This design comes from an exercise in tuning for small area, a short achievable clock period and few clock cycles per item on the open sky130 flow, not from production work. At most, simulation tests tie the RTL to the original design; equivalence was not proved. The series may have gaps, and a smaller design here may also do less where the tests do not look. Function not checked in runs 2 and 3: the RTL went through the layout flow alone.

File: flow/constraint.sdc
create_clock -name core_clock -period 15.0 [get_ports {clk}]
set_input_delay 3.0000 -clock core_clock [delete_from_list [all_inputs] [get_ports {clk}]]
set_output_delay 3.0000 -clock core_clock [all_outputs]
set_load 0.01 [all_outputs]
File: flow/config.mk
export PLATFORM = sky130hd
export DESIGN_NAME = rsa_xcel_naive_RSAXcel
export DESIGN_NICKNAME = rsa_xcel_naive_RSAXcel
export VERILOG_FILES = /design/flow/design.v
export SDC_FILE = /design/flow/constraint.sdc
export NUM_CORES = 4
export LEC_CHECK = 0
export CAP_MARGIN = 20
export CORE_MARGIN = 2
export CORE_UTILIZATION = 40
export GPL_ROUTABILITY_DRIVEN = 0
export GPL_TIMING_DRIVEN = 0
export PLACE_DENSITY = 0.6
export SLEW_MARGIN = 20
File: flow/design.v
module vc_Reg
#(
  parameter p_nbits = 1
)(
  input  logic               clk,  
  output logic [p_nbits-1:0] q,    
  input  logic [p_nbits-1:0] d     
);
  always_ff @( posedge clk )
    q <= d;
endmodule
module vc_ResetReg
#(
  parameter p_nbits       = 1,
  parameter p_reset_value = 0
)(
  input  logic               clk,    
  input  logic               reset,  
  output logic [p_nbits-1:0] q,      
  input  logic [p_nbits-1:0] d       
);
  always_ff @( posedge clk )
    q <= reset ? p_reset_value : d;
endmodule
module vc_EnReg
#(
  parameter p_nbits = 1
)(
  input  logic               clk,    
  input  logic               reset,  
  output logic [p_nbits-1:0] q,      
  input  logic [p_nbits-1:0] d,      
  input  logic               en      
);
  always_ff @( posedge clk )
    if ( en )
      q <= d;
endmodule
module vc_EnResetReg
#(
  parameter p_nbits       = 1,
  parameter p_reset_value = 0
)(
  input  logic               clk,    
  input  logic               reset,  
  output logic [p_nbits-1:0] q,      
  input  logic [p_nbits-1:0] d,      
  input  logic               en      
);
  always_ff @( posedge clk )
    if ( reset || en )
      q <= reset ? p_reset_value : d;
endmodule
module vc_Mux2
#(
  parameter p_nbits = 1
)(
  input  logic [p_nbits-1:0] in0, in1,
  input  logic               sel,
  output logic [p_nbits-1:0] out
);
  always_comb
  begin
    case ( sel )
      1'd0 : out = in0;
      1'd1 : out = in1;
      default : out = {p_nbits{1'bx}};
    endcase
  end
endmodule
module vc_QueueCtrl1
#(
  parameter p_type = 4'b0000
)(
  input  logic clk,
  input  logic reset,
  input  logic enq_val,         
  output logic enq_rdy,         
  output logic deq_val,         
  input  logic deq_rdy,         
  output logic write_en,        
  output logic bypass_mux_sel,  
  output logic num_free_entries  
);
  logic full;
  logic full_next;
  always_ff @(posedge clk) begin
    full <= reset ? 1'b0 : full_next;
  end
  assign num_free_entries = full ? 1'b0 : 1'b1;
  localparam c_pipe_en   = |( p_type & 4'b0001   );
  localparam c_bypass_en = |( p_type & 4'b0010 );
  logic  do_enq;
  assign do_enq = enq_rdy && enq_val;
  logic  do_deq;
  assign do_deq = deq_rdy && deq_val;
  logic  empty;
  assign empty = ~full;
  logic  do_pipe;
  assign do_pipe = c_pipe_en   && full  && do_enq && do_deq;
  logic  do_bypass;
  assign do_bypass = c_bypass_en && empty && do_enq && do_deq;
  assign write_en = do_enq && ~do_bypass;
  assign bypass_mux_sel = empty;
  assign enq_rdy  = ~full  || ( c_pipe_en   && full  && deq_rdy );
  assign deq_val  = ~empty || ( c_bypass_en && empty && enq_val );
  assign full_next = ( do_deq && ~do_pipe )   ? 1'b0
                   : ( do_enq && ~do_bypass ) ? 1'b1
                   :                            full;
endmodule
module vc_QueueDpath1
#(
  parameter p_type      = 4'b0000,
  parameter p_msg_nbits = 1
)(
  input  logic                   clk,
  input  logic                   reset,
  input  logic                   write_en,
  input  logic                   bypass_mux_sel,
  input  logic [p_msg_nbits-1:0] enq_msg,
  output logic [p_msg_nbits-1:0] deq_msg
);
  logic [p_msg_nbits-1:0] qstore;
  vc_EnReg#(p_msg_nbits) qstore_reg
  (
    .clk   (clk),
    .reset (reset),
    .en    (write_en),
    .d     (enq_msg),
    .q     (qstore)
  );
  generate
  if ( |(p_type & 4'b0010 ) )
    vc_Mux2#(p_msg_nbits) bypass_mux
    (
      .in0 (qstore),
      .in1 (enq_msg),
      .sel (bypass_mux_sel),
      .out (deq_msg)
    );
  else
    assign deq_msg = qstore;
  endgenerate
endmodule
module vc_Queue
#(
  parameter p_type      = 4'b0000,
  parameter p_msg_nbits = 1,
  parameter p_num_msgs  = 2,
  parameter c_addr_nbits = $clog2(p_num_msgs)
)(
  input  logic                   clk,
  input  logic                   reset,
  input  logic                   enq_val,
  output logic                   enq_rdy,
  input  logic [p_msg_nbits-1:0] enq_msg,
  output logic                   deq_val,
  input  logic                   deq_rdy,
  output logic [p_msg_nbits-1:0] deq_msg,
  output logic [c_addr_nbits:0]  num_free_entries
);
  logic write_en;
  logic bypass_mux_sel;
  vc_QueueCtrl1#(p_type) ctrl
  (
    .clk              (clk),
    .reset            (reset),
    .enq_val          (enq_val),
    .enq_rdy          (enq_rdy),
    .deq_val          (deq_val),
    .deq_rdy          (deq_rdy),
    .write_en         (write_en),
    .bypass_mux_sel   (bypass_mux_sel),
    .num_free_entries (num_free_entries)
  );
  vc_QueueDpath1#(p_type,p_msg_nbits) dpath
  (
    .clk            (clk),
    .reset          (reset),
    .write_en       (write_en),
    .bypass_mux_sel (bypass_mux_sel),
    .enq_msg        (enq_msg),
    .deq_msg        (deq_msg)
  );
endmodule
module div_ModDiv 
#(
  parameter nbits = 32
)(
    input  logic        clk,
    input  logic        reset,
    input  logic [( 2 * nbits):0]     istream_msg,  
    input  logic                      istream_val,
    output logic                      istream_rdy,
    output logic [nbits - 1:0]        ostream_msg,
    output logic                      ostream_val,
    input  logic                      ostream_rdy
);
    logic [nbits - 1:0] opa;
    logic [nbits - 1:0] opb;
    logic               msg_sel;  
    assign opa     = istream_msg[(2 * nbits) - 1:nbits];
    assign opb     = istream_msg[nbits - 1:0];
    assign msg_sel = istream_msg[(2 * nbits)];
    localparam IDLE      = 2'd0;
    localparam SHIFT_OPB = 2'd1;
    localparam CALC      = 2'd2;
    localparam DONE      = 2'd3;
    logic  [nbits - 1:0] opa_reg;
    logic  [nbits - 1:0] opb_reg;
    logic  [nbits - 1:0] opb_value;
    logic [nbits - 1:0] opb_reg_sl;
    assign opb_reg_sl = opb_reg << 1;
    logic  [1:0] state_curr;
    logic  [1:0] state_next;
    always @( posedge clk ) begin
        state_curr <= state_next;
    end
    always @( * ) begin
        if( reset )
            state_next = IDLE;
        else if( state_curr == IDLE ) begin
            if( istream_val ) begin
                if( opb > opa )  
                    state_next = DONE;
                else if( opb[nbits - 1] == 1 )  
                    state_next = CALC;
                else state_next = SHIFT_OPB;
            end
            else state_next = state_curr;
        end
        else if( state_curr == SHIFT_OPB ) begin
            if( opb_reg[nbits - 2] == 1'b1 )  
                state_next = CALC;
            else if( opb_reg_sl > opa_reg )  
                state_next = CALC;
            else state_next = state_curr;
        end
        else if( state_curr == CALC ) begin
            if( opb_reg == opb_value )
                state_next = DONE;
            else if( opb_reg == opa_reg )  
                state_next = DONE;
            else state_next = state_curr;
        end
        else if( state_curr == DONE ) begin
            if( ostream_rdy )
                state_next = IDLE;
            else state_next = state_curr;
        end
        else state_next = state_curr;
    end
    assign istream_rdy = ( state_curr == IDLE );
    assign ostream_val = ( state_curr == DONE );
    always @( posedge clk ) begin
        if( reset ) opa_reg <= 0;
        else if( state_curr == IDLE ) begin
            opa_reg <= opa;
        end
        else if( state_curr == CALC ) begin
            if( opb_reg <= opa_reg ) begin  
                opa_reg <= ( opa_reg - opb_reg );
            end
        end
    end
    always @( posedge clk ) begin
        if( reset ) opb_reg <= 0;
        else if( state_curr == IDLE ) begin
            opb_reg <= opb;
        end
        else if( state_curr == SHIFT_OPB ) begin
            opb_reg <= opb_reg_sl;  
        end
        else if( state_curr == CALC ) begin
            opb_reg <= ( opb_reg >> 1 );  
        end
    end
    always @( posedge clk ) begin
        if( reset ) opb_value <= 0;
        else if( state_curr == IDLE ) opb_value <= opb;
    end
    logic [nbits - 1:0] curr_quot;
    logic [nbits - 1:0] add_quot_val;
    always @( posedge clk ) begin
        if( reset ) add_quot_val <= 0;
        else if( state_curr == IDLE ) add_quot_val <= 1;
        else if( state_curr == SHIFT_OPB ) add_quot_val <= add_quot_val << 1;
        else if( state_curr == CALC ) add_quot_val <= add_quot_val >> 1;
    end
    always @( posedge clk ) begin
        if( reset ) curr_quot <= 0;
        else if( state_curr == IDLE ) curr_quot <= 0;
        else if( state_curr == CALC ) begin
            if( opb_reg <= opa_reg )  
                curr_quot <= curr_quot ^ add_quot_val;
        end
    end
    logic msg_sel_reg;
    always @( posedge clk ) begin
        if( reset ) msg_sel_reg <= 0;
        else if( state_curr == IDLE ) msg_sel_reg <= msg_sel;
    end
    assign ostream_msg = ( msg_sel_reg ) ? opa_reg : curr_quot;
endmodule
module mul_IntMulScycle
#(
  parameter nbits = 32
)
(
  input  logic        clk,
  input  logic        reset,
  input  logic        istream_val,
  output logic        istream_rdy,
  input  logic [( 2 * nbits) - 1:0] istream_msg,
  output logic        ostream_val,
  input  logic        ostream_rdy,
  output logic [nbits - 1:0] ostream_msg
);
  logic val_reg_out;
  vc_EnResetReg#(1) val_reg
  (
    .clk   (clk),
    .reset (reset),
    .d     (istream_val),
    .en    (ostream_rdy),
    .q     (val_reg_out)
  );
  logic [nbits-1:0] a_reg_out;
  vc_EnReg#(nbits) a_reg
  (
    .clk   (clk),
    .reset (reset),
    .d     (istream_msg[ (2 * nbits) - 1:nbits ]),
    .en    (ostream_rdy),
    .q     (a_reg_out)
  );
  logic [nbits-1:0] b_reg_out;
  vc_EnReg#(nbits) b_reg
  (
    .clk   (clk),
    .reset (reset),
    .d     (istream_msg[ nbits - 1 :0 ]),
    .en    (ostream_rdy),
    .q     (b_reg_out)
  );
  logic [nbits - 1:0] product;
  assign istream_rdy = ostream_rdy;
  assign ostream_val = val_reg_out;
  assign product     = a_reg_out * b_reg_out;
  assign ostream_msg = product & {nbits{ostream_val}};  
endmodule
module rsa_xcel_naive_MulRem
(
    input  logic clk,
    input  logic reset,
    input  logic [95:0] istream_msg,
    input  logic        istream_val,
    output logic        istream_rdy,
    output logic [31:0] ostream_msg,
    output logic        ostream_val,
    input  logic        ostream_rdy
);
    logic [31:0] mul_opa;
    logic [31:0] mul_opb;
    logic [31:0] n;
    assign n       = istream_msg[95:64];
    assign mul_opa = istream_msg[63:32];
    assign mul_opb = istream_msg[31:0];
    logic [31:0] n_reg_out;
    vc_EnResetReg#( 32, 0 ) n_reg
    (
        .clk   ( clk ),
        .reset ( reset ),
        .q     ( n_reg_out ),
        .d     ( n ),
        .en    ( istream_val & istream_rdy )
    );
    logic        mul_rem_val;
    logic        mul_rem_rdy;
    logic [63:0] mul_out;
    mul_IntMulScycle #( 64 ) imul
    (
      .clk         (clk),
      .reset       (reset),
      .istream_val (istream_val),
      .istream_rdy (istream_rdy),
      .istream_msg ({ 32'b0, mul_opa, 32'b0, mul_opb }),
      .ostream_val (mul_rem_val),
      .ostream_rdy (mul_rem_rdy),
      .ostream_msg (mul_out)
    );
    logic [63:0] div_out;
    div_ModDiv #( 64 ) div_rem
    (
      .clk         (clk),
      .reset       (reset),
      .istream_val (mul_rem_val),
      .istream_rdy (mul_rem_rdy),
      .istream_msg ({ 1'b1, mul_out, { 32'b0, n_reg_out } }),
      .ostream_val (ostream_val),
      .ostream_rdy (ostream_rdy),
      .ostream_msg (div_out)
    );
    assign ostream_msg = div_out[31:0];
endmodule
module rsa_xcel_naive_ModExpCtrl
(
    input  logic clk,
    input  logic reset,
    input  logic istream_val,
    output logic istream_rdy,
    output logic ostream_val,
    input  logic ostream_rdy,
    output logic e_mux_sel,
    output logic r_mux_sel,
    output logic b_mux_sel,
    output logic e_reg_en,
    output logic r_reg_en,
    output logic b_reg_en,
    output logic n_reg_en,
    output logic r_mulrem_i_val,
    output logic r_mulrem_o_rdy,
    output logic b_mulrem_i_val,
    output logic b_mulrem_o_rdy,
    input  logic [31:0] e_reg_out,
    input  logic        r_mulrem_i_rdy,
    input  logic        r_mulrem_o_val,
    input  logic        b_mulrem_i_rdy,
    input  logic        b_mulrem_o_val
);
    localparam IDLE            = 2'd0;
    localparam SEND_MULREM_MSG = 2'd1;
    localparam RECV_MULREM_MSG = 2'd2;
    localparam DONE            = 2'd3;
    logic [1:0] state_curr;
    logic [1:0] state_next;
    logic mulrems_i_rdy;
    logic mulrems_o_val;
    always @( posedge clk ) begin
        state_curr <= state_next;
    end
    always @( * ) begin
        state_next = state_curr;
        if( reset ) state_next = IDLE;
        else if( state_curr == IDLE ) begin
            if( istream_val ) state_next = SEND_MULREM_MSG;
        end
        else if( state_curr == SEND_MULREM_MSG ) begin
            if( mulrems_i_rdy ) begin
                state_next = RECV_MULREM_MSG;
            end
        end
        else if( state_curr == RECV_MULREM_MSG ) begin
            if( mulrems_o_val ) begin
                if( ( e_reg_out >> 1 ) == 0 ) state_next = DONE;
                else state_next = SEND_MULREM_MSG;
            end
        end
        else if( state_curr == DONE ) begin
            if( ostream_rdy ) state_next = IDLE;
        end
    end
    assign istream_rdy = ( state_curr == IDLE );
    assign ostream_val = ( state_curr == DONE );
    always @( * ) begin
        if( state_curr == IDLE ) begin
            e_mux_sel = 0;
            r_mux_sel = 0;
            b_mux_sel = 0;
            n_reg_en = 1;
        end
        else begin
            e_mux_sel = 1;
            r_mux_sel = 1;
            b_mux_sel = 1;
            n_reg_en = 0;
        end
    end
    logic e_lsb;
    assign e_lsb = e_reg_out[0];
    always @( * ) begin
        if( state_curr == IDLE ) begin
            e_reg_en = 1;
            b_reg_en = 1;
            r_reg_en = 1;
        end
        else if( ( ( state_curr == RECV_MULREM_MSG ) & mulrems_o_val ) ) begin
            e_reg_en = 1;
            b_reg_en = 1;
            if( e_lsb ) begin
                r_reg_en = 1;
            end else begin
                r_reg_en = 0;
            end
        end
        else begin
            e_reg_en = 0;
            b_reg_en = 0;
            r_reg_en = 0;
        end
    end
    always @( * ) begin
        if( e_lsb == 1 ) begin
            mulrems_i_rdy = ( b_mulrem_i_rdy & r_mulrem_i_rdy );
            mulrems_o_val = ( b_mulrem_o_val & r_mulrem_o_val );
        end
        else begin
            mulrems_i_rdy = b_mulrem_i_rdy;
            mulrems_o_val = b_mulrem_o_val;
        end
    end
    logic mulrems_i_val;
    logic mulrems_o_rdy;
    always @( * ) begin
        if( state_curr == SEND_MULREM_MSG ) begin
            mulrems_i_val = mulrems_i_rdy;
            mulrems_o_rdy = 0;
        end
        else if( state_curr == RECV_MULREM_MSG ) begin
            mulrems_i_val = 0;
            mulrems_o_rdy = mulrems_o_val;
        end
        else begin
            mulrems_i_val = 0;
            mulrems_o_rdy = 0;
        end
    end
    assign r_mulrem_i_val = ( e_lsb ) ? mulrems_i_val : 1'b0;
    assign b_mulrem_i_val = mulrems_i_val;
    assign r_mulrem_o_rdy = ( e_lsb ) ? mulrems_o_rdy : 1'b0;
    assign b_mulrem_o_rdy = mulrems_o_rdy;
endmodule
module rsa_xcel_naive_ModExpDpath
(
    input  logic clk,
    input  logic reset,
    input  logic [31:0] b,
    input  logic [31:0] e,
    input  logic [31:0] n,
    output logic [31:0] result,
    input  logic e_mux_sel,
    input  logic r_mux_sel,
    input  logic b_mux_sel,
    input  logic e_reg_en,
    input  logic r_reg_en,
    input  logic b_reg_en,
    input  logic n_reg_en,
    input  logic r_mulrem_i_val,
    input  logic r_mulrem_o_rdy,
    input  logic b_mulrem_i_val,
    input  logic b_mulrem_o_rdy,
    output logic [31:0] e_reg_out,
    output logic        r_mulrem_i_rdy,
    output logic        r_mulrem_o_val,
    output logic        b_mulrem_i_rdy,
    output logic        b_mulrem_o_val
);
    logic [31:0] e_mux_out;
    logic [31:0] r_mux_out;
    logic [31:0] b_mux_out;
    logic [31:0] e_shift_out;
    logic [31:0] r_mulrem_out;
    logic [31:0] b_mulrem_out;
    vc_Mux2 #( 32 ) e_mux
    (
        .in0 ( e ),
        .in1 ( e_shift_out ),
        .sel ( e_mux_sel ),
        .out ( e_mux_out )
    );
    vc_Mux2 #( 32 ) r_mux
    (
        .in0 ( 32'b1 ),
        .in1 ( r_mulrem_out ),
        .sel ( r_mux_sel ),
        .out ( r_mux_out )
    );
    vc_Mux2 #( 32 ) b_mux
    (
        .in0 ( b ),
        .in1 ( b_mulrem_out ),
        .sel ( b_mux_sel ),
        .out ( b_mux_out )
    );
    logic [31:0] n_reg_out;
    logic [31:0] b_reg_out;
    logic [31:0] r_reg_out;
    vc_EnResetReg#( 32, 0 ) e_reg
    (
        .clk   ( clk ),
        .reset ( reset ),
        .q     ( e_reg_out ),
        .d     ( e_mux_out ),
        .en    ( e_reg_en )
    );
    vc_EnResetReg#( 32, 0 ) r_reg
    (
        .clk   ( clk ),
        .reset ( reset ),
        .q     ( r_reg_out ),
        .d     ( r_mux_out ),
        .en    ( r_reg_en )
    );
    vc_EnResetReg#( 32, 0 ) b_reg
    (
        .clk   ( clk ),
        .reset ( reset ),
        .q     ( b_reg_out ),
        .d     ( b_mux_out ),
        .en    ( b_reg_en )
    );
    vc_EnResetReg#( 32, 0 ) n_reg
    (
        .clk   ( clk ),
        .reset ( reset ),
        .q     ( n_reg_out ),
        .d     ( n ),
        .en    ( n_reg_en )
    );
    assign e_shift_out = ( e_reg_out >> 1 );
    logic [95:0] r_mulrem_istream_msg;
    logic [95:0] b_mulrem_istream_msg;
    assign r_mulrem_istream_msg = { n_reg_out, r_reg_out, b_reg_out };
    assign b_mulrem_istream_msg = { n_reg_out, b_reg_out, b_reg_out };
    rsa_xcel_naive_MulRem r_mulrem
    (
        .clk         ( clk ),
        .reset       ( reset ),
        .istream_msg ( r_mulrem_istream_msg ),
        .istream_val ( r_mulrem_i_val ),
        .istream_rdy ( r_mulrem_i_rdy ),
        .ostream_msg ( r_mulrem_out ),
        .ostream_val ( r_mulrem_o_val ),
        .ostream_rdy ( r_mulrem_o_rdy )
    );
    rsa_xcel_naive_MulRem b_mulrem
    (
        .clk         ( clk ),
        .reset       ( reset ),
        .istream_msg ( b_mulrem_istream_msg ),
        .istream_val ( b_mulrem_i_val ),
        .istream_rdy ( b_mulrem_i_rdy ),
        .ostream_msg ( b_mulrem_out ),
        .ostream_val ( b_mulrem_o_val ),
        .ostream_rdy ( b_mulrem_o_rdy )
    );
    assign result = r_reg_out;
endmodule
module rsa_xcel_naive_ModExp
(
    input  logic clk,
    input  logic reset,
    input  logic [95:0] istream_msg,
    input  logic        istream_val,
    output logic        istream_rdy,
    output logic [31:0] ostream_msg,
    output logic        ostream_val,
    input  logic        ostream_rdy
);
    logic [31:0] b;
    logic [31:0] e;
    logic [31:0] n;
    assign b = istream_msg[31:0];
    assign e = istream_msg[63:32];
    assign n = istream_msg[95:64];
    logic [31:0] result;
    assign ostream_msg = result;
    logic e_mux_sel;
    logic r_mux_sel;
    logic b_mux_sel;
    logic e_reg_en;
    logic r_reg_en;
    logic b_reg_en;
    logic n_reg_en;
    logic r_mulrem_i_val;
    logic r_mulrem_o_rdy;
    logic b_mulrem_i_val;
    logic b_mulrem_o_rdy;
    logic [31:0] e_reg_out;
    logic        r_mulrem_i_rdy;
    logic        r_mulrem_o_val;
    logic        b_mulrem_i_rdy;
    logic        b_mulrem_o_val;
    rsa_xcel_naive_ModExpCtrl ctrl
    (
        .*
    );
    rsa_xcel_naive_ModExpDpath dpath
    (
        .*
    );
endmodule
module rsa_xcel_naive_XcelAdapter
(
    input  logic         clk,
    input  logic         reset,
    input  logic [37:0]  xcel_reqstream_msg,    
    input  logic         xcel_reqstream_val,
    output logic         xcel_reqstream_rdy,
    output logic [32:0]  xcel_respstream_msg,   
    output logic         xcel_respstream_val,
    input  logic         xcel_respstream_rdy,
    output logic [95:0]  modexp_istream_msg,
    output logic         modexp_istream_val,
    input  logic         modexp_istream_rdy,
    input  logic [31:0]  modexp_ostream_msg,
    input  logic         modexp_ostream_val,
    output logic         modexp_ostream_rdy
);
    logic [32:0] xcel_respstream_msg_raw;
    assign xcel_respstream_msg = xcel_respstream_msg_raw & {33{xcel_respstream_val}};
    logic      xcelreq_deq_val;
    logic      xcelreq_deq_rdy;
    logic [37:0] xcelreq_deq_msg;
    vc_Queue#(4'b0001,38,1) xcelreq_q
    (
      .clk     (clk),
      .reset   (reset),
      .num_free_entries(),
      .enq_val (xcel_reqstream_val),
      .enq_rdy (xcel_reqstream_rdy),
      .enq_msg (xcel_reqstream_msg),
      .deq_val (xcelreq_deq_val),
      .deq_rdy (xcelreq_deq_rdy),
      .deq_msg (xcelreq_deq_msg)
    );
    localparam IDLE = 2'd0;
    localparam SEND = 2'd1;
    localparam RECV = 2'd2;
    localparam DONE = 2'd3;
    logic is_write;
    assign is_write = ( xcelreq_deq_msg[37] == 1'd1 );
    logic [1:0] state_curr;
    logic [1:0] state_next;
    always @( posedge clk ) state_curr <= state_next;
    always @( * ) begin
        state_next = state_curr;
        if( reset ) state_next = IDLE;
        else if( state_curr == IDLE ) begin
            if( xcelreq_deq_val & xcelreq_deq_rdy & is_write & ( xcelreq_deq_msg[36:32] == 0 ) ) begin
                state_next = SEND;
            end
        end
        else if( state_curr == SEND ) begin
            if( modexp_istream_rdy ) begin
                state_next = RECV;
            end
        end
        else if( state_curr == RECV ) begin
            if( modexp_ostream_val ) begin
                state_next = DONE;
            end
        end
        else if( state_curr == DONE ) begin
            if( xcelreq_deq_val & xcel_respstream_rdy ) begin
                state_next = IDLE;
            end
        end
    end
    logic [31:0] base_reg;
    logic [31:0] exp_reg;
    logic [31:0] mod_reg;
    always @( posedge clk ) begin
        if( reset ) begin
            base_reg <= 32'b0;
            exp_reg  <= 32'b0;
            mod_reg  <= 32'b0;
        end
        else if( ( state_curr == IDLE ) & xcelreq_deq_val & xcelreq_deq_rdy & is_write ) begin
            if( xcelreq_deq_msg[36:32] == 1 )  
                base_reg <= xcelreq_deq_msg[31:0];
            else if( xcelreq_deq_msg[36:32] == 2 )  
                exp_reg <= xcelreq_deq_msg[31:0];
            else if( xcelreq_deq_msg[36:32] == 3 )  
                mod_reg <= xcelreq_deq_msg[31:0];
        end
    end
    logic [31:0] result;
    always @( posedge clk ) begin
        if( reset ) result <= 32'b0;
        else if( ( state_curr == RECV ) & modexp_ostream_val )  
            result <= modexp_ostream_msg;
    end
    assign modexp_istream_msg[31:0]  = base_reg;
    assign modexp_istream_msg[63:32] = exp_reg;
    assign modexp_istream_msg[95:64] = mod_reg;
    assign modexp_istream_val = ( state_curr == SEND );
    assign modexp_ostream_rdy = ( state_curr == RECV );
    always @( * ) begin
        if( state_curr == IDLE ) begin
            xcelreq_deq_rdy     = xcel_respstream_rdy;
            xcel_respstream_val = xcelreq_deq_val;
            xcel_respstream_msg_raw[31:0]  = 32'b0;
            xcel_respstream_msg_raw[32] = 1'd1;
        end
        else if( state_curr == DONE ) begin
            xcelreq_deq_rdy     = xcel_respstream_rdy;
            xcel_respstream_val = xcelreq_deq_val;
            xcel_respstream_msg_raw[31:0]   = result;
            xcel_respstream_msg_raw[32]  = 1'd0;
        end
        else begin
            xcelreq_deq_rdy     = 0;
            xcel_respstream_val = 0;
            xcel_respstream_msg_raw[31:0]   = 32'b0;
            xcel_respstream_msg_raw[32]  = 1'd0;
        end
    end
endmodule
module rsa_xcel_naive_RSAXcel
(
    input  logic clk,
    input  logic reset,
    input  logic [37:0]  xcel_reqstream_msg,    
    input  logic         xcel_reqstream_val,
    output logic         xcel_reqstream_rdy,
    output logic [32:0]  xcel_respstream_msg,   
    output logic         xcel_respstream_val,
    input  logic         xcel_respstream_rdy
);
    logic [95:0] modexp_istream_msg;
    logic        modexp_istream_val;
    logic        modexp_istream_rdy;
    logic [31:0] modexp_ostream_msg;
    logic        modexp_ostream_val;
    logic        modexp_ostream_rdy;
    rsa_xcel_naive_XcelAdapter adapter
    (
        .*
    );
    rsa_xcel_naive_ModExp modexp
    (
        .clk   ( clk ),
        .reset ( reset ),
        .istream_msg ( modexp_istream_msg ),
        .istream_val ( modexp_istream_val ),
        .istream_rdy ( modexp_istream_rdy ),
        .ostream_msg ( modexp_ostream_msg ),
        .ostream_val ( modexp_ostream_val ),
        .ostream_rdy ( modexp_ostream_rdy )
    );
endmodule
File: flow/run.sh
#!/bin/bash
# synth_recipe.tcl (not shown) runs the flow's synth.tcl, then flattens the netlist and writes it again
# the make line also repeats each setting of config.mk as NAME=value (left out here)
make -C /OpenROAD-flow-scripts/flow DESIGN_CONFIG=/design/flow/config.mk WORK_HOME=/design/flow/orfs CLKGATE_MAP_FILE= SYNTH_SCRIPT=/design/flow/synth_recipe.tcl finish
==> results list, run 1 <==
* Path type of the worst setup path: register to register
* Pin count of the biggest net entering global routing: 42
- The most critical setup path has its startpoint at modexp.dpath.b_mulrem.imul.b_reg.q[25]$_DFFE_PP_.
- Met1 wire length: 171.9 mm
- For this configuration, the core starts out at a cell density of 40.14%.
- Max H-tree Level: 3
* Detailed Place HPWL: 342.8 mm
- Post-synth EDFFs: 328
- For the pin with the worst max-slew slack, the measured transition is 1.263 ns.
- After synthesis, the share of flip-flops with an asynchronous set or reset is 0%.
- Outcome: no timing/DRC/antenna violations
- Sequential fraction of the synthesis area: 19.62%
- Worst setup EP type: register
- Cell with the largest stage delay on the worst path: sky130_fd_sc_hd__o21ai_0
- TritonCTS built the clock tree.
- Largest clock skew in the final design: 0.05591 ns
- After detailed routing, no signal wire sits above met5.
- Yosys warnings: 9
- The post-route netlist has 2.570% of its cells at a drive strength greater than 1.
- Most common cell after layout, fill and taps aside: sky130_fd_sc_hd__inv_1
- Biggest cell delay along the critical path: 0.79 ns
- Post-CTS repair changed the size of 0 cells.
- Register-to-register setup slack: 3.05 ns
- Cell Area, Synth: 116600 um^2
* WL per Instance: 24.45 um
- The finished cells cover 126300 um^2.
- Initial DRC count: 9161
* Hold violation total from the final report: 0
* Commonest cells after routing, fill and taps aside: sky130_fd_sc_hd__inv_1 (2102), sky130_fd_sc_hd__fa_1 (1688), sky130_fd_sc_hd__nand2_1 (1322)
- For this run, the total global-route usage over all layers was measured as 28.34%.
- Met3 wire length: 45.77 mm
- Total of hold buffers inserted after clock tree synthesis: 0
- Die footprint: 296000 um^2
- Slew HR: 15.78%
* Via density: 5.474
- Average cell area after synthesis: 9.030 um^2
* Max clock buf depth: 3
- After routing, the total negative slack on setup checks comes to 0 ns.
* Core Region: 290600 um^2
- Largest fanout on the critical path: 10
- Max Cap Viol: 0
- Site row count: 198
- The detailed router placed 93680 vias in this run.
* Root buffer selected by CTS: sky130_fd_sc_hd__clkbuf_16
- Once the clock tree was built, the setup fixing pass inserted 0 buffers.
- Antenna violations before repair: 20
- Area growth, synth to finish: 8.247%
* Worst hold path cell count: 2
- Routed Antenna Nets: 0
* Worst setup path end: modexp.dpath.b_mulrem.div_rem.state_curr[1]$_SDFFE_PP0P_
* Post-Place Cell Area: 122500 um^2
- Setup repair after global routing left no endpoint under its margin.
- Worst path most repeated cell: sky130_fd_sc_hd__fa_1
- Most common flop cell mapped by yosys: sky130_fd_sc_hd__dfxtp_1
- Final wirelength: 418.3 mm
- Number of clock buffers inserted by TritonCTS: 101
* First-pass GRT wire length: 621.4 mm
* Achievable Freq: 83.69 MHz
- Type of the most critical hold path: register to register
- Req. time, crit path: 15.65 ns
- Clock slew at the register clock pins of the worst setup and hold paths: 0.07 ns
* Period Utilization, post-route: 79.66%
- In the final design database the tool counted 15730 nets.
- The number of nets in the synthesized netlist is 15540.
* Count of different cell masters after synthesis: 116
- Total grt overflow: 0
* Post-synthesis sequential element count: 979
* Number of sinks on the clock net: 979
* Final routed DRC violation total: 0
- The worst register-to-register path ends at modexp.dpath.b_mulrem.div_rem.state_curr[1]$_SDFFE_PP0P_.
- Crit path time final: 11.95 ns
- Count of pins over their slew limit: 0
* Number of optimization iterations in the first detailed-route pass: 6
* Number of global-route vias before repair: 93300
- Number of endpoints failing setup at the final stage: 0
- Clk Latency, worst-skew pair: 0.77 ns
- STA classifies the critical path startpoint as a register.
- Final Util: 43.45%
- In the synthesized netlist, the number of instances is 12920.
- Detail Route met2 WL: 177.5 mm
- Startpoint of the worst-slack reg-to-reg timing path: modexp.dpath.b_mulrem.imul.b_reg.q[25]$_DFFE_PP_
* Cell depth of the worst flop-to-flop path: 30
* Arrival time reported for the critical path endpoint: 12.59 ns
Testbench counts for the RTL of run 1, summed over its fixed seeds: cycles 297,518, items 192.
-- run 1: layout make-up --
| type | instances | area [um^2] |
|---|---|---|
| Antenna cell | 20 | 50.05 |
| Buffer | 738 | 2932 |
| Clock buffer | 122 | 2676 |
| Clock inverter | 69 | 988.4 |
| Fill cell | 28710 | 164300 |
| Inverter | 2104 | 7898 |
| Multi-Input combinational cell | 9096 | 83020 |
| Sequential cell | 979 | 22880 |
| Tap cell | 3900 | 4880 |
| Timing Repair Buffer | 84 | 939.7 |
-- run 1: synthesized netlist by cell type, drive strengths merged (39+ instances only) --
library cell	number	area share, %
nor2	972	3.1
o21ai	233	1.0
inv	2103	6.8
o21a	47	0.30
clkbuf	660	2.2
nor3	60	0.27
xor2	184	1.4
nor4	55	0.31
fa	1688	29
nand2	1326	4.3
ha	892	9.6
dfxtp	651	11
buf	74	0.28
and3	39	0.21
and2	891	4.8
a31oi	47	0.26
nand3	81	0.35
nand2b	49	0.27
o21bai	49	0.32
a21o	178	1.1
a211oi	368	2.4
nand4	162	0.87
nor2b	107	0.57
xnor2	195	1.5
edfxtp	328	8.4
a21oi	679	2.9
mux2i	415	3.6
-- run 1: critical path: cells and delay by family (launching register included) --
family                   cells  cell delay [ns]
flip-flops                   1             0.64
AO/OA/AOI/OAI                5             2.09
buffers and inverters        5             1.58
adder cells (fa/ha/maj)     10             5.01
AND/OR/NAND/NOR             10             2.50
-- run 1: how the worst min path moves through the flow --
stage | startpoint | endpoint | slack (ns)
3_5_place_dp | adapter.mod_reg[29]$_SDFFE_PP0P_ | adapter.mod_reg[29]$_SDFFE_PP0P_ | 0.44
4_1_cts | adapter.mod_reg[29]$_SDFFE_PP0P_ | adapter.mod_reg[29]$_SDFFE_PP0P_ | 0.45
5_1_grt | adapter.result[1]$_SDFFE_PP0P_ | adapter.result[1]$_SDFFE_PP0P_ | 0.47
2_1_floorplan | modexp.dpath.b_reg.q[0]$_SDFFCE_PP0P_ | modexp.dpath.b_mulrem.imul.b_reg.q[0]$_DFFE_PP_ | 0.42
6_report | adapter.result[1]$_SDFFE_PP0P_ | adapter.result[1]$_SDFFE_PP0P_ | 0.45
3_3_place_gp | modexp.dpath.b_reg.q[0]$_SDFFCE_PP0P_ | modexp.dpath.b_mulrem.imul.b_reg.q[0]$_DFFE_PP_ | 0.43
-- run 1: through the flow --
stage | worst slack (ns) | instances | hold slack [ns]
floorplan | 6.082 | 12920 | 0.4215
finish | 3.051 | 17110 | 0.4507
global route | 2.614 | 17090 | 0.4691
global placement | 2.958 | 16890 | 0.4314
detailed placement | 3.271 | 16900 | 0.4422
CTS | 3.238 | 17090 | 0.4518
-- run 1: cells by family after synthesis --
kind of cell	after synthesis	synth area share (%)
XOR/XNOR	379	2.852
other	2	0.006438
multiplexers	419	3.600
AND/OR/NAND/NOR	3840	15.68
adder cells (fa/ha/maj)	2580	38.54
flip-flops	979	19.62
buffers and inverters	2842	9.256
AO/OA/AOI/OAI	1876	10.45
-- run 1: layer usage --
metal  vias up  GRT usage, %
met4        16         12.87
met1     46370         38.33
met5         -             0
met2      4609         42.28
li1      41790             -
met3       893         7.513
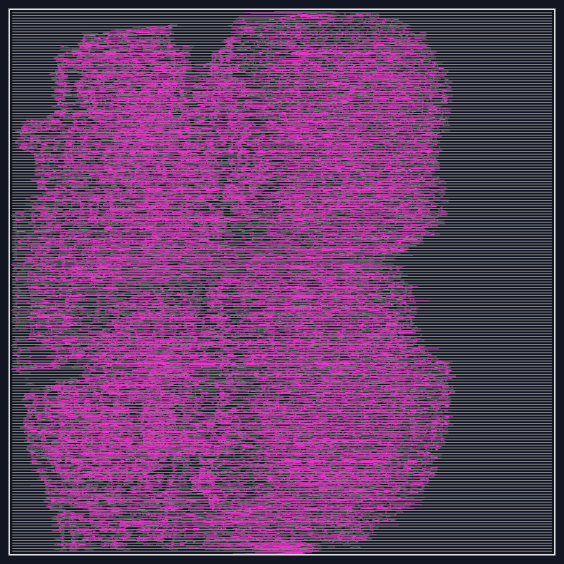
Figure 1: run 1, M1 wires.
Scale: 1 px per um. Supply wires on this layer in gray.
wire length on this layer	172 mm
share of all routed wire	41%
longest straight run	129 um

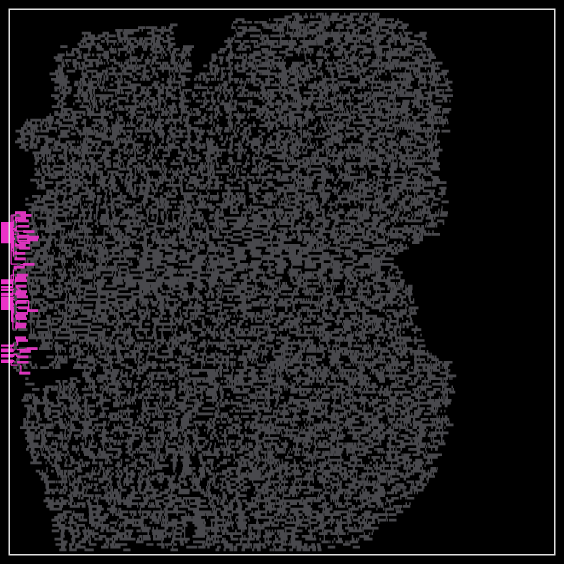
Figure 2: run 1, port wiring.
Scale: 1 px per um.
port	color	bits	direction	edge	end cells	buffers	wire
xcel_reqstream_msg	magenta	38	input	left	38	38	568 um
number of buffers added on ports: 75
number of placed I/O pins: 77

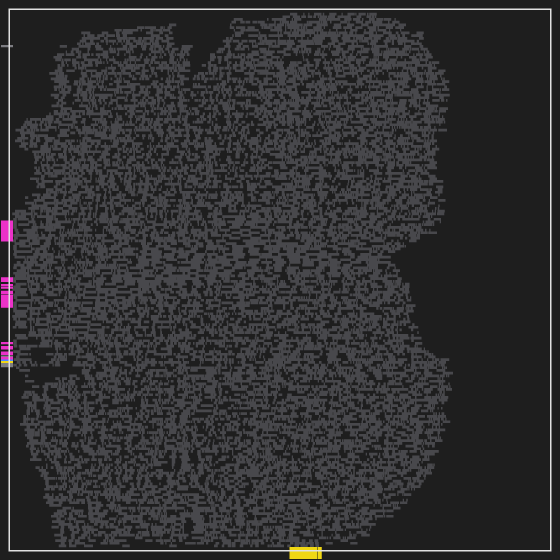
Figure 3: run 1, I/O pins on the die edge.
Pins as bars across the die edge, other pins in gray.
port	color	pins	direction	edge
xcel_respstream_msg	yellow	33	output	32 bottom, 1 left
xcel_reqstream_msg	magenta	38	input	left
reset	blue	1	input	left
height of the die: 544.0 um
horizontal die dimension: 544.0 um

## Run 2: files that changed since run 1, shown whole
==> flow/design.v <==
module rsa_xcel_naive_RSAXcel
(
    input  logic clk,
    input  logic reset,
    input  logic [37:0]  xcel_reqstream_msg,    
    input  logic         xcel_reqstream_val,
    output logic         xcel_reqstream_rdy,
    output logic [32:0]  xcel_respstream_msg,   
    output logic         xcel_respstream_val,
    input  logic         xcel_respstream_rdy
);
    localparam K     = 4;            
    localparam NSLOT = 36;           
    localparam NCYC  = NSLOT / K;    
    localparam ST_IDLE = 2'd0;
    localparam ST_DBL  = 2'd1;       
    localparam ST_MM   = 2'd2;       
    localparam OP_SQ  = 2'd0;        
    localparam OP_MUL = 2'd1;        
    localparam OP_FIN = 2'd2;        
    logic [31:0] b_r, e_r, n_r;      
    logic        busy;               
    logic        go_pend;            
    logic [1:0]  pend;               
    logic        t0, t1;             
    logic [1:0]  st;
    logic [1:0]  op;
    logic [3:0]  cyc;
    logic [6:0]  dcnt;
    logic [4:0]  idx;
    logic [32:0] r;                  
    logic [32:0] bt;                 
    logic [34:0] S, C;               
    logic [K-1:0] dig_r;             
    assign xcel_reqstream_rdy = !busy & ( pend != 2'd2 );
    logic       acc, is_wr, deq, go_acc;
    logic [4:0] addr;
    assign acc    = xcel_reqstream_val & xcel_reqstream_rdy;
    assign is_wr  = xcel_reqstream_msg[37];
    assign addr   = xcel_reqstream_msg[36:32];
    assign go_acc = acc & is_wr & ( addr == 5'd0 );
    assign deq    = ( pend != 2'd0 ) & xcel_respstream_rdy;
    assign xcel_respstream_val = ( pend != 2'd0 );
    assign xcel_respstream_msg = { t0, r[31:0] & {32{~t0}} };
    always @( posedge clk ) begin
        if ( reset )
            pend <= 2'd0;
        else
            pend <= pend + {1'b0, acc} - {1'b0, deq};
        case ( {acc, deq} )
            2'b10: if ( pend == 2'd0 ) t0 <= is_wr; else t1 <= is_wr;
            2'b01: t0 <= t1;
            2'b11: if ( pend == 2'd1 ) t0 <= is_wr;
                   else begin t0 <= t1; t1 <= is_wr; end
            default: ;
        endcase
    end
    always @( posedge clk ) begin
        if ( acc & is_wr ) begin
            if ( addr == 5'd1 ) b_r <= xcel_reqstream_msg[31:0];
            if ( addr == 5'd2 ) e_r <= xcel_reqstream_msg[31:0];
            if ( addr == 5'd3 ) n_r <= xcel_reqstream_msg[31:0];
        end
    end
    logic rd_pend;
    assign rd_pend = ( ( pend != 2'd0 ) & ~t0 ) | ( ( pend == 2'd2 ) & ~t1 );
    logic start;
    assign start = go_pend & ~rd_pend & ( st == ST_IDLE );
    logic        dbl;
    logic        fast;
    logic        inbit;
    logic [32:0] v;
    assign dbl   = start | ( st == ST_DBL );
    assign fast  = n_r[31];
    assign inbit = ~dcnt[6] & ~dcnt[5] & b_r[~dcnt[4:0]];
    assign v     = start ? {1'b0, b_r & {32{fast}}} : {bt[31:0], inbit};
    logic [33:0] add_x, add_y;
    logic [35:0] add_s;
    assign add_x = S[33:0] | ( {1'b0, v} & {34{dbl}} );
    assign add_y = C[33:0] | ( ~{2'b0, n_r} & {34{dbl}} );
    assign add_s = {1'b0, add_x, dbl} + {1'b0, add_y, dbl};
    logic        ge;
    logic [32:0] red;                
    assign ge  = add_s[35];
    assign red = ge ? add_s[33:1] : v;
    logic [35:0]  r_ext;
    logic [32:0]  B;
    assign r_ext = {3'b0, r};
    assign B     = ( op == OP_SQ ) ? r : ( op == OP_MUL ) ? bt : 33'd1;
    logic [34:0] s_o, c_o;
    always @( * ) begin : csa
        logic [34:0] s, c, qn, s1, c1, ab, s2, c2;
        logic        q;
        integer      j;
        s = S;
        c = C;
        for ( j = 0; j < K; j = j + 1 ) begin
            q  = s[0];
            qn = q ? {3'b0, n_r} : 35'd0;
            s1 = s ^ c ^ qn;
            c1 = ( s & c ) | ( s & qn ) | ( c & qn );
            s1 = s1 >> 1;
            ab = dig_r[j] ? {2'b0, B} : 35'd0;
            s2 = s1 ^ c1 ^ ab;
            c2 = ( s1 & c1 ) | ( s1 & ab ) | ( c1 & ab );
            s  = s2;
            c  = {c2[33:0], 1'b0};
        end
        s_o = s;
        c_o = c;
    end
    logic compute;
    assign compute = ( st == ST_MM ) & ( cyc != NCYC[3:0] ) & ~reset;
    always @( posedge clk ) begin
        S <= compute ? s_o : 35'd0;
        C <= compute ? c_o : 35'd0;
    end
    logic ebit;
    assign ebit = e_r[idx];
    always @( posedge clk ) begin
        if ( reset ) begin
            st      <= ST_IDLE;
            busy    <= 1'b0;
            go_pend <= 1'b0;
        end
        else begin
            if ( go_acc ) begin
                busy    <= 1'b1;
                go_pend <= 1'b1;
            end
            case ( st )
                ST_IDLE: begin
                    if ( start ) begin
                        go_pend <= 1'b0;
                        st      <= ST_DBL;
                        bt      <= red;
                        dcnt    <= fast ? 7'd32 : 7'd0;
                        idx     <= 5'd31;
                    end
                end
                ST_DBL: begin
                    bt   <= red;
                    dcnt <= dcnt + 7'd1;
                    if ( ~ebit & ( idx != 5'd0 ) ) idx <= idx - 5'd1;
                    if ( dcnt == 7'd66 ) begin
                        cyc <= 4'd0;
                        if ( ~ebit ) begin
                            r    <= 33'd1;
                            st   <= ST_IDLE;
                            busy <= 1'b0;
                        end
                        else begin
                            r     <= red;
                            dig_r <= red[K-1:0];
                            st    <= ST_MM;
                            if ( idx == 5'd0 ) op <= OP_FIN;
                            else begin
                                op  <= OP_SQ;
                                idx <= idx - 5'd1;
                            end
                        end
                    end
                end
                ST_MM: begin
                    if ( cyc != NCYC[3:0] ) begin
                        cyc   <= cyc + 4'd1;
                        dig_r <= r_ext[(cyc+4'd1)*K +: K];
                        if ( ( op == OP_FIN ) & ( cyc == NCYC[3:0] - 4'd1 ) )
                            busy <= 1'b0;
                    end
                    else begin
                        cyc   <= 4'd0;
                        r     <= add_s[33:1];
                        dig_r <= add_s[K:1];
                        case ( op )
                            OP_SQ: begin
                                if ( ebit ) op <= OP_MUL;
                                else if ( idx == 5'd0 ) op <= OP_FIN;
                                else idx <= idx - 5'd1;
                            end
                            OP_MUL: begin
                                if ( idx == 5'd0 ) op <= OP_FIN;
                                else begin
                                    op  <= OP_SQ;
                                    idx <= idx - 5'd1;
                                end
                            end
                            default: st <= ST_IDLE;
                        endcase
                    end
                end
                default: st <= ST_IDLE;
            endcase
        end
    end
endmodule
==> flow/config.mk <==
export PLATFORM = sky130hd
export DESIGN_NAME = rsa_xcel_naive_RSAXcel
export DESIGN_NICKNAME = rsa_xcel_naive_RSAXcel
export VERILOG_FILES = /design/flow/design.v
export SDC_FILE = /design/flow/constraint.sdc
export NUM_CORES = 4
export LEC_CHECK = 0
export CAP_MARGIN = 20
export CORE_MARGIN = 2
export CORE_UTILIZATION = 40
export GPL_ROUTABILITY_DRIVEN = 0
export GPL_TIMING_DRIVEN = 0
export PLACE_DENSITY = 0.6
export SETUP_SLACK_MARGIN = 5
export SLEW_MARGIN = 20
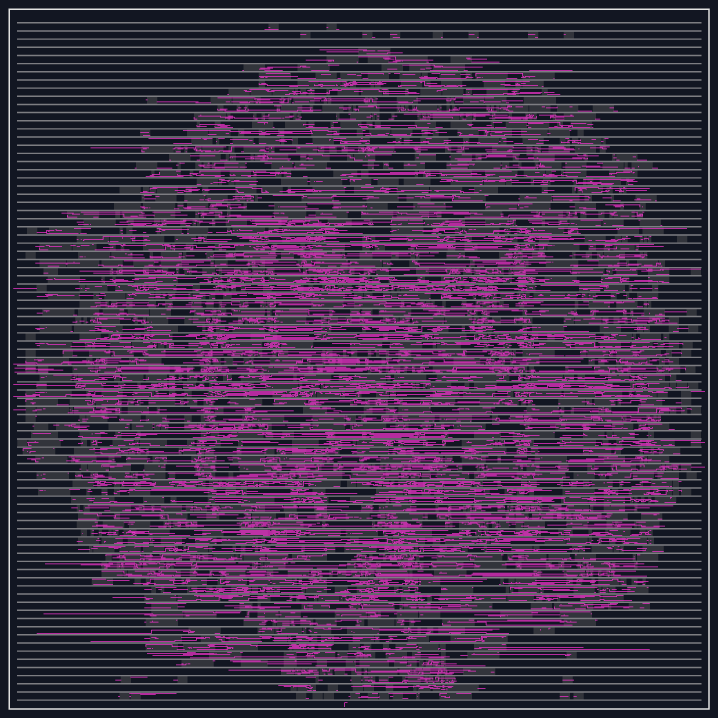
Figure 4: run 2, M1 wires.
Scale: 3 px per um. Supply wires on this layer in gray.
wire length on this layer	26.9 mm
main direction	horizontal
longest straight run	104 um
via count: 15260
final wirelength: 66.08 mm
grt met1 use: 32.98%

==> run 2 against run 1 <==
  * Critical path depth is 12 lower
  * Sequential share of layout area is 12 points higher
  * Clock skew is 0.020 ns lower
  * Register-to-register slack better by 3.4 ns
  * Sequential cell count is 718 lower
  * Count of clock-buffer cells in the layout is 79 lower
  * Cell area is 81% lower
  * Worst setup slack better by 3.4 ns
  * Die area is 82% lower
  * Critical endpoint is now S[21]$_SDFF_PN0_
==> results list, run 2 <==
- The delay of the slowest cell on the worst path was 1.07 ns (was 0.79 ns).
- The vertical die dimension came to 232.8 um (was 544.0 um).
- Worst path most repeated cell: sky130_fd_sc_hd__fa_1 (unchanged)
- Antenna violations before repair: 2 (was 20)
* Achievable Freq: 116.8 MHz (was 83.69 MHz)
* Req. time, crit path: 15.48 ns (was 15.65 ns)
- The number of warnings issued by yosys is 1 (was 9).
* Count of different cell masters after synthesis: 73 (was 116)
- The register area share after synthesis was 33.86% (was 19.62%).
- The post-cts resize count was 0 (unchanged).
- The number of vias per cell is 5.607 (was 5.474).
* Total of hold buffers inserted after clock tree synthesis: 0 (unchanged)
* Largest area contributor in the synthesized netlist: sky130_fd_sc_hd__edfxtp_1 (was sky130_fd_sc_hd__fa_1)
- The async set or reset register ratio after synthesis is 0% (unchanged).
* Fill cell count: 4928 (was 28710)
- The cell count after synthesis came to 1899 (was 12920).
* Max FFs per register: 35
* List of most frequent post-synthesis cells: sky130_fd_sc_hd__fa_1 (260), sky130_fd_sc_hd__edfxtp_1 (186), sky130_fd_sc_hd__inv_1 (170) (was sky130_fd_sc_hd__inv_1 (2102), sky130_fd_sc_hd__fa_1 (1688), sky130_fd_sc_hd__nand2_1 (1324))
* Path type of the worst setup path: register to register (unchanged)
* Final routed DRC violation total: 0 (unchanged)
- Most common flop cell mapped by yosys: sky130_fd_sc_hd__edfxtp_1 (was sky130_fd_sc_hd__dfxtp_1)
* TritonCTS clock tree: built (unchanged)
- Cell with the largest stage delay on the worst path: sky130_fd_sc_hd__fa_1 (was sky130_fd_sc_hd__o21ai_0)
* Number of buffers added on ports: 76 (was 75)
- The count of H-tree levels built during CTS is 1 (was 3).
* Outcome: no timing/DRC/antenna violations (unchanged)
- Most area-consuming cells after synthesis: sky130_fd_sc_hd__edfxtp_1 (27%), sky130_fd_sc_hd__fa_1 (25%), sky130_fd_sc_hd__dfxtp_1 (7.2%), sky130_fd_sc_hd__and2_1 (4.1%), sky130_fd_sc_hd__ha_1 (3.8%) (was sky130_fd_sc_hd__fa_1 (29%), sky130_fd_sc_hd__dfxtp_1 (11%), sky130_fd_sc_hd__ha_1 (9.6%), sky130_fd_sc_hd__edfxtp_1 (8.4%), sky130_fd_sc_hd__inv_1 (6.8%))
- Post-layout net count: 2380 (was 15730)
* Clk Latency, worst-skew pair: 0.62 ns (was 0.77 ns)
* Cell Area, Synth: 20930 um^2 (was 116600 um^2)
- Commonest cells after routing, fill and taps aside: sky130_fd_sc_hd__fa_1 (260), sky130_fd_sc_hd__edfxtp_1 (186), sky130_fd_sc_hd__inv_1 (170) (was sky130_fd_sc_hd__inv_1 (2102), sky130_fd_sc_hd__fa_1 (1688), sky130_fd_sc_hd__nand2_1 (1322)).
* Crit-path cells: clkbuf_1 > clkbuf_1 > a211o_1 > nand2_1 > fa_1 > nor2b_1 > fa_1 > inv_1 > fa_1 > nor2b_1 > fa_1 > inv_1 > fa_1 > clkbuf_1 > nor2b_1 > fa_1 > fa_1 > and2_1
- Overall global routing resource usage: 25.04% (was 28.34%)
* Arrival time reported for the critical path endpoint: 9.04 ns (was 12.59 ns)
- The average cell area after synthesis came to 11.02 um^2 (was 9.030 um^2).
- Largest clock skew in the final design: 0.03542 ns (was 0.05591 ns)
- Number of sinks on the clock net: 261 (was 979)
- Max Cap Viol: 0 (unchanged)
* Total negative setup slack: 0 ns (unchanged)
- Number of nets produced by synthesis: 2265 (was 15540)
* Number of optimization iterations in the first detailed-route pass: 5 (was 6)
- Total grt overflow: 0 (unchanged)
* Number of endpoints failing setup at the final stage: 0 (unchanged)
* Slew @ Worst Pin: 1.178 ns (was 1.263 ns)
- Initial DRC count: 1549 (was 9161)
* Post-synth top area share: 26.68% (was 28.97%)
- Largest fanout on the critical path: 10 (unchanged)
* Horizontal die dimension: 232.8 um (was 544.0 um)
- The number of setup buffers added after CTS is 0 (unchanged).
- The worst min-delay path category is register to register (unchanged).
- The synthesis-stage register bit count was 261 (was 979).
- The wire length of the first global-routing pass was 99.61 mm (was 621.4 mm).
- The clock tree root driver cell is sky130_fd_sc_hd__clkbuf_16 (unchanged).
- The number of flops mapped to enable cells by yosys is 186 (was 328).
* Slew HR: 21.48% (was 15.78%)
* Number of clock buffers inserted by TritonCTS: 31 (was 101)
* Worst Path Buf+Inv: 5 (unchanged)
* Crit path time final: 8.559 ns (was 11.95 ns)
- Site row count: 83 (was 198)
- RSZ-0062 raised after global routing: no (unchanged).
- The register with the most flip-flops in the final layout is S.
* Routed Antenna Nets: 0 (unchanged)
* Pin count of the biggest net entering global routing: 21 (was 42)
* Number of global-route vias before repair: 16050 (was 93300)
- Registers with the most flip-flops: S x35, C x34
- The final period utilization came to 57.06% (was 79.66%).
* Clock slew at the register clock pins of the worst setup and hold paths: 0.06 ns (was 0.07 ns)
* Count of pins over their slew limit: 0 (unchanged)
* Startpoint type of the worst setup path: register (unchanged)
- Die footprint: 54170 um^2 (was 296000 um^2)
- Top-count cell post-synth: sky130_fd_sc_hd__fa_1 (was sky130_fd_sc_hd__inv_1)
- The kind of cell with the highest combined delay on the critical path was adder cells (unchanged).
- Max clock buf depth: 3 (unchanged)
- The starting density of the core was 40.64% (was 40.14%).
- The area growth from synthesis to final layout is 13.50% (was 8.247%).
* Share of post-route cells with drive strength above 1: 5.689% (was 2.570%)
* Core Region: 51510 um^2 (was 290600 um^2)
- The most common cell after layout, fill and taps aside was sky130_fd_sc_hd__fa_1 (was sky130_fd_sc_hd__inv_1).
- The critical path capture point type is a register (unchanged).
- Hold violation total from the final report: 0 (unchanged)
* WL per Instance: 24.28 um (was 24.45 um)
* Detailed Place HPWL: 51.54 mm (was 342.8 mm)
* Number of placed I/O pins: 77 (unchanged)
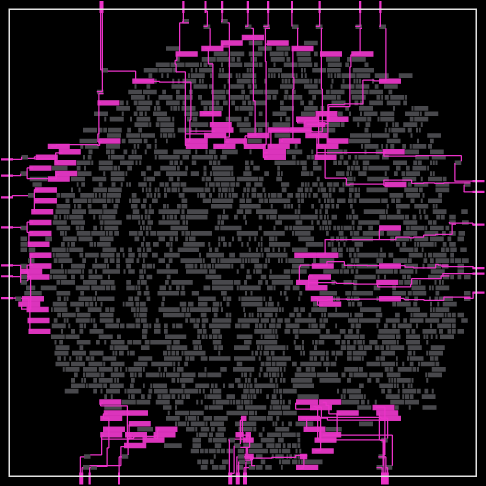
Figure 5: run 2, port wiring.
Scale: 2 px per um.
port	color	bits	direction	edge	end cells	buffers	wire
xcel_reqstream_msg	magenta	38	input	14 bottom, 11 top, 7 left, 6 right	106	38	2610 um

-- run 2: cell count changes after synthesis, sizes merged, moves of 365 or more --
cell    before  now
a21oi      679   71
and2       891  138
clkbuf     660   72
dfxtp      651   75
fa        1688  260
ha         892   64
inv       2103  172
mux2i      415   50
nand2     1326  165
nor2       972   92
-- run 2: logic make-up after synthesis --
logic type | count (synthesis) | synth area share [%]
muxes | 76 | 5.135
DFF | 261 | 33.86
xor gates and xnor gates | 43 | 1.799
AOI/OAI and AO/OA | 314 | 10.03
adders and majority gates | 324 | 28.69
buffers and inverters | 265 | 4.878
and+or+nand+nor | 616 | 15.61
-- run 2: metal layers --
metal | part of all wire, % | vias to the layer above | wire [um] | global-route usage, %
met2 | 46 | 658 | 30590 | 40.70
met4 | 5.0 | 0 | 3333 | 10.83
met5 | 0 | - | 0 | 0
met1 | 41 | 7829 | 26890 | 32.98
li1 | - | 6625 | - | -
met3 | 8.0 | 144 | 5258 | 4.301
-- run 2: through the flow --
| stage | worst slack [ns] | hold slack (ns) | utilization [%] | cell area (um^2) | instances |
|---|---|---|---|---|---|
| floorplan | 8.207 | 0.4760 | - | 20930 | 1899 |
| global placement | 5.330 | 0.4927 | 43.76 | 22540 | 2655 |
| detailed placement | 6.488 | 0.5030 | 44.12 | 22730 | 2661 |
| CTS | 6.430 | 0.5118 | 46.11 | 23750 | 2719 |
| global route | 6.155 | 0.5509 | 46.11 | 23750 | 2719 |
| finish | 6.441 | 0.5059 | 46.12 | 23760 | 2721 |
-- run 2: path summary, 6_finish.rpt --
| kind | start | endpoint | slack (ns) | cells after the start |
|---|---|---|---|---|
| max | op[0]$_SDFFCE_PP0P_ | S[21]$_SDFF_PN0_ | 6.44 | 18 |
| min | go_pend$_SDFF_PP0_ | go_pend$_SDFF_PP0_ | 0.51 | 2 |
| max reg2reg | op[0]$_SDFFCE_PP0P_ | S[21]$_SDFF_PN0_ | 6.44 | 18 |
| min reg2reg | go_pend$_SDFF_PP0_ | go_pend$_SDFF_PP0_ | 0.51 | 2 |
-- run 2: cell type report --
class	instances	area [um^2]	share of cell area, %
clock buffers	43	850.8	3.581
plain buffers	92	371.6	1.564
multi-input cells	1373	12860	54.14
diodes	2	5.005	0.02107
inverters	173	651.9	2.744
well taps	680	850.8	3.581
flip-flops and latches	261	7087	29.83
clock inverters	15	171.4	0.7215
repair buffers	82	905.9	3.813
-- run 2: worst register-to-register path: cells and delay by family (launching register included) --
family                     cells  cell delay (ns)
buffers and inverters          5             2.20
DFF                            1             0.32
and+or+nand+nor                5             0.75
adders and majority gates      7             4.82
AOI/OAI and AO/OA              1             0.34
## Run 3: what changed since run 2
==> flow/flow/run.sh (new file) <==
#!/bin/bash
# Standard ORFS layout, with timing repair aiming well below the clock period.
set -euo pipefail
bash standard.sh SETUP_SLACK_MARGIN=10 finish > standard_flow.log 2>&1
==> flow/standard.sh (new file) <==
#!/bin/bash
# synth_recipe.tcl (not shown) runs the flow's synth.tcl, then flattens the netlist and writes it again
# the make line also repeats each setting of config.mk as NAME=value (left out here)
make -C /OpenROAD-flow-scripts/flow DESIGN_CONFIG=/design/flow/config.mk WORK_HOME=/design/flow/orfs CLKGATE_MAP_FILE= SYNTH_SCRIPT=/design/flow/synth_recipe.tcl "${@:-finish}"
--- a/flow/config.mk
+++ b/flow/config.mk
@@ -11,5 +11,4 @@
 export GPL_ROUTABILITY_DRIVEN = 0
 export GPL_TIMING_DRIVEN = 0
 export PLACE_DENSITY = 0.6
-export SETUP_SLACK_MARGIN = 5
 export SLEW_MARGIN = 20
removed: flow/run.sh
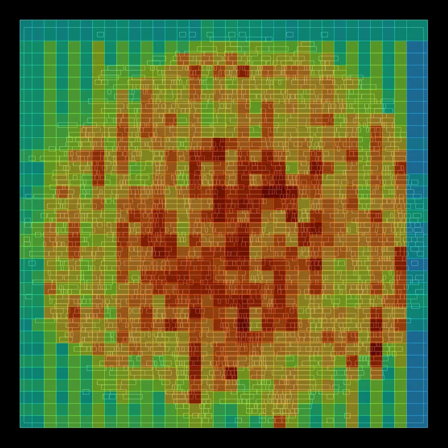
Figure 6: run 3, routing congestion.
overall global routing resource usage: 25.81%
Final Util: 48.27%
layer with the highest usage: met2

==> run 3 against run 2 <==
  * First-iteration DRC count shrank 6.1%
  * Clock skew shrank 0.011 ns
  * Die area is the same
  * Via count grew 1.5%
  * Hold slack gained 0.0085 ns
  * Maximum frequency grew 47%
  * Critical path type unchanged
==> results list, run 3 <==
* Arrival time reported for the critical path endpoint: 6.25 ns (was 9.04 ns)
- The half-perimeter wire length of the detailed placement result is 52.39 mm (was 51.54 mm).
- The number of buffers on the longest clock path is 3 (unchanged).
- Crit path time final: 5.818 ns (was 8.559 ns)
- The CTS tree is built (unchanged).
* Number of optimization iterations in the first detailed-route pass: 9 (was 5)
* Sequential fraction of the synthesis area: 33.86% (unchanged)
- The initial DRC count was 1454 (was 1549).
* Height of the die: 232.8 um (unchanged)
- Most common cell after layout, fill and taps aside: sky130_fd_sc_hd__fa_1 (unchanged)
- Number of clock buffers inserted by TritonCTS: 34 (was 31)
- Crit Reg-Reg Endpoint: S[10]$_SDFF_PN0_ (was S[21]$_SDFF_PN0_)
* Met3 usage: 3.787% (was 4.301%)
* Register-to-register setup slack: 9.18 ns (was 6.44 ns)
- The top achievable clock speed came to 171.9 MHz (was 116.8 MHz).
- The cell area after synthesis is 20930 um^2 (unchanged).
- Commonest cells after routing, fill and taps aside: sky130_fd_sc_hd__fa_1 (212), sky130_fd_sc_hd__edfxtp_1 (186), sky130_fd_sc_hd__inv_1 (166) (was sky130_fd_sc_hd__fa_1 (260), sky130_fd_sc_hd__edfxtp_1 (186), sky130_fd_sc_hd__inv_1 (170)).
- The synthesized-area fraction occupied by and/or/nand/nor cells was 15.61% (unchanged).
- The parity-gate share of the synthesized area counting xor and xnor cells is 1.799% (unchanged).
- The class of the most critical setup path is register to register (unchanged).
- Fraction of registers with async set or reset after synthesis: 0% (unchanged)
- Number of nets produced by synthesis: 2265 (unchanged)
- The standard cell area after detailed placement came to 22930 um^2 (was 22730 um^2).
- Largest clock skew in the final design: 0.02471 ns (was 0.03542 ns)
* Clock slew at the register clock pins of the worst setup and hold paths: 0.06 ns (about the same)
- Fill cell count: 4769 (was 4928)
* Routed Antenna Nets: 0 (unchanged)
- The core area came to 51510 um^2 (unchanged).
* Post-layout net count: 2407 (was 2380)
* Yosys warnings: 1 (unchanged)
- The count of H-tree levels built during CTS was 2 (was 1).
- First-pass GRT wire length: 103.2 mm (was 99.61 mm)
* Worst setup EP type: register (unchanged)
* Number of global-route vias before repair: 16420 (was 16050)
- The antenna diode count is 0 (was 2).
- Slew HR: 41.96% (was 21.48%)
- WL per Instance: 24.99 um (was 24.28 um)
- Number of sinks on the clock net: 261 (unchanged)
- Cell depth of the worst flop-to-flop path: 19 (was 18)
* Count of pins over their slew limit: 0 (unchanged)
- The number of remaining DRC errors was 0 (unchanged).
- Number of buffers added on ports: 76 (unchanged)
* Initial Util: 40.64% (unchanged)
- The number of rows in the core area was 83 (unchanged).
* Placed Cells incl. Taps: 2663 (was 2661)
- Post-synth EDFFs: 186 (unchanged)
* Grt met1 use: 34.40% (was 32.98%)
* Share of post-route cells with drive strength above 1: 14.23% (was 5.689%)
- The summed negative setup slack over all endpoints came to 0 ns (unchanged).
- Most area-consuming cells after synthesis: sky130_fd_sc_hd__edfxtp_1 (27%), sky130_fd_sc_hd__fa_1 (25%), sky130_fd_sc_hd__dfxtp_1 (7.2%), sky130_fd_sc_hd__and2_1 (4.1%), sky130_fd_sc_hd__ha_1 (3.8%) (unchanged).
- The clock tree root driver cell was sky130_fd_sc_hd__clkbuf_16 (unchanged).
- The element type at the critical path start is a register (unchanged).
- The number of failing setup endpoints in the final timing report was 0 (unchanged).
* Via density: 5.639 (was 5.607)
- The cell taking the most area after synthesis was sky130_fd_sc_hd__edfxtp_1 (unchanged).
* Area growth, synth to finish: 18.79% (was 13.50%)
- The final period utilization is 38.79% (was 57.06%).
* Max Cap Viol: 0 (unchanged)
- Worst Hold Endpoint: go_pend$_SDFF_PP0_ (unchanged)
- Post-synthesis compound-gate area fraction: 10.03% (unchanged)
* Largest fanout on the critical path: 5 (was 10)
- Slew @ Worst Pin: 0.8706 ns (was 1.178 ns)
* Outcome: no timing/DRC/antenna violations (unchanged)
- Via count: 15490 (was 15260)
* Registers with the most flip-flops: S x35, C x34 (unchanged)
- List of most frequent post-synthesis cells: sky130_fd_sc_hd__fa_1 (260), sky130_fd_sc_hd__edfxtp_1 (186), sky130_fd_sc_hd__inv_1 (170) (unchanged).
- Total grt overflow: 0 (unchanged)
* Horizontal die dimension: 232.8 um (unchanged)
- The average cell area after synthesis came to 11.02 um^2 (unchanged).
- Most common flop cell mapped by yosys: sky130_fd_sc_hd__edfxtp_1 (unchanged)
- The hold path depth was 2 (unchanged).
- Final design instance area without fill: 24870 um^2 (was 23760 um^2)
* Register with the most flip-flops: S (unchanged)
- RSZ-0062 raised after global routing: yes (was no).
- CP Launch Point: S[0]$_SDFF_PN0_ (was op[0]$_SDFFCE_PP0P_)
* Pin count of the biggest net entering global routing: 21 (unchanged)
- Antenna violations before repair: 2 (unchanged)
- The startpoint of the most critical register-to-register path is S[0]$_SDFF_PN0_ (was op[0]$_SDFFCE_PP0P_).
- Post-synth top area share: 26.68% (unchanged)
* Number of placed I/O pins: 77 (unchanged)
* Count of different cell masters after synthesis: 73 (unchanged)
- Clk Latency, worst-skew pair: 0.54 ns (was 0.62 ns)
- Die footprint: 54170 um^2 (unchanged)
- The number of flip-flops in the largest register is 35 (unchanged).
- Type of the most critical hold path: register to register (unchanged)
- The most common cell in the synthesized netlist was sky130_fd_sc_hd__fa_1 (unchanged).
- Hold violation total from the final report: 0 (unchanged)
- Post-synthesis share of cell area spent on full adders, half adders and majority gates: 28.69% (unchanged)
* Dominant combinational cell family by area after synthesis: adder cells (unchanged)
- Final wirelength: 68.61 mm (was 66.08 mm)
* Multiplexer share of the synthesized area: 5.135% (unchanged)
* Met2 usage in global routing: 42.25% (was 40.70%)
- The synthesis-stage register bit count is 261 (unchanged).
- Launch point of the worst hold path: go_pend$_SDFF_PP0_ (unchanged)
- The endpoint required time on the critical path came to 15.43 ns (was 15.48 ns).
- Number of instances in the synthesized netlist: 1899 (unchanged)
* Non-Filler Instances: 2746 (was 2721)
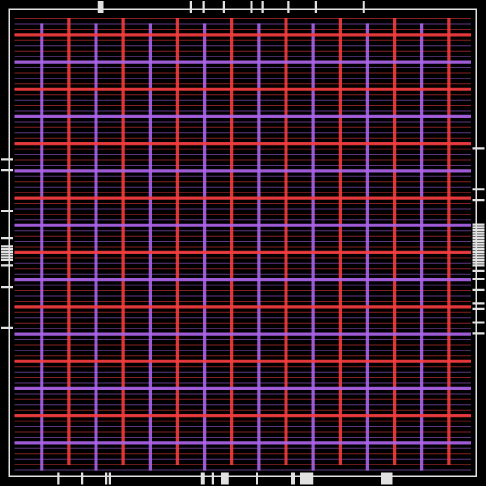
Figure 7: run 3, floorplan with the power grid.
Scale: 2 px per um. Pins as bars on the die edge.
net	color
VSS	purple
VDD	red
met5 straps	16
rows	83
met1 rails	84
met4 straps	16
signal pins	77

[run 3: cell counts after synthesis]
Identical to the previous run, type by type.
[run 3: worst max-delay path by stage]
stage                                   to  slack (ns)  cells after the start
after global routing       S[0]$_SDFF_PN0_        9.07                     19
after global placement    S[16]$_SDFF_PN0_        7.67                     16
after detailed placement  S[16]$_SDFF_PN0_        7.58                     16
final                     S[10]$_SDFF_PN0_        9.18                     19
after floorplan           S[19]$_SDFF_PN0_        9.55                     18
after CTS                 S[10]$_SDFF_PN0_        9.20                     19
[run 3: repair_timing]
| item | in CTS | in global routing |
|---|---|---|
| setup buffers | 17 | 1 |
| pin swaps | 13 | 23 |
| hold endpoints to repair | 0 | 0 |
| cloned | 1 | 3 |
| hold buffers | 0 | 0 |
| resized for setup | 118 | 113 |
| endpoints found under the setup margin | 167 | 157 |
[run 3: per-stage QoR]
stage                     setup WS, ns  hold slack [ns]
after floorplan                  9.546           0.4760
after global placement           7.667           0.4958
after detailed placement         7.584           0.5008
after CTS                        9.201           0.5125
after global routing             9.074           0.5513
final                            9.182           0.5144
[run 3: routing by layer]
metal  share of wire [%]  wire (um)
met5                   0          0
met4                 4.6       3140
met3                 8.0       5505
met2                  47      32140
met1                  41      27820
[run 3: worst max-delay path, cell delays in order (launching register included)]
cell and delay, ns:
sky130_fd_sc_hd__dfxtp_4 0.35, sky130_fd_sc_hd__clkbuf_16 0.14, sky130_fd_sc_hd__and2_4 0.13, sky130_fd_sc_hd__fa_1 0.49
sky130_fd_sc_hd__inv_2 0.04, sky130_fd_sc_hd__fa_2 0.62, sky130_fd_sc_hd__nor2b_2 0.07, sky130_fd_sc_hd__fa_1 0.49
sky130_fd_sc_hd__inv_2 0.05, sky130_fd_sc_hd__fa_2 0.59, sky130_fd_sc_hd__nor2b_2 0.07, sky130_fd_sc_hd__fa_1 0.52
sky130_fd_sc_hd__inv_2 0.04, sky130_fd_sc_hd__fa_2 0.57, sky130_fd_sc_hd__buf_12 0.17, sky130_fd_sc_hd__clkbuf_16 0.19
sky130_fd_sc_hd__nor2b_4 0.05, sky130_fd_sc_hd__fa_2 0.53, sky130_fd_sc_hd__fa_2 0.45, sky130_fd_sc_hd__and2_1 0.15
[run 3: cell families (layout without fill, tap and decap cells)]
family | count (synthesis) | count (layout)
simple gates | 616 | 616
fa+ha+maj | 324 | 324
compound gates | 314 | 314
buf+inv | 265 | 432
flops | 261 | 261
mux | 76 | 76
xor+xnor | 43 | 43
[run 3: cell type report]
type / instances / area (um^2) / area share [%]
flip-flops and latches: 261 / 7091 / 28.52
multi-input cells: 1373 / 13330 / 53.62
inverters: 173 / 651.9 / 2.622
well taps: 680 / 850.8 / 3.422
repair buffers: 106 / 1234 / 4.961
clock inverters: 17 / 160.2 / 0.6441
clock buffers: 44 / 929.6 / 3.739
plain buffers: 92 / 615.6 / 2.476
--- run 4 (changed files replaced; the others as in run 3) ---
removed: flow/flow/run.sh
removed: flow/standard.sh
==> flow/design.v <==
module rsa_xcel_naive_RSAXcel
(
    input  logic clk,
    input  logic reset,
    input  logic [37:0]  xcel_reqstream_msg,    
    input  logic         xcel_reqstream_val,
    output logic         xcel_reqstream_rdy,
    output logic [32:0]  xcel_respstream_msg,   
    output logic         xcel_respstream_val,
    input  logic         xcel_respstream_rdy
);
    localparam K     = 4;            
    localparam NSTEP = 36;           
    localparam NCYC  = NSTEP / K;    
    localparam ST_IDLE = 2'd0;
    localparam ST_DBL  = 2'd1;       
    localparam ST_MM   = 2'd2;       
    localparam OP_SQ  = 2'd0;        
    localparam OP_MUL = 2'd1;        
    localparam OP_FIN = 2'd2;        
    logic [31:0] b_r, e_r, n_r;      
    logic        busy;               
    logic        go_pend;            
    logic [1:0]  pend;               
    logic        t0, t1;             
    logic [1:0]  st;
    logic [1:0]  op;
    logic [3:0]  cyc;
    logic [6:0]  dcnt;
    logic [4:0]  idx;
    logic [32:0] r;                  
    logic [32:0] bt;                 
    logic [33:0] S, C;               
    assign xcel_reqstream_rdy = !busy & ( pend != 2'd2 );
    logic       acc, is_wr, deq, go_acc;
    logic [4:0] addr;
    assign acc    = xcel_reqstream_val & xcel_reqstream_rdy;
    assign is_wr  = xcel_reqstream_msg[37];
    assign addr   = xcel_reqstream_msg[36:32];
    assign go_acc = acc & is_wr & ( addr == 5'd0 );
    assign deq    = ( pend != 2'd0 ) & xcel_respstream_rdy;
    assign xcel_respstream_val = ( pend != 2'd0 );
    assign xcel_respstream_msg = { t0, r[31:0] & {32{~t0}} };
    always @( posedge clk ) begin
        if ( reset )
            pend <= 2'd0;
        else
            pend <= pend + {1'b0, acc} - {1'b0, deq};
        case ( {acc, deq} )
            2'b10: if ( pend == 2'd0 ) t0 <= is_wr; else t1 <= is_wr;
            2'b01: t0 <= t1;
            2'b11: if ( pend == 2'd1 ) t0 <= is_wr;
                   else begin t0 <= t1; t1 <= is_wr; end
            default: ;
        endcase
    end
    always @( posedge clk ) begin
        if ( acc & is_wr ) begin
            if ( addr == 5'd1 ) b_r <= xcel_reqstream_msg[31:0];
            if ( addr == 5'd2 ) e_r <= xcel_reqstream_msg[31:0];
            if ( addr == 5'd3 ) n_r <= xcel_reqstream_msg[31:0];
        end
    end
    logic rd_pend;
    assign rd_pend = ( ( pend != 2'd0 ) & ~t0 ) | ( ( pend == 2'd2 ) & ~t1 );
    logic start;
    assign start = go_pend & ~rd_pend & ( st == ST_IDLE );
    logic        dbl;
    logic        fast;
    logic        inbit;
    logic [32:0] v;
    assign dbl   = start | ( st == ST_DBL );
    assign fast  = n_r[31];
    assign inbit = ~dcnt[6] & ~dcnt[5] & b_r[~dcnt[4:0]];
    assign v     = start ? {1'b0, b_r & {32{fast}}} : {bt[31:0], inbit};
    logic [33:0] add_x, add_y;
    logic [35:0] add_s;
    assign add_x = S | ( {1'b0, v} & {34{dbl}} );
    assign add_y = C | ( ~{2'b0, n_r} & {34{dbl}} );
    assign add_s = {1'b0, add_x, dbl} + {1'b0, add_y, dbl};
    logic        ge;
    logic [32:0] red;                
    assign ge  = add_s[35];
    assign red = ge ? add_s[33:1] : v;
    logic [35:0] r_ext;
    logic [K-1:0] dig;
    logic [32:0] B;
    assign r_ext = {3'b0, r};
    assign dig   = r_ext[cyc*K +: K];
    assign B     = ( op == OP_SQ ) ? r : ( op == OP_MUL ) ? bt : 33'd1;
    logic [33:0] s_o, c_o;
    always @( * ) begin : csa
        logic [33:0] s, c, ab, s1;
        logic [34:0] c1, qn, s2, c2;
        logic        q;
        integer      j;
        s = S;
        c = C;
        for ( j = 0; j < K; j = j + 1 ) begin
            ab = dig[j] ? {1'b0, B} : 34'd0;
            s1 = s ^ c ^ ab;
            c1 = { ( s & c ) | ( s & ab ) | ( c & ab ), 1'b0 };
            q  = s1[0];
            qn = q ? {3'b0, n_r} : 35'd0;
            s2 = {1'b0, s1} ^ c1 ^ qn;
            c2 = ( {1'b0, s1} & c1 ) | ( {1'b0, s1} & qn ) | ( c1 & qn );
            s  = s2[34:1];
            c  = c2[33:0];
        end
        s_o = s;
        c_o = c;
    end
    logic compute;
    assign compute = ( st == ST_MM ) & ( cyc != NCYC[3:0] ) & ~reset;
    always @( posedge clk ) begin
        S <= compute ? s_o : 34'd0;
        C <= compute ? c_o : 34'd0;
    end
    logic ebit;
    assign ebit = e_r[idx];
    always @( posedge clk ) begin
        if ( reset ) begin
            st      <= ST_IDLE;
            busy    <= 1'b0;
            go_pend <= 1'b0;
        end
        else begin
            if ( go_acc ) begin
                busy    <= 1'b1;
                go_pend <= 1'b1;
            end
            case ( st )
                ST_IDLE: begin
                    if ( start ) begin
                        go_pend <= 1'b0;
                        st      <= ST_DBL;
                        bt      <= red;
                        dcnt    <= fast ? 7'd32 : 7'd0;
                        idx     <= 5'd31;
                    end
                end
                ST_DBL: begin
                    bt   <= red;
                    dcnt <= dcnt + 7'd1;
                    if ( ~ebit & ( idx != 5'd0 ) ) idx <= idx - 5'd1;
                    if ( dcnt == 7'd67 ) begin
                        cyc <= 4'd0;
                        if ( ~ebit ) begin
                            r    <= 33'd1;
                            st   <= ST_IDLE;
                            busy <= 1'b0;
                        end
                        else begin
                            r  <= red;
                            st <= ST_MM;
                            if ( idx == 5'd0 ) op <= OP_FIN;
                            else begin
                                op  <= OP_SQ;
                                idx <= idx - 5'd1;
                            end
                        end
                    end
                end
                ST_MM: begin
                    if ( cyc != NCYC[3:0] ) begin
                        cyc <= cyc + 4'd1;
                        if ( ( op == OP_FIN ) & ( cyc == NCYC[3:0] - 4'd1 ) )
                            busy <= 1'b0;
                    end
                    else begin
                        cyc <= 4'd0;
                        r   <= add_s[33:1];
                        case ( op )
                            OP_SQ: begin
                                if ( ebit ) op <= OP_MUL;
                                else if ( idx == 5'd0 ) op <= OP_FIN;
                                else idx <= idx - 5'd1;
                            end
                            OP_MUL: begin
                                if ( idx == 5'd0 ) op <= OP_FIN;
                                else begin
                                    op  <= OP_SQ;
                                    idx <= idx - 5'd1;
                                end
                            end
                            default: st <= ST_IDLE;
                        endcase
                    end
                end
                default: st <= ST_IDLE;
            endcase
        end
    end
endmodule
==> flow/run.sh <==
#!/bin/bash
# synth_recipe.tcl (not shown) runs the flow's synth.tcl, then flattens the netlist and writes it again
# the make line also repeats each setting of config.mk as NAME=value (left out here)
make -C /OpenROAD-flow-scripts/flow DESIGN_CONFIG=/design/flow/config.mk WORK_HOME=/design/flow/orfs CLKGATE_MAP_FILE= SYNTH_SCRIPT=/design/flow/synth_recipe.tcl finish
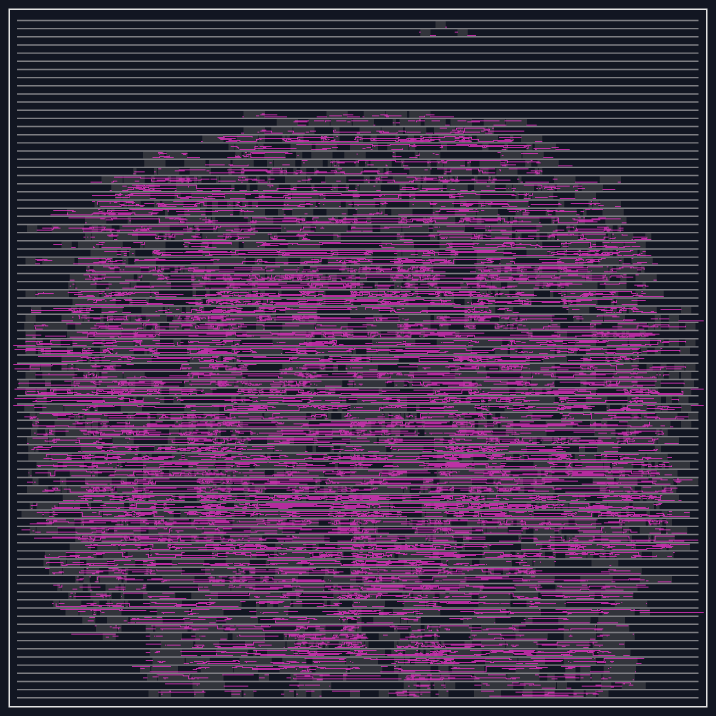
Figure 8: run 4, M1 wires.
Scale: 3 px per um. Supply wires on this layer in gray.
longest straight run	118 um
wire length on this layer	27.9 mm
share of all routed wire	43%
main direction	horizontal
nets with wire on the layer	2170
via count: 15100
final wirelength: 65.45 mm
grt met1 use: 35.92%

==> run 4 against run 3 <==
  * Routed wire length down 4.6%
  * Synthesized cell count down 0.84%
  * Critical path type unchanged
  * Core utilization down 2.3 points
  * Clock skew down 0.0095 ns
  * Critical path depth up 2
  * Via count down 2.5%
  * Sequential cell count down 5
  * Worst setup slack worse by 5.0 ns
  * Largest cell class unchanged
==> results list, run 4 <==
- Outcome: no timing/DRC/antenna violations (unchanged).
- Count of pins over their slew limit: 0 (unchanged)
- Max clock buf depth: 3 (unchanged)
* Clock slew at the register clock pins of the worst setup and hold paths: 0.06 ns (about the same)
- The number of flops mapped to enable cells by yosys was 182 (was 186).
- Multiplexer share of the synthesized area: 5.694% (was 5.135%)
- Registers with the most flip-flops: C x34, S x34 (was S x35, C x34)
- The worst min-delay path category is register to register (unchanged).
- The total iterations of the first detailed-routing run was 6 (was 9).
- The parity-gate share of the synthesized area counting xor and xnor cells came to 1.727% (was 1.799%).
* Most common cell after layout, fill and taps aside: sky130_fd_sc_hd__fa_1 (unchanged)
- The share of the synthesized area in the top cell type is 26.29% (was 26.68%).
- Number of global-route vias before repair: 15620 (was 16420)
- The total met2 wirelength after detailed routing is 29.11 mm (was 32.14 mm).
* Area growth, synth to finish: 13.47% (was 18.79%)
- Path type of the worst setup path: register to register (unchanged)
- Startpoint type of the worst setup path: register (unchanged)
* Number of placed I/O pins: 77 (unchanged)
- The post-cts resize count is 0 (was 118).
- The combinational family with the most area after synthesis is adder cells (unchanged).
- The final clock skew is 0.01518 ns (was 0.02471 ns).
- The area of the multi-input gates was 12810 um^2 (was 13330 um^2).
* Max H-tree Level: 1 (was 2)
- The synthesized-area fraction occupied by and/or/nand/nor cells came to 15.39% (was 15.61%).
- Period Utilization, post-route: 72.11% (was 38.79%)
- The endpoint required time on the critical path came to 15.47 ns (was 15.43 ns).
- The peak fanout along the critical path is 10 (was 5).
* WL per Instance: 24.16 um (was 24.99 um)
- The number of failing setup endpoints in the final timing report was 0 (unchanged).
- Detailed Place HPWL: 52.33 mm (was 52.39 mm)
- Core Region: 51300 um^2 (was 51510 um^2)
* Hold violation total from the final report: 0 (unchanged)
* Slew HR: 20.47% (was 41.96%)
* Crit path time final: 10.82 ns (was 5.818 ns)
- Horizontal die dimension: 232.0 um (was 232.8 um)
- Yosys warnings: 1 (unchanged)
- The setup slack at placement was 4.532 ns (was 7.584 ns).
* Overall global routing resource usage: 25.02% (was 25.81%)
- Final Util: 45.98% (was 48.27%)
- The detailed route wirelength on metal3 came to 5.236 mm (was 5.505 mm).
- The initial DRC count came to 1589 (was 1454).
- Clk Latency, worst-skew pair: 0.58 ns (was 0.54 ns)
- The average cell area after synthesis was 11.04 um^2 (was 11.02 um^2).
- First-pass GRT wire length: 99.57 mm (was 103.2 mm)
* Post-layout net count: 2367 (was 2407)
* Commonest cells after routing, fill and taps aside: sky130_fd_sc_hd__fa_1 (260), sky130_fd_sc_hd__edfxtp_1 (182), sky130_fd_sc_hd__inv_1 (173) (was sky130_fd_sc_hd__fa_1 (212), sky130_fd_sc_hd__edfxtp_1 (186), sky130_fd_sc_hd__inv_1 (166))
* Post-synthesis sequential element count: 256 (was 261)
- The adder and majority cell fraction of the synthesized area was 28.59% (was 28.69%).
* Largest area contributor in the synthesized netlist: sky130_fd_sc_hd__edfxtp_1 (unchanged)
* Number of sinks on the clock net: 256 (was 261)
* RSZ-0062 raised after global routing: no (was yes)
* Number of instances in the synthesized netlist: 1883 (was 1899)
* Height of the die: 232.0 um (was 232.8 um)
- Site row count: 83 (unchanged)
* Non-Filler Instances: 2709 (was 2746)
* Worst setup EP type: register (unchanged)
* Total of hold buffers inserted after clock tree synthesis: 0 (unchanged)
- TritonCTS clock tree: built (unchanged)
* Count of different cell masters after synthesis: 73 (unchanged)
- Root buffer selected by CTS: sky130_fd_sc_hd__clkbuf_16 (unchanged)
- Top-count cell post-synth: sky130_fd_sc_hd__fa_1 (unchanged)
- Sequential fraction of the synthesis area: 33.42% (was 33.86%)
* Met1 wire length: 27.92 mm (was 27.82 mm)
* Pin count of the biggest net entering global routing: 21 (unchanged)
- The summed negative setup slack over all endpoints is 0 ns (unchanged).
* Share of post-route cells with drive strength above 1: 6.752% (was 14.23%)
- The sequential cell area came to 6947 um^2 (was 7091 um^2).
- The top achievable clock speed is 92.45 MHz (was 171.9 MHz).
- Fill cell count: 4790 (was 4769)
* Cell Area, Synth: 20790 um^2 (was 20930 um^2)
- The max-cap violation count was 0 (unchanged).
- Placed Cells incl. Taps: 2654 (was 2663)
- Number of clock buffers inserted by TritonCTS: 30 (was 34)
- Die footprint: 53810 um^2 (was 54170 um^2)
* Via density: 5.574 (was 5.639)
* Initial Util: 40.52% (was 40.64%)
- The number of setup buffers added after CTS was 0 (was 17).
- The total congestion overflow is 0 (unchanged).
- The antenna diode count was 0 (unchanged).
* Antenna violations before repair: 2 (unchanged)
* Number of buffers added on ports: 76 (unchanged)
* Number of nets produced by synthesis: 2244 (was 2265)
- The number of remaining DRC errors was 0 (unchanged).
- Slew @ Worst Pin: 1.193 ns (was 0.8706 ns)
- The predominant post-synthesis flop cell was sky130_fd_sc_hd__edfxtp_1 (unchanged).
* Topmost layer with routed signal wires: met4 (unchanged)
- Most area-consuming cells after synthesis: sky130_fd_sc_hd__edfxtp_1 (26%), sky130_fd_sc_hd__fa_1 (25%), sky130_fd_sc_hd__dfxtp_1 (7.1%), sky130_fd_sc_hd__ha_1 (3.6%), sky130_fd_sc_hd__inv_1 (3.1%) (was sky130_fd_sc_hd__edfxtp_1 (27%), sky130_fd_sc_hd__fa_1 (25%), sky130_fd_sc_hd__dfxtp_1 (7.2%), sky130_fd_sc_hd__and2_1 (4.1%), sky130_fd_sc_hd__ha_1 (3.8%))
* Routed Antenna Nets: 0 (unchanged)
- Arrival time reported for the critical path endpoint: 11.29 ns (was 6.25 ns)
- Setup ws final: 4.184 ns (was 9.182 ns)
- List of most frequent post-synthesis cells: sky130_fd_sc_hd__fa_1 (260), sky130_fd_sc_hd__edfxtp_1 (182), sky130_fd_sc_hd__inv_1 (173) (was sky130_fd_sc_hd__fa_1 (260), sky130_fd_sc_hd__edfxtp_1 (186), sky130_fd_sc_hd__inv_1 (170))
- Post-synthesis compound-gate area fraction: 10.09% (was 10.03%)
- Fraction of registers with async set or reset after synthesis: 0% (unchanged)
Testbench counts for the RTL of run 4, summed over its fixed seeds: cycles 70,710, items 192.
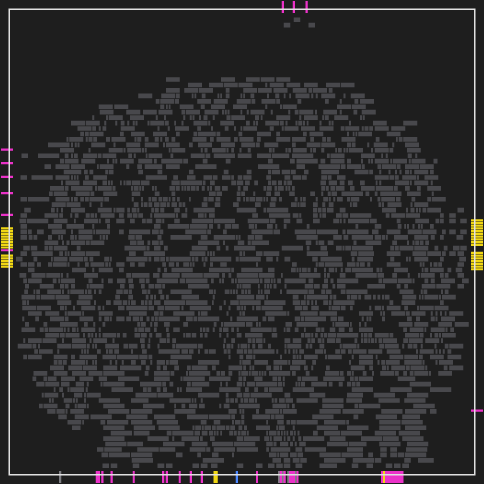
Figure 9: run 4, I/O pins on the die edge.
Scale: 2 px per um. Pins as bars across the die edge, other pins in gray.
port	color	pins	direction	edge
xcel_reqstream_msg	magenta	38	input	28 bottom, 6 left, 3 top, 1 right
reset	blue	1	input	bottom
xcel_respstream_msg	yellow	33	output	17 right, 13 left, 3 bottom
all pins by edge	37 bottom, 19 left, 18 right, 3 top

-- run 4: cell types whose count changed after synthesis, moves of 6 or more --
cell                       previous run  this run
sky130_fd_sc_hd__nor3_1              12        50
sky130_fd_sc_hd__a31oi_1              3        10
sky130_fd_sc_hd__o21ai_1             19         2
sky130_fd_sc_hd__o221ai_1             8         2
sky130_fd_sc_hd__o21ai_0             48        32
sky130_fd_sc_hd__o211ai_1             9         3
sky130_fd_sc_hd__nand2_1            162       146
sky130_fd_sc_hd__and2_1             138        72
sky130_fd_sc_hd__a21o_1              14        27
sky130_fd_sc_hd__o21ai_2              0        12
sky130_fd_sc_hd__nand3_1              9        16
sky130_fd_sc_hd__nand2b_1            61       101
-- run 4: area by class of cell --
| cell class | instances | share of cell area [%] |
|---|---|---|
| repair buffers | 91 | 3.872 |
| clock buffers | 33 | 3.320 |
| flip-flops and latches | 256 | 29.45 |
| clock inverters | 22 | 0.9441 |
| plain buffers | 96 | 1.708 |
| inverters | 175 | 2.785 |
| well taps | 680 | 3.607 |
| multi-input cells | 1356 | 54.31 |
-- run 4: final timing paths --
path	startpoint	endpoint	slack, ns	cells past startpoint
worst max-delay path	cyc[0]$_SDFFCE_PN0P_	S[10]$_SDFF_PN0_	4.18	21
worst min-delay path	busy$_SDFF_PP0_	busy$_SDFF_PP0_	0.52	2
worst max register to register	cyc[0]$_SDFFCE_PN0P_	S[10]$_SDFF_PN0_	4.18	21
worst min register to register	busy$_SDFF_PP0_	busy$_SDFF_PP0_	0.52	2
-- run 4: cells by family after synthesis --
kind of cell / Yosys count
XOR/XNOR: 41
multiplexers: 82
adder cells (fa/ha/maj): 319
AND/OR/NAND/NOR: 614
AO/OA/AOI/OAI: 300
flip-flops: 256
buffers and inverters: 271
-- run 4: layer usage --
layer | GRT usage (%) | up-vias
met2 | 38.38 | 692
met3 | 3.205 | 127
met1 | 35.92 | 7680
met4 | 10.06 | 0
met5 | 0 | -
li1 | - | 6602
-- run 4: stage by stage --
stage               hold WS [ns]  area, um^2
floorplan                 0.4681       20790
global placement          0.4975       22400
detailed placement        0.5040       22580
CTS                       0.5268       23590
global route              0.5642       23590
finish                    0.5244       23590
-- run 4: worst max-delay path, stage by stage, from the launching register on --
cell and delay (ns):
sky130_fd_sc_hd__edfxtp_1 0.42, sky130_fd_sc_hd__buf_1 0.63, sky130_fd_sc_hd__mux4_2 0.60, sky130_fd_sc_hd__a31oi_1 0.70, sky130_fd_sc_hd__clkbuf_1 0.74, sky130_fd_sc_hd__nor2_1 0.15, sky130_fd_sc_hd__fa_1 0.50, sky130_fd_sc_hd__fa_1 0.49
sky130_fd_sc_hd__inv_1 0.05, sky130_fd_sc_hd__fa_1 0.96, sky130_fd_sc_hd__nor2b_1 0.16, sky130_fd_sc_hd__fa_1 0.56, sky130_fd_sc_hd__inv_1 0.05, sky130_fd_sc_hd__fa_1 1.07, sky130_fd_sc_hd__clkbuf_1 0.61, sky130_fd_sc_hd__nand2b_1 0.22
sky130_fd_sc_hd__fa_1 0.44, sky130_fd_sc_hd__fa_1 0.71, sky130_fd_sc_hd__clkbuf_1 0.80, sky130_fd_sc_hd__nor2b_1 0.19, sky130_fd_sc_hd__fa_1 0.52, sky130_fd_sc_hd__and2_1 0.15
## Run 5: files that changed since run 4, shown whole
removed: flow/run.sh
==> flow/design.v <==
module rsa_xcel_naive_RSAXcel
(
    input  logic clk,
    input  logic reset,
    input  logic [37:0]  xcel_reqstream_msg,    
    input  logic         xcel_reqstream_val,
    output logic         xcel_reqstream_rdy,
    output logic [32:0]  xcel_respstream_msg,   
    output logic         xcel_respstream_val,
    input  logic         xcel_respstream_rdy
);
    localparam K     = 4;            
    localparam NSLOT = 36;           
    localparam NCYC  = NSLOT / K;    
    localparam ST_IDLE = 2'd0;
    localparam ST_DBL  = 2'd1;       
    localparam ST_MM   = 2'd2;       
    localparam OP_SQ  = 2'd0;        
    localparam OP_MUL = 2'd1;        
    localparam OP_FIN = 2'd2;        
    logic [31:0]  b_r, e_r, n_r;     
    logic         busy;              
    logic         go_pend;           
    logic [1:0]   pend;              
    logic         t0, t1;            
    logic [1:0]   st;
    logic [1:0]   op;
    logic [3:0]   cyc;
    logic [6:0]   dcnt;
    logic [4:0]   idx;
    logic         inbit;             
    logic [32:0]  r;                 
    logic [31:0]  bt;                
    logic [34:0]  S;                 
    logic [34:1]  C;
    logic [K-1:0] dsq, dmul, dfin;   
    logic rdy_r, val_r;              
    assign xcel_reqstream_rdy = rdy_r;
    logic       acc, is_wr, deq, go_acc;
    logic [4:0] addr;
    assign acc    = xcel_reqstream_val & xcel_reqstream_rdy;
    assign is_wr  = xcel_reqstream_msg[37];
    assign addr   = xcel_reqstream_msg[36:32];
    assign go_acc = acc & is_wr & ( addr == 5'd0 );
    assign deq    = val_r & xcel_respstream_rdy;
    assign xcel_respstream_val = val_r;
    assign xcel_respstream_msg = { t0, r[31:0] & {32{~t0}} };
    logic [1:0] pend_nxt;
    logic       busy_nxt;
    assign pend_nxt = reset ? 2'd0 : pend + {1'b0, acc} - {1'b0, deq};
    always @( posedge clk ) begin
        pend  <= pend_nxt;
        busy  <= busy_nxt;
        val_r <= ( pend_nxt != 2'd0 );
        rdy_r <= ~busy_nxt & ( pend_nxt != 2'd2 );
        case ( {acc, deq} )
            2'b10: if ( pend == 2'd0 ) t0 <= is_wr; else t1 <= is_wr;
            2'b01: t0 <= t1;
            2'b11: if ( pend == 2'd1 ) t0 <= is_wr;
                   else begin t0 <= t1; t1 <= is_wr; end
            default: ;
        endcase
    end
    always @( posedge clk ) begin
        if ( acc & is_wr ) begin
            if ( addr == 5'd1 ) b_r <= xcel_reqstream_msg[31:0];
            if ( addr == 5'd2 ) e_r <= xcel_reqstream_msg[31:0];
            if ( addr == 5'd3 ) n_r <= xcel_reqstream_msg[31:0];
        end
    end
    logic rd_pend;
    assign rd_pend = ( ( pend != 2'd0 ) & ~t0 ) | ( ( pend == 2'd2 ) & ~t1 );
    logic start;
    assign start = go_pend & ~rd_pend & ( st == ST_IDLE );
    logic        dbl;
    logic        fast;
    logic [32:0] v;
    assign dbl  = start | ( st == ST_DBL );
    assign fast = n_r[31];
    assign v    = start ? {1'b0, b_r & {32{fast}}} : {bt, inbit};
    logic [34:0] add_x, add_y;
    logic [35:0] add_s;
    assign add_x = S | ( {2'b0, v} & {35{dbl}} );
    assign add_y = {C, 1'b0} | ( ~{3'b0, n_r} & {35{dbl}} );
    always @( * ) begin : bk
        logic [35:0] g, p, G, P;
        integer      d, i;
        g = {add_x & add_y, dbl};
        p = {add_x ^ add_y, 1'b0};
        G = g;
        P = p;
        for ( d = 1; d < 36; d = d * 2 )
            for ( i = 2 * d - 1; i < 36; i = i + 2 * d ) begin
                G[i] = G[i] | ( P[i] & G[i-d] );
                P[i] = P[i] & P[i-d];
            end
        for ( d = 8; d >= 1; d = d / 2 )
            for ( i = 3 * d - 1; i < 36; i = i + 2 * d ) begin
                G[i] = G[i] | ( P[i] & G[i-d] );
                P[i] = P[i] & P[i-d];
            end
        add_s = {G[35], p[35:1] ^ G[34:0]};
    end
    logic        ge;
    logic [31:0] red;                
    logic [32:0] sum;                
    assign ge  = add_s[35];
    assign red = ge ? add_s[31:0] : v[31:0];
    assign sum = add_s[32:0];
    logic [34:0] s_o, c_o;
    always @( * ) begin : csa
        logic [34:0] s, c, qn, s1, c1, ab, s2, c2;
        logic        q, qa;
        integer      j;
        s = S;
        c = {C, 1'b0};
        q = S[0];
        for ( j = 0; j < K; j = j + 1 ) begin
            ab = {2'b0, ( r & {33{dsq[j]}} ) | ( {1'b0, bt} & {33{dmul[j]}} ) | {32'd0, dfin[j]}};
            qa = s[1] ^ c[1] ^ ab[0] ^ ( q & ~n_r[1] );
            qn = q ? {3'b0, n_r} : 35'd0;
            s1 = s ^ c ^ qn;
            c1 = ( s & c ) | ( s & qn ) | ( c & qn );
            s1 = s1 >> 1;
            s2 = s1 ^ c1 ^ ab;
            c2 = ( s1 & c1 ) | ( s1 & ab ) | ( c1 & ab );
            s  = s2;
            c  = {c2[33:0], 1'b0};
            q  = qa;
        end
        s_o = s;
        c_o = c;
    end
    logic ebit;
    assign ebit = e_r[idx];
    logic cpa;                       
    assign cpa = ( st == ST_MM ) & ( cyc == NCYC[3:0] );
    logic lead;                      
    assign lead = ( st == ST_DBL ) & ( dcnt == 7'd66 );
    logic       nxt_done;
    logic [1:0] nxt_op;
    logic       nxt_dec;
    always @( * ) begin
        nxt_done = 1'b0;
        nxt_op   = op;
        nxt_dec  = 1'b0;
        if ( lead ) begin
            if ( ~ebit ) nxt_done = 1'b1;                
            else if ( idx == 5'd0 ) nxt_op = OP_FIN;
            else begin nxt_op = OP_SQ; nxt_dec = 1'b1; end
        end
        else case ( op )
            OP_SQ: begin
                if ( ebit ) nxt_op = OP_MUL;
                else if ( idx == 5'd0 ) nxt_op = OP_FIN;
                else nxt_dec = 1'b1;
            end
            OP_MUL: begin
                if ( idx == 5'd0 ) nxt_op = OP_FIN;
                else begin nxt_op = OP_SQ; nxt_dec = 1'b1; end
            end
            default: nxt_done = 1'b1;
        endcase
    end
    always @( * ) begin
        busy_nxt = busy;
        if ( go_acc ) busy_nxt = 1'b1;
        if ( lead & nxt_done ) busy_nxt = 1'b0;
        if ( ( st == ST_MM ) & ( op == OP_FIN ) & ( cyc == NCYC[3:0] - 4'd1 ) )
            busy_nxt = 1'b0;
        if ( reset ) busy_nxt = 1'b0;
    end
    always @( posedge clk ) begin
        if ( reset ) begin
            st      <= ST_IDLE;
            go_pend <= 1'b0;
        end
        else begin
            if ( go_acc ) go_pend <= 1'b1;
            if ( start ) begin
                go_pend <= 1'b0;
                st      <= ST_DBL;
            end
            if ( lead ) st <= nxt_done ? ST_IDLE : ST_MM;
            if ( cpa & nxt_done ) st <= ST_IDLE;
        end
    end
    logic [32:0]    r_nxt;           
    logic [NSLOT+K-1:0] r_ext;
    assign r_nxt = lead ? {1'b0, red} : sum;
    assign r_ext = {{(NSLOT+K-33){1'b0}}, r};
    always @( posedge clk ) begin
        S <= ( ( st == ST_MM ) & ~cpa ) ? s_o      : 35'd0;
        C <= ( ( st == ST_MM ) & ~cpa ) ? c_o[34:1] : 34'd0;
    end
    always @( posedge clk ) begin
        if ( start ) begin
            bt   <= red;
            dcnt <= fast ? 7'd32 : 7'd0;
            idx  <= 5'd31;
        end
        if ( st == ST_DBL ) begin
            bt   <= red;
            dcnt <= dcnt + 7'd1;
            if ( ~ebit & ( idx != 5'd0 ) ) idx <= idx - 5'd1;
        end
        if ( start )
            inbit <= ~fast & b_r[31];
        else
            inbit <= ~( dcnt[6] | dcnt[5] | ( dcnt[4:0] == 5'd31 ) ) & b_r[~( dcnt[4:0] + 5'd1 )];
        if ( lead | cpa ) begin
            cyc  <= 4'd0;
            op   <= nxt_op;
            if ( nxt_dec ) idx <= idx - 5'd1;
            r    <= nxt_done & lead ? 33'd1 : r_nxt;
            dsq  <= r_nxt[K-1:0] & {K{nxt_op == OP_SQ}};
            dmul <= r_nxt[K-1:0] & {K{nxt_op == OP_MUL}};
            dfin <= r_nxt[K-1:0] & {K{nxt_op == OP_FIN}};
        end
        else if ( st == ST_MM ) begin
            cyc  <= cyc + 4'd1;
            dsq  <= r_ext[(cyc+4'd1)*K +: K] & {K{op == OP_SQ}};
            dmul <= r_ext[(cyc+4'd1)*K +: K] & {K{op == OP_MUL}};
            dfin <= r_ext[(cyc+4'd1)*K +: K] & {K{op == OP_FIN}};
        end
    end
endmodule
==> flow/flow/run.sh <==
#!/bin/bash
# Standard ORFS layout, with timing repair aiming below the clock period.
set -euo pipefail
bash standard.sh SETUP_SLACK_MARGIN=10.8 finish > standard_flow.log 2>&1
==> flow/standard.sh <==
#!/bin/bash
# synth_recipe.tcl (not shown) runs the flow's synth.tcl, then flattens the netlist and writes it again
# the make line also repeats each setting of config.mk as NAME=value (left out here)
make -C /OpenROAD-flow-scripts/flow DESIGN_CONFIG=/design/flow/config.mk WORK_HOME=/design/flow/orfs CLKGATE_MAP_FILE= SYNTH_SCRIPT=/design/flow/synth_recipe.tcl "${@:-finish}"
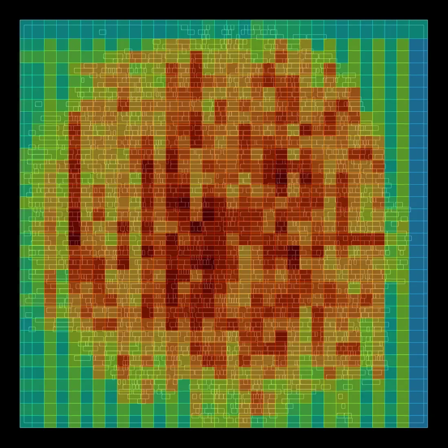
Figure 10: run 5, routing congestion.
met3 usage: 6.250%
WL per Instance: 27.54 um

==> run 5 against run 4 <==
  * Clock skew increased by 0.0025 ns
  * Sequential share of layout area decreased by 3.4 points
  * Critical path depth decreased by 3
  * Core utilization increased by 8.6 points
  * Synthesized cell count decreased by 5.5%
  * Area after synthesis decreased by 0.55%
  * Largest cell class unchanged
==> results list, run 5 <==
* Number of buffers added on ports: 76 (unchanged)
- The count of endpoints failing hold in the final timing report came to 0 (unchanged).
* Number of global-route vias before repair: 16970 (was 15620)
- The terminus of the critical flop-to-flop path is S[15]$_SDFF_PN0_ (was S[10]$_SDFF_PN0_).
- Startpoint of the worst-slack reg-to-reg timing path: S[0]$_SDFF_PN0_ (was cyc[0]$_SDFFCE_PN0P_)
- Startpoint type of the worst setup path: register (unchanged)
- Overall global routing resource usage: 28.59% (was 25.02%)
- The number of antenna violations at the first check in global routing was 1 (was 2).
- Cell with the largest stage delay on the worst path: sky130_fd_sc_hd__fa_2 (was sky130_fd_sc_hd__fa_1)
- The critical path startpoint is S[0]$_SDFF_PN0_ (was cyc[0]$_SDFFCE_PN0P_).
- Routed Antenna Nets: 0 (unchanged)
* Slew @ Worst Pin: 1.203 ns (was 1.193 ns)
- The vertical die dimension was 231.3 um (was 232.0 um).
- The share of cell area taken by muxes after synthesis was 4.351% (was 5.694%).
- Count of different cell masters after synthesis: 65 (was 73)
* Average cell area after synthesis: 11.62 um^2 (was 11.04 um^2)
* Post-synthesis sequential element count: 271 (was 256)
- The wire length of the first global-routing pass came to 110.9 mm (was 99.57 mm).
- Post-Route Hold Slack: 0.5353 ns (was 0.5244 ns)
- Post-synth EDFFs: 184 (was 182)
- Pin count of the biggest net entering global routing: 33 (was 21)
* Crit-path cells: clkbuf_16 > and2_4 > fa_1 > inv_1 > fa_1 > fa_1 > fa_2 > inv_2 > ha_4 > xor2_4 > xnor2_4 > buf_12 > clkbuf_16 > nand2_4 > fa_1 > inv_2 > fa_2 > and2_1 (was buf_1 > mux4_2 > a31oi_1 > clkbuf_1 > nor2_1 > fa_1 > fa_1 > inv_1 > fa_1 > nor2b_1 > fa_1 > inv_1 > fa_1 > clkbuf_1 > nand2b_1 > fa_1 > fa_1 > clkbuf_1 > nor2b_1 > fa_1 > and2_1)
- The clock tree root driver cell is sky130_fd_sc_hd__clkbuf_16 (unchanged).
- TritonCTS clock tree: built (unchanged)
* Period Utilization, post-route: 34.27% (was 72.11%)
* Area growth, synth to finish: 35.25% (was 13.47%)
* Registers with the most flip-flops: S x35, C x34, r x33 (was C x34, S x34)
- The clock insertion delay at the later pin of the skew report is 0.55 ns (was 0.58 ns).
* Worst path most repeated cell: sky130_fd_sc_hd__fa_1 (unchanged)
- Commonest cells after routing, fill and taps aside: sky130_fd_sc_hd__fa_1 (221), sky130_fd_sc_hd__edfxtp_1 (184), sky130_fd_sc_hd__inv_1 (160) (was sky130_fd_sc_hd__fa_1 (260), sky130_fd_sc_hd__edfxtp_1 (182), sky130_fd_sc_hd__inv_1 (173)).
* Number of clock buffers inserted by TritonCTS: 34 (was 30)
- The number of buffers on the longest clock path was 3 (unchanged).
* Worst setup path end: S[15]$_SDFF_PN0_ (was S[10]$_SDFF_PN0_)
- The max-slew violation count was 0 (unchanged).
- Number of nets produced by synthesis: 2163 (was 2244)
- The class of the most critical setup path was register to register (unchanged).
* RSZ-0062 raised after global routing: yes (was no)
* Site row count: 83 (unchanged)
- Number of optimization iterations in the first detailed-route pass: 9 (was 6)
- The share of the synthesized area in the top cell type is 26.72% (was 26.29%).
- Post-synthesis compound-gate area fraction: 12.44% (was 10.09%)
* Crit path time final: 5.141 ns (was 10.82 ns)
* Register with the most flip-flops: S
* Register-to-register setup slack: 9.86 ns (was 4.18 ns)
* Top Family by Delay on Critical Path: adder cells (unchanged)
- Yosys warnings: 1 (unchanged)
- Clock slew at the register clock pins of the worst setup and hold paths: 0.06 ns (about the same)
- The cell area after synthesis is 20670 um^2 (was 20790 um^2).
- Worst Path Buf+Inv: 6 (unchanged)
- The fraction of layout instances using a drive strength above 1 came to 33.41% (was 6.752%).
* Final routed DRC violation total: 0 (unchanged)
- Most common cell after layout, fill and taps aside: sky130_fd_sc_hd__fa_1 (unchanged)
* Type of the most critical hold path: register to register (unchanged)
- The parity-gate share of the synthesized area counting xor and xnor cells is 1.356% (was 1.727%).
- Number of endpoints failing setup at the final stage: 0 (unchanged)
* Via count: 16360 (was 15100)
- Dominant combinational cell family by area after synthesis: adder cells (unchanged)
- Detailed Place HPWL: 52.58 mm (was 52.33 mm)
* Max FFs per register: 35
* Max Cap Viol: 0 (unchanged)
* Post-layout net count: 2450 (was 2367)
- Req. time, crit path: 15.49 ns (was 15.47 ns)
* Die footprint: 53520 um^2 (was 53810 um^2)
- Largest fanout on the critical path: 7 (was 10)
- Number of logic stages on the critical path including buffering: 18 (was 21)
- Largest clock skew in the final design: 0.01770 ns (was 0.01518 ns)
- The predominant post-synthesis flop cell is sky130_fd_sc_hd__edfxtp_1 (unchanged).
- Post-synthesis share of cell area spent on full adders, half adders and majority gates: 30.62% (was 28.59%)
* Sequential fraction of the synthesis area: 35.15% (was 33.42%)
- Via density: 5.899 (was 5.574)
- The final routed wirelength across all metal layers is 76.36 mm (was 65.45 mm).
* Worst hold path cell count: 1 (was 2)
- Total of hold buffers inserted after clock tree synthesis: 0 (unchanged)
- Top-count cell post-synth: sky130_fd_sc_hd__fa_1 (unchanged)
- Fill cell count: 4194 (was 4790)
- The total congestion overflow came to 0 (unchanged).
* Number of sinks on the clock net: 271 (was 256)
- Outcome: no timing/DRC/antenna violations (unchanged)
- The initial DRC count came to 1802 (was 1589).
- The relative max-transition margin is 19.77% (was 20.47%).
- Fraction of the mapped netlist area in simple logic gates: 10.74% (was 15.39%)
- List of most frequent post-synthesis cells: sky130_fd_sc_hd__fa_1 (275), sky130_fd_sc_hd__inv_1 (190), sky130_fd_sc_hd__edfxtp_1 (184) (was sky130_fd_sc_hd__fa_1 (260), sky130_fd_sc_hd__edfxtp_1 (182), sky130_fd_sc_hd__inv_1 (173)).
* Horizontal die dimension: 231.3 um (was 232.0 um)
- Max H-tree Level: 2 (was 1)
- The summed negative setup slack over all endpoints was 0 ns (unchanged).
- The depth of the most critical reg-to-reg path came to 18 (was 21).
* Core Region: 51200 um^2 (was 51300 um^2)
* Fraction of registers with async set or reset after synthesis: 0% (unchanged)
* Most area-consuming cells after synthesis: sky130_fd_sc_hd__edfxtp_1 (27%), sky130_fd_sc_hd__fa_1 (27%), sky130_fd_sc_hd__dfxtp_1 (8.4%), sky130_fd_sc_hd__a22oi_1 (4.0%), sky130_fd_sc_hd__ha_1 (4.0%) (was sky130_fd_sc_hd__edfxtp_1 (26%), sky130_fd_sc_hd__fa_1 (25%), sky130_fd_sc_hd__dfxtp_1 (7.1%), sky130_fd_sc_hd__ha_1 (3.6%), sky130_fd_sc_hd__inv_1 (3.1%))
- Arrival time reported for the critical path endpoint: 5.63 ns (was 11.29 ns)
- Biggest cell delay along the critical path: 0.57 ns (was 1.07 ns)
- Achievable Freq: 194.5 MHz (was 92.45 MHz)
- Number of instances in the synthesized netlist: 1780 (was 1883)
- The critical path capture point type was a register (unchanged).
- Number of placed I/O pins: 77 (unchanged)
- Initial Util: 40.38% (was 40.52%)
* Largest area contributor in the synthesized netlist: sky130_fd_sc_hd__edfxtp_1 (unchanged)
Testbench counts for the RTL of run 5, summed over its fixed seeds: cycles 70,518, items 192.
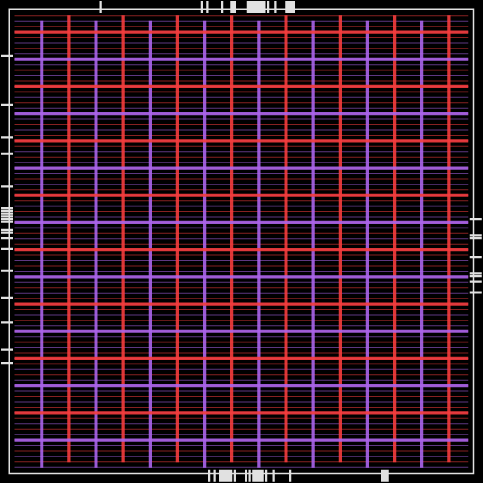
Figure 11: run 5, floorplan with the power grid.
Scale: 2 px per um. Pins as bars on the die edge.
net	color
VDD	red
VSS	purple
rows	83
met4 straps	16
met5 straps	16
met1 rails	84

run 5: cell types whose count changed after synthesis, sizes merged, moves of 19 or more:
cell,before,now
and3,43,23
nor2,88,54
nor3,50,8
nand2b,101,10
a22oi,1,110
a21oi,71,47
o21bai,67,42
and2,72,105
a21o,27,6
nor2b,77,40
a22o,17,44
a221o,0,19
run 5: worst min path at each step:
stage                         startpoint              to
after CTS                 idx[3]$_DFF_P_  idx[3]$_DFF_P_
final                     idx[3]$_DFF_P_  idx[3]$_DFF_P_
after detailed placement  idx[3]$_DFF_P_  idx[3]$_DFF_P_
after global placement    idx[3]$_DFF_P_  idx[3]$_DFF_P_
after global routing      idx[2]$_DFF_P_  idx[2]$_DFF_P_
after floorplan           idx[3]$_DFF_P_  idx[3]$_DFF_P_
run 5: cells by family after synthesis:
family                     after synthesis
buffers and inverters                  283
muxes                                   66
DFF                                    271
xor gates and xnor gates                32
adders and majority gates              341
AOI/OAI and AO/OA                      354
and+or+nand+nor                        433
run 5: worst reg2reg max path, cell delays in order, from the launching register on:
cell and delay [ns]:
sky130_fd_sc_hd__dfxtp_4 0.37, sky130_fd_sc_hd__clkbuf_16 0.17, sky130_fd_sc_hd__and2_4 0.14, sky130_fd_sc_hd__fa_1 0.48, sky130_fd_sc_hd__inv_1 0.05, sky130_fd_sc_hd__fa_1 0.49, sky130_fd_sc_hd__fa_1 0.43, sky130_fd_sc_hd__fa_2 0.57
sky130_fd_sc_hd__inv_2 0.05, sky130_fd_sc_hd__ha_4 0.29, sky130_fd_sc_hd__xor2_4 0.20, sky130_fd_sc_hd__xnor2_4 0.16, sky130_fd_sc_hd__buf_12 0.19, sky130_fd_sc_hd__clkbuf_16 0.21, sky130_fd_sc_hd__nand2_4 0.06, sky130_fd_sc_hd__fa_1 0.56
sky130_fd_sc_hd__inv_2 0.05, sky130_fd_sc_hd__fa_2 0.51, sky130_fd_sc_hd__and2_1 0.11
run 5: layout make-up:
| cell class | instances | area (um^2) | area share (%) |
|---|---|---|---|
| clock buffers | 43 | 915.9 | 3.275 |
| multi-input cells | 1227 | 14240 | 50.93 |
| well taps | 680 | 850.8 | 3.043 |
| diodes | 1 | 2.502 | 0.008949 |
| repair inverters | 2 | 12.51 | 0.04475 |
| flip-flops and latches | 271 | 7273 | 26.01 |
| clock inverters | 18 | 167.7 | 0.5996 |
| inverters | 191 | 720.7 | 2.577 |
| repair buffers | 248 | 2739 | 9.795 |
| plain buffers | 92 | 1040 | 3.718 |
run 5: repair_timing:
action | 4_1_cts | 5_1_grt
endpoints found under the setup margin | 277 | 183
endpoints found under the hold margin | 0 | 0
pin swaps | 143 | 69
cloned | 17 | 2
buffers inserted | 110 | 42
gates resized for setup | 524 | 175
run 5: per-stage QoR:
step                instance area [um^2]  utilization [%]  worst slack (ns)  cells
floorplan                          21270                -             10.12   1780
global placement                   22880            44.69             8.390   2536
detailed placement                 22970            44.86             8.349   2540
CTS                                26870            52.49             9.853   2728
global route                       27960            54.61             9.743   2772
finish                             27960            54.62             9.859   2773
run 5: metal layers:
metal  GRT usage (%)  part of all wire [%]
met1           36.54                    38
met2           45.53                    46
met3           6.250                    10
met4           15.18                   6.3
met5               0                     0
## Run 6: what changed since run 5
==> flow/flow/run.sh (replaced) <==
#!/bin/bash
# Standard ORFS layout, with timing repair aiming below the clock period.
set -euo pipefail
bash standard.sh SETUP_SLACK_MARGIN=10 GPL_TIMING_DRIVEN=1 finish > standard_flow.log 2>&1
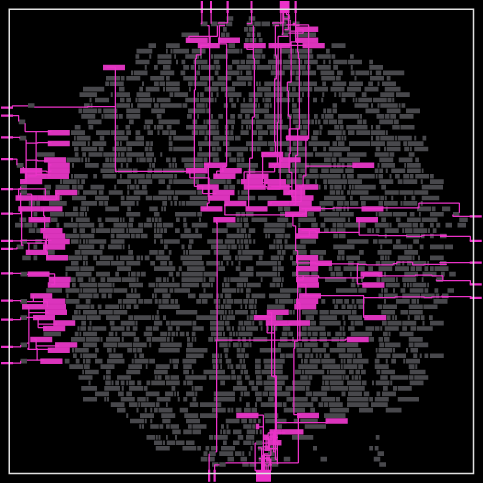
Figure 12: run 6, port wiring.
Scale: 2 px per um.
port	color	bits	direction	edge	end cells	buffers	wire
xcel_reqstream_msg	magenta	38	input	13 left, 10 bottom, 10 top, 5 right	106	38	3180 um

==> run 6 against run 5 <==
  * Core utilization shrank 6.6 points
  * Largest cell class unchanged
  * Count of clock-buffer cells in the layout shrank 5
  * Sequential share of layout area rose by 3.6 points
  * Routed wire length is 18% lower
  * Clock skew shrank 0.0023 ns
  * Global-route usage is 5.1 points lower
  * Area after synthesis did not move
  * Still clean on timing, DRC and antenna
==> results list, run 6 <==
* Crit-path cells: buf_12 > and2_4 > fa_1 > inv_1 > fa_1 > fa_1 > fa_1 > inv_2 > ha_4 > xor2_4 > xnor2_4 > buf_12 > buf_12 > buf_12 > nand2_2 > fa_1 > inv_2 > fa_2 > and2_1 (was clkbuf_16 > and2_4 > fa_1 > inv_1 > fa_1 > fa_1 > fa_2 > inv_2 > ha_4 > xor2_4 > xnor2_4 > buf_12 > clkbuf_16 > nand2_4 > fa_1 > inv_2 > fa_2 > and2_1)
* Setup ws final: 9.832 ns (was 9.859 ns)
- Routed Antenna Nets: 0 (unchanged)
* Number of clock buffers inserted by TritonCTS: 34 (unchanged)
- The final period utilization is 34.45% (was 34.27%).
- The clock tree root driver cell was sky130_fd_sc_hd__clkbuf_16 (unchanged).
* Final routed DRC violation total: 0 (unchanged)
- Via density: 5.714 (was 5.899)
* Height of the die: 231.3 um (unchanged)
- The most common cell after layout, fill and taps aside is sky130_fd_sc_hd__fa_1 (unchanged).
- Overall global routing resource usage: 23.46% (was 28.59%)
* Worst Hold Endpoint: idx[3]$_DFF_P_ (unchanged)
* Cell Area, Synth: 20670 um^2 (unchanged)
* Crit path time final: 5.168 ns (was 5.141 ns)
- Commonest cells after routing, fill and taps aside: sky130_fd_sc_hd__fa_1 (253), sky130_fd_sc_hd__edfxtp_1 (184), sky130_fd_sc_hd__inv_1 (181) (was sky130_fd_sc_hd__fa_1 (221), sky130_fd_sc_hd__edfxtp_1 (184), sky130_fd_sc_hd__inv_1 (160)).
- Worst hold path cell count: 1 (unchanged)
- Slew @ Worst Pin: 1.094 ns (was 1.203 ns)
- The most common cell in the synthesized netlist was sky130_fd_sc_hd__fa_1 (unchanged).
- Register-to-register setup slack: 9.83 ns (was 9.86 ns)
- The overall die area is 53520 um^2 (unchanged).
- The initial DRC count was 1293 (was 1802).
- Post-layout net count: 2255 (was 2450)
- The delay of the slowest cell on the worst path is 0.57 ns (about the same).
- Detailed Place HPWL: 42.46 mm (was 52.58 mm)
- Number of instances in the synthesized netlist: 1780 (unchanged)
- The core area came to 51200 um^2 (unchanged).
- Most area-consuming cells after synthesis: sky130_fd_sc_hd__edfxtp_1 (27%), sky130_fd_sc_hd__fa_1 (27%), sky130_fd_sc_hd__dfxtp_1 (8.4%), sky130_fd_sc_hd__a22oi_1 (4.0%), sky130_fd_sc_hd__ha_1 (4.0%) (unchanged)
- The synthesis-stage register bit count came to 271 (unchanged).
* Largest area contributor in the synthesized netlist: sky130_fd_sc_hd__edfxtp_1 (unchanged)
* Number of nets produced by synthesis: 2163 (unchanged)
- List of most frequent post-synthesis cells: sky130_fd_sc_hd__fa_1 (275), sky130_fd_sc_hd__inv_1 (190), sky130_fd_sc_hd__edfxtp_1 (184) (unchanged).
- The clock net sink count came to 271 (unchanged).
* Average cell area after synthesis: 11.62 um^2 (unchanged)
- Startpoint type of the worst setup path: register (unchanged)
* Req. time, crit path: 15.48 ns (was 15.49 ns)
- The pin count of the biggest net entering global routing is 70 (was 33).
- The critical path capture point type was a register (unchanged).
- The terminus of the critical flop-to-flop path is S[23]$_SDFF_PN0_ (was S[15]$_SDFF_PN0_).
- RSZ-0062 raised after global routing: yes (unchanged).
- Outcome: no timing/DRC/antenna violations (unchanged)
- Cell depth of the worst flop-to-flop path: 19 (was 18)
* Max clock buf depth: 3 (unchanged)
* Final design instance area without fill: 24590 um^2 (was 27960 um^2)
- Most common flop cell mapped by yosys: sky130_fd_sc_hd__edfxtp_1 (unchanged)
* Max FFs per register: 35 (unchanged)
- Achievable Freq: 193.5 MHz (was 194.5 MHz)
- Clk Latency, worst-skew pair: 0.54 ns (was 0.55 ns)
* Registers with the most flip-flops: S x35, C x34, r x33 (unchanged)
- The standard cell area after detailed placement was 22130 um^2 (was 22970 um^2).
- Number of placed I/O pins: 77 (unchanged)
* Register with the most flip-flops: S (unchanged)
- Number of optimization iterations in the first detailed-route pass: 5 (was 9)
- The kind of cell with the highest combined delay on the critical path is adder cells (unchanged).
* Worst Path Buf+Inv: 7 (was 6)
- The relative max-transition margin came to 26.95% (was 19.77%).
- Total negative setup slack: 0 ns (unchanged)
* Count of pins over their slew limit: 0 (unchanged)
- The final routed wirelength across all metal layers was 62.91 mm (was 76.36 mm).
- The number of rows in the core area is 83 (unchanged).
- The sequential cell area was 7271 um^2 (was 7273 um^2).
- Post-synth top area share: 26.72% (unchanged)
- Largest fanout on the critical path: 6 (was 7)
- Cell with the largest stage delay on the worst path: sky130_fd_sc_hd__fa_1 (was sky130_fd_sc_hd__fa_2)
* Placed Cells incl. Taps: 2466 (was 2540)
* Area growth, synth to finish: 18.93% (was 35.25%)
- Total of hold buffers inserted after clock tree synthesis: 0 (unchanged)
* Type of the most critical hold path: register to register (unchanged)
- The number of antenna violations at the first check in global routing was 1 (unchanged).
- The setup slack at placement is 7.723 ns (was 8.349 ns).
- Worst path most repeated cell: sky130_fd_sc_hd__fa_1 (unchanged)
- The final clock skew came to 0.01543 ns (was 0.01770 ns).
- The wire length of the first global-routing pass is 94.33 mm (was 110.9 mm).
* Launch point of the worst hold path: idx[3]$_DFF_P_ (unchanged)
- The clock transition time at the flip-flop clock pins of the worst setup and hold paths came to 0.06 ns (about the same).
* Max Cap Viol: 0 (unchanged)
* Sequential fraction of the synthesis area: 35.15% (unchanged)
- The number of flops mapped to enable cells by yosys came to 184 (unchanged).
- Number of global-route vias before repair: 15390 (was 16970)
* Max H-tree Level: 2 (unchanged)
* Non-Filler Instances: 2576 (was 2773)
- The number of distinct library cells after synthesis was 65 (unchanged).
- The number of warnings issued by yosys is 1 (unchanged).
- Via count: 14720 (was 16360)
- The total congestion overflow is 0 (unchanged).
- The class of the most critical setup path was register to register (unchanged).
* Hold violation total from the final report: 0 (unchanged)
- Number of endpoints failing setup at the final stage: 0 (unchanged)
* TritonCTS clock tree: built (unchanged)
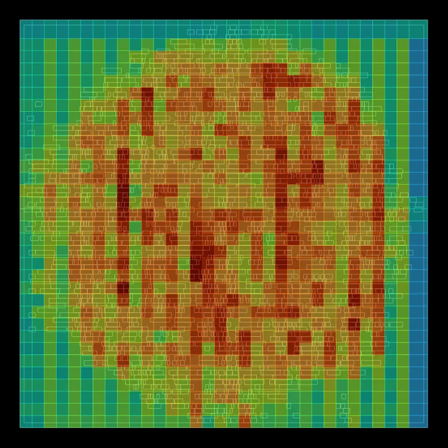
Figure 13: run 6, routing congestion.
Final Util: 48.03%
met3 usage: 3.137%
grt met1 use: 31.39%
WL per Instance: 24.42 um
met2 usage in global routing: 40.03%

[run 6: per-stage QoR]
stage / hold slack [ns] / utilization, %
6_report: 0.5272 / 48.03
5_1_grt: 0.5431 / 48.03
4_1_cts: 0.5218 / 47.24
3_5_place_dp: 0.5086 / 43.23
3_3_place_gp: 0.4940 / 43.23
2_1_floorplan: 0.4716 / -
[run 6: area by class of cell]
cell class | instances | area share, %
multi-input combinational | 1229 | 52.16
sequential | 271 | 29.57
timing repair buffer | 145 | 6.849
clock buffer | 38 | 3.648
tap | 680 | 3.460
inverter | 191 | 2.936
clock inverter | 22 | 1.379
[run 6: kinds of logic after synthesis]
logic type	count (synthesis)	share of synthesized area, %
DFF	271	35.15
AOI/OAI and AO/OA	354	12.44
buffers and inverters	283	5.344
and+or+nand+nor	433	10.74
muxes	66	4.351
xor gates and xnor gates	32	1.356
adders and majority gates	341	30.62
[run 6: how the worst max path moves through the flow]
stage                         start             endpoint  slack (ns)  depth (start not counted)
detailed placement     t1$_DFFE_PP_  r[15]$_SDFFCE_PP0N_        7.72                         16
global route        S[0]$_SDFF_PN0_     S[23]$_SDFF_PN0_        9.74                         19
floorplan           S[0]$_SDFF_PN0_     S[30]$_SDFF_PN0_       10.03                         17
global placement       t1$_DFFE_PP_  r[23]$_SDFFCE_PP0N_        7.92                         16
finish              S[0]$_SDFF_PN0_     S[23]$_SDFF_PN0_        9.83                         19
CTS                 S[0]$_SDFF_PN0_     S[28]$_SDFF_PN0_        9.84                         19
[run 6: routing by layer]
layer  vias to the layer above  GRT usage, %  share of wire [%]
li1                       6348             -                  -
met3                        91         3.137                6.3
met4                         2         6.431                2.6
met1                      7760         31.39                 42
met2                       518         40.03                 49
met5                         -             0              0.021
[run 6: repair_timing]
action                                  in CTS  in global routing
hold endpoints to repair                     0                  0
cloned                                       7                  5
pin swaps                                   22                 25
setup buffers                               27                 11
gates resized for setup                     86                 67
endpoints found under the setup margin     174                120
## Run 7: what changed since run 6
==> flow/flow/run.sh (replaced) <==
#!/bin/bash
# Standard ORFS layout, with timing repair aiming below the clock period.
set -euo pipefail
bash standard.sh SETUP_SLACK_MARGIN=10 PLACE_DENSITY=0.75 finish > standard_flow.log 2>&1
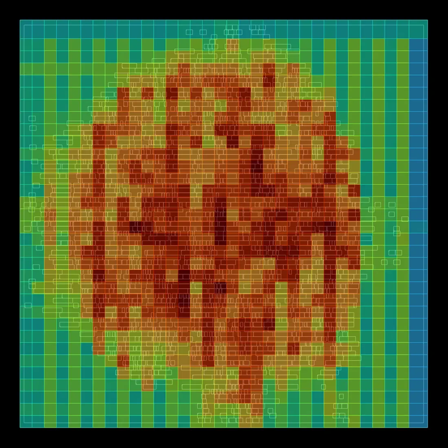
Figure 14: run 7, routing congestion.
grt met1 use: 31.11%
met3 usage: 7.037%
WL per Instance: 25.92 um
met2 usage in global routing: 40.54%
Final Util: 48.32%

==> run 7 against run 6 <==
  * Routed wire length up 8.7%
  * Area after synthesis did not move
  * Via count grew 7.8%
  * Largest cell class unchanged
  * First-iteration DRC count grew 74%
  * Synthesized cell count unchanged
  * Sequential share of layout area shrank 0.18 points
  * Count of clock-buffer cells in the layout shrank 2
==> results list, run 7 <==
* Number of global-route vias before repair: 16910 (was 15390)
* Most common cell after layout, fill and taps aside: sky130_fd_sc_hd__fa_1 (unchanged)
- Number of diodes added for antenna fixing: 0 (unchanged)
- The summed negative setup slack over all endpoints was 0 ns (unchanged).
* Initial DRC count: 2252 (was 1293)
- The number of flip-flops in the largest register is 35 (unchanged).
* Req. time, crit path: 15.52 ns (was 15.48 ns)
* Worst hold path cell count: 2 (was 1)
* First-pass GRT wire length: 102.2 mm (was 94.33 mm)
- The clock net sink count was 271 (unchanged).
- Outcome: no timing/DRC/antenna violations (unchanged)
- The global-route usage over all layers was 25.68% (was 23.46%).
* FF+latch area: 7271 um^2 (unchanged)
- Register with the most flip-flops: S (unchanged)
* Number of buffers added on ports: 76 (unchanged)
- Area growth, synth to finish: 19.66% (was 18.93%)
- The post-cts hold buffer count is 0 (unchanged).
* Site row count: 83 (unchanged)
- Antenna violations before repair: 0 (was 1)
- The capture endpoint of the worst hold path is busy$_DFF_P_ (was idx[3]$_DFF_P_).
* Pin count of the biggest net entering global routing: 26 (was 70)
- The critical path startpoint is S[0]$_SDFF_PN0_ (unchanged).
- Final routed DRC violation total: 0 (unchanged)
- The number of vias per cell was 6.017 (was 5.714).
- Detailed Place HPWL: 50.26 mm (was 42.46 mm)
- The start point of the worst min-delay path is busy$_DFF_P_ (was idx[3]$_DFF_P_).
* Initial Util: 40.38% (unchanged)
- Largest area contributor in the synthesized netlist: sky130_fd_sc_hd__edfxtp_1 (unchanged)
* Post-synthesis sequential element count: 271 (unchanged)
- The peak fanout along the critical path is 5 (was 6).
- The final routed wirelength across all metal layers was 68.38 mm (was 62.91 mm).
* Average cell area after synthesis: 11.62 um^2 (unchanged)
- The cell count after synthesis came to 1780 (unchanged).
- Number of clock buffers inserted by TritonCTS: 31 (was 34)
- Startpoint type of the worst setup path: register (unchanged)
- The max-cap violation count is 0 (unchanged).
- Slew HR: 24.36% (was 26.95%)
- The register area share after synthesis was 35.15% (unchanged).
- The number of cells after detailed placement is 2542 (was 2466).
* List of most frequent post-synthesis cells: sky130_fd_sc_hd__fa_1 (275), sky130_fd_sc_hd__inv_1 (190), sky130_fd_sc_hd__edfxtp_1 (184) (unchanged)
- Slew @ Worst Pin: 1.135 ns (was 1.094 ns)
- The clock tree root driver cell is sky130_fd_sc_hd__clkbuf_16 (unchanged).
- The number of warnings issued by yosys was 1 (unchanged).
- The final setup slack of the worst path came to 9.761 ns (was 9.832 ns).
* Crit path time final: 5.239 ns (was 5.168 ns)
* Type of the most critical hold path: register to register (unchanged)
* RSZ-0062 raised after global routing: yes (unchanged)
- The number of flops mapped to enable cells by yosys is 184 (unchanged).
- Startpoint of the worst-slack reg-to-reg timing path: S[0]$_SDFF_PN0_ (unchanged)
- The setup slack at placement was 7.810 ns (was 7.723 ns).
- The final net count came to 2317 (was 2255).
* Count of pins over their slew limit: 0 (unchanged)
- Post-Place Cell Area: 22430 um^2 (was 22130 um^2)
* Via count: 15870 (was 14720)
- Cell Area, Synth: 20670 um^2 (unchanged)
- The final clock skew was 0.03316 ns (was 0.01543 ns).
- Share of post-route cells with drive strength above 1: 15.99% (was 13.34%)
- Arrival time reported for the critical path endpoint: 5.76 ns (was 5.65 ns)
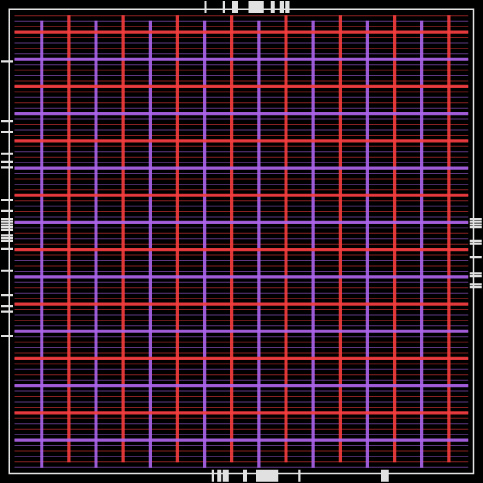
Figure 15: run 7, floorplan with the power grid.
Scale: 2 px per um. Pins as bars on the die edge.
net	color
VDD	red
VSS	purple
met4 straps	16
met1 rails	84
signal pins	77
met5 straps	16
height of the die: 231.3 um
Core Region: 51200 um^2
horizontal die dimension: 231.3 um

run 7: cell counts after synthesis:
No cell type changed its count.
run 7: cells by family (layout without fill, tap and decap cells):
kind of cell / count (synthesis) / count (layout) / synth area share (%)
XOR/XNOR: 32 / 32 / 1.356
adder cells (fa/ha/maj): 341 / 341 / 30.62
multiplexers: 66 / 66 / 4.351
flip-flops: 271 / 271 / 35.15
buffers and inverters: 283 / 461 / 5.344
AO/OA/AOI/OAI: 354 / 354 / 12.44
AND/OR/NAND/NOR: 433 / 433 / 10.74
run 7: per-layer routing:
| metal | routed length (um) | part of all wire [%] | global-route usage, % | vias to the layer above |
|---|---|---|---|---|
| li1 | - | - | - | 6470 |
| met1 | 23140 | 34 | 31.11 | 7885 |
| met2 | 31190 | 46 | 40.54 | 1205 |
| met3 | 8971 | 13 | 7.037 | 313 |
| met4 | 5077 | 7.4 | 16.31 | 0 |
| met5 | 0 | 0 | 0 | - |
run 7: worst max-delay path: stages, from the launching register on:
cell	delay [ns]
sky130_fd_sc_hd__dfxtp_4	0.37
sky130_fd_sc_hd__clkbuf_16	0.15
sky130_fd_sc_hd__and2_4	0.13
sky130_fd_sc_hd__fa_1	0.49
sky130_fd_sc_hd__inv_1	0.06
sky130_fd_sc_hd__fa_1	0.50
sky130_fd_sc_hd__inv_2	0.05
sky130_fd_sc_hd__ha_4	0.23
sky130_fd_sc_hd__xor2_4	0.17
sky130_fd_sc_hd__xnor2_4	0.43
sky130_fd_sc_hd__buf_6	0.20
sky130_fd_sc_hd__clkbuf_16	0.17
sky130_fd_sc_hd__nand2_4	0.05
sky130_fd_sc_hd__fa_1	0.53
sky130_fd_sc_hd__fa_2	0.46
sky130_fd_sc_hd__fa_1	0.50
sky130_fd_sc_hd__inv_2	0.04
sky130_fd_sc_hd__fa_2	0.51
sky130_fd_sc_hd__and2_1	0.11
run 7: worst max-delay path by stage:
stage	to	cells after the start
3_3_place_gp	S[11]$_SDFF_PN0_	17
5_1_grt	S[11]$_SDFF_PN0_	17
4_1_cts	S[23]$_SDFF_PN0_	18
2_1_floorplan	S[30]$_SDFF_PN0_	17
6_report	S[19]$_SDFF_PN0_	18
3_5_place_dp	S[11]$_SDFF_PN0_	17
run 7: per-stage QoR:
| step | hold slack, ns | utilization (%) |
|---|---|---|
| final | 0.5415 | 48.32 |
| after floorplan | 0.4716 | - |
| after global routing | 0.5529 | 48.32 |
| after global placement | 0.4963 | 43.56 |
| after detailed placement | 0.5149 | 43.81 |
| after CTS | 0.5257 | 47.70 |
run 7: what timing repair did:
item	4_1_cts	5_1_grt
pin swaps	46	25
endpoints found under the setup margin	174	139
resized for setup	227	88
gates cloned	6	0
setup buffers	24	9
run 7: cell type report:
type	instances	share of cell area (%)
inverters	191	2.908
well taps	680	3.439
flip-flops and latches	271	29.39
repair buffers	121	4.987
clock buffers	36	3.212
multi-input cells	1226	52.09
clock inverters	21	1.168
plain buffers	92	2.807

[separate check: timing with driven ports]
The results above use ideal ports. As a check the final layouts listed here were re-extracted and re-timed, cells and wires unchanged.
Step 1 assumes that a clkbuf_16 drives the clock port and a buf_2 every other input.
Step 2 moves the port delays by t, midway between the first and last clock arrival at a register: inputs arrive t later, outputs are due t later. That takes back most of the time a late clock gives input paths.
Three values: no drivers, after step 1, after step 2; two values: the first two.
run | t, ns | setup slack, ns | worst hold slack (ns) | worst setup path at the end | worst register clock-pin slew, ns
run 1 | 0.821 | 3.051 / 3.051 / 3.051 | 0.451 / 0.451 / 0.451 | register to register | 0.07 / 0.07
run 2 | 0.651 | 6.441 / 6.441 / 6.441 | 0.506 / 0.506 / 0.506 | register to register | 0.07 / 0.07
run 3 | 0.579 | 9.182 / 9.182 / 9.182 | 0.514 / 0.514 / 0.514 | register to register | 0.07 / 0.07
run 4 | 0.625 | 4.184 / 4.184 / 4.184 | 0.524 / 0.524 / 0.524 | register to register | 0.07 / 0.07
run 5 | 0.601 | 9.859 / 9.859 / 9.859 | 0.535 / 0.535 / 0.535 | register to register | 0.07 / 0.07
run 6 | 0.591 | 9.832 / 9.832 / 9.690 | 0.527 / 0.527 / 0.527 | input to register | 0.06 / 0.06
run 7 | 0.643 | 9.761 / 9.761 / 9.706 | 0.542 / 0.542 / 0.542 | input to register | 0.07 / 0.07
After both steps every run listed still meets setup and hold. For run 6, which loses most, drivers alone change the setup slack by 0.000 ns; drivers and shift together by -0.142 ns.
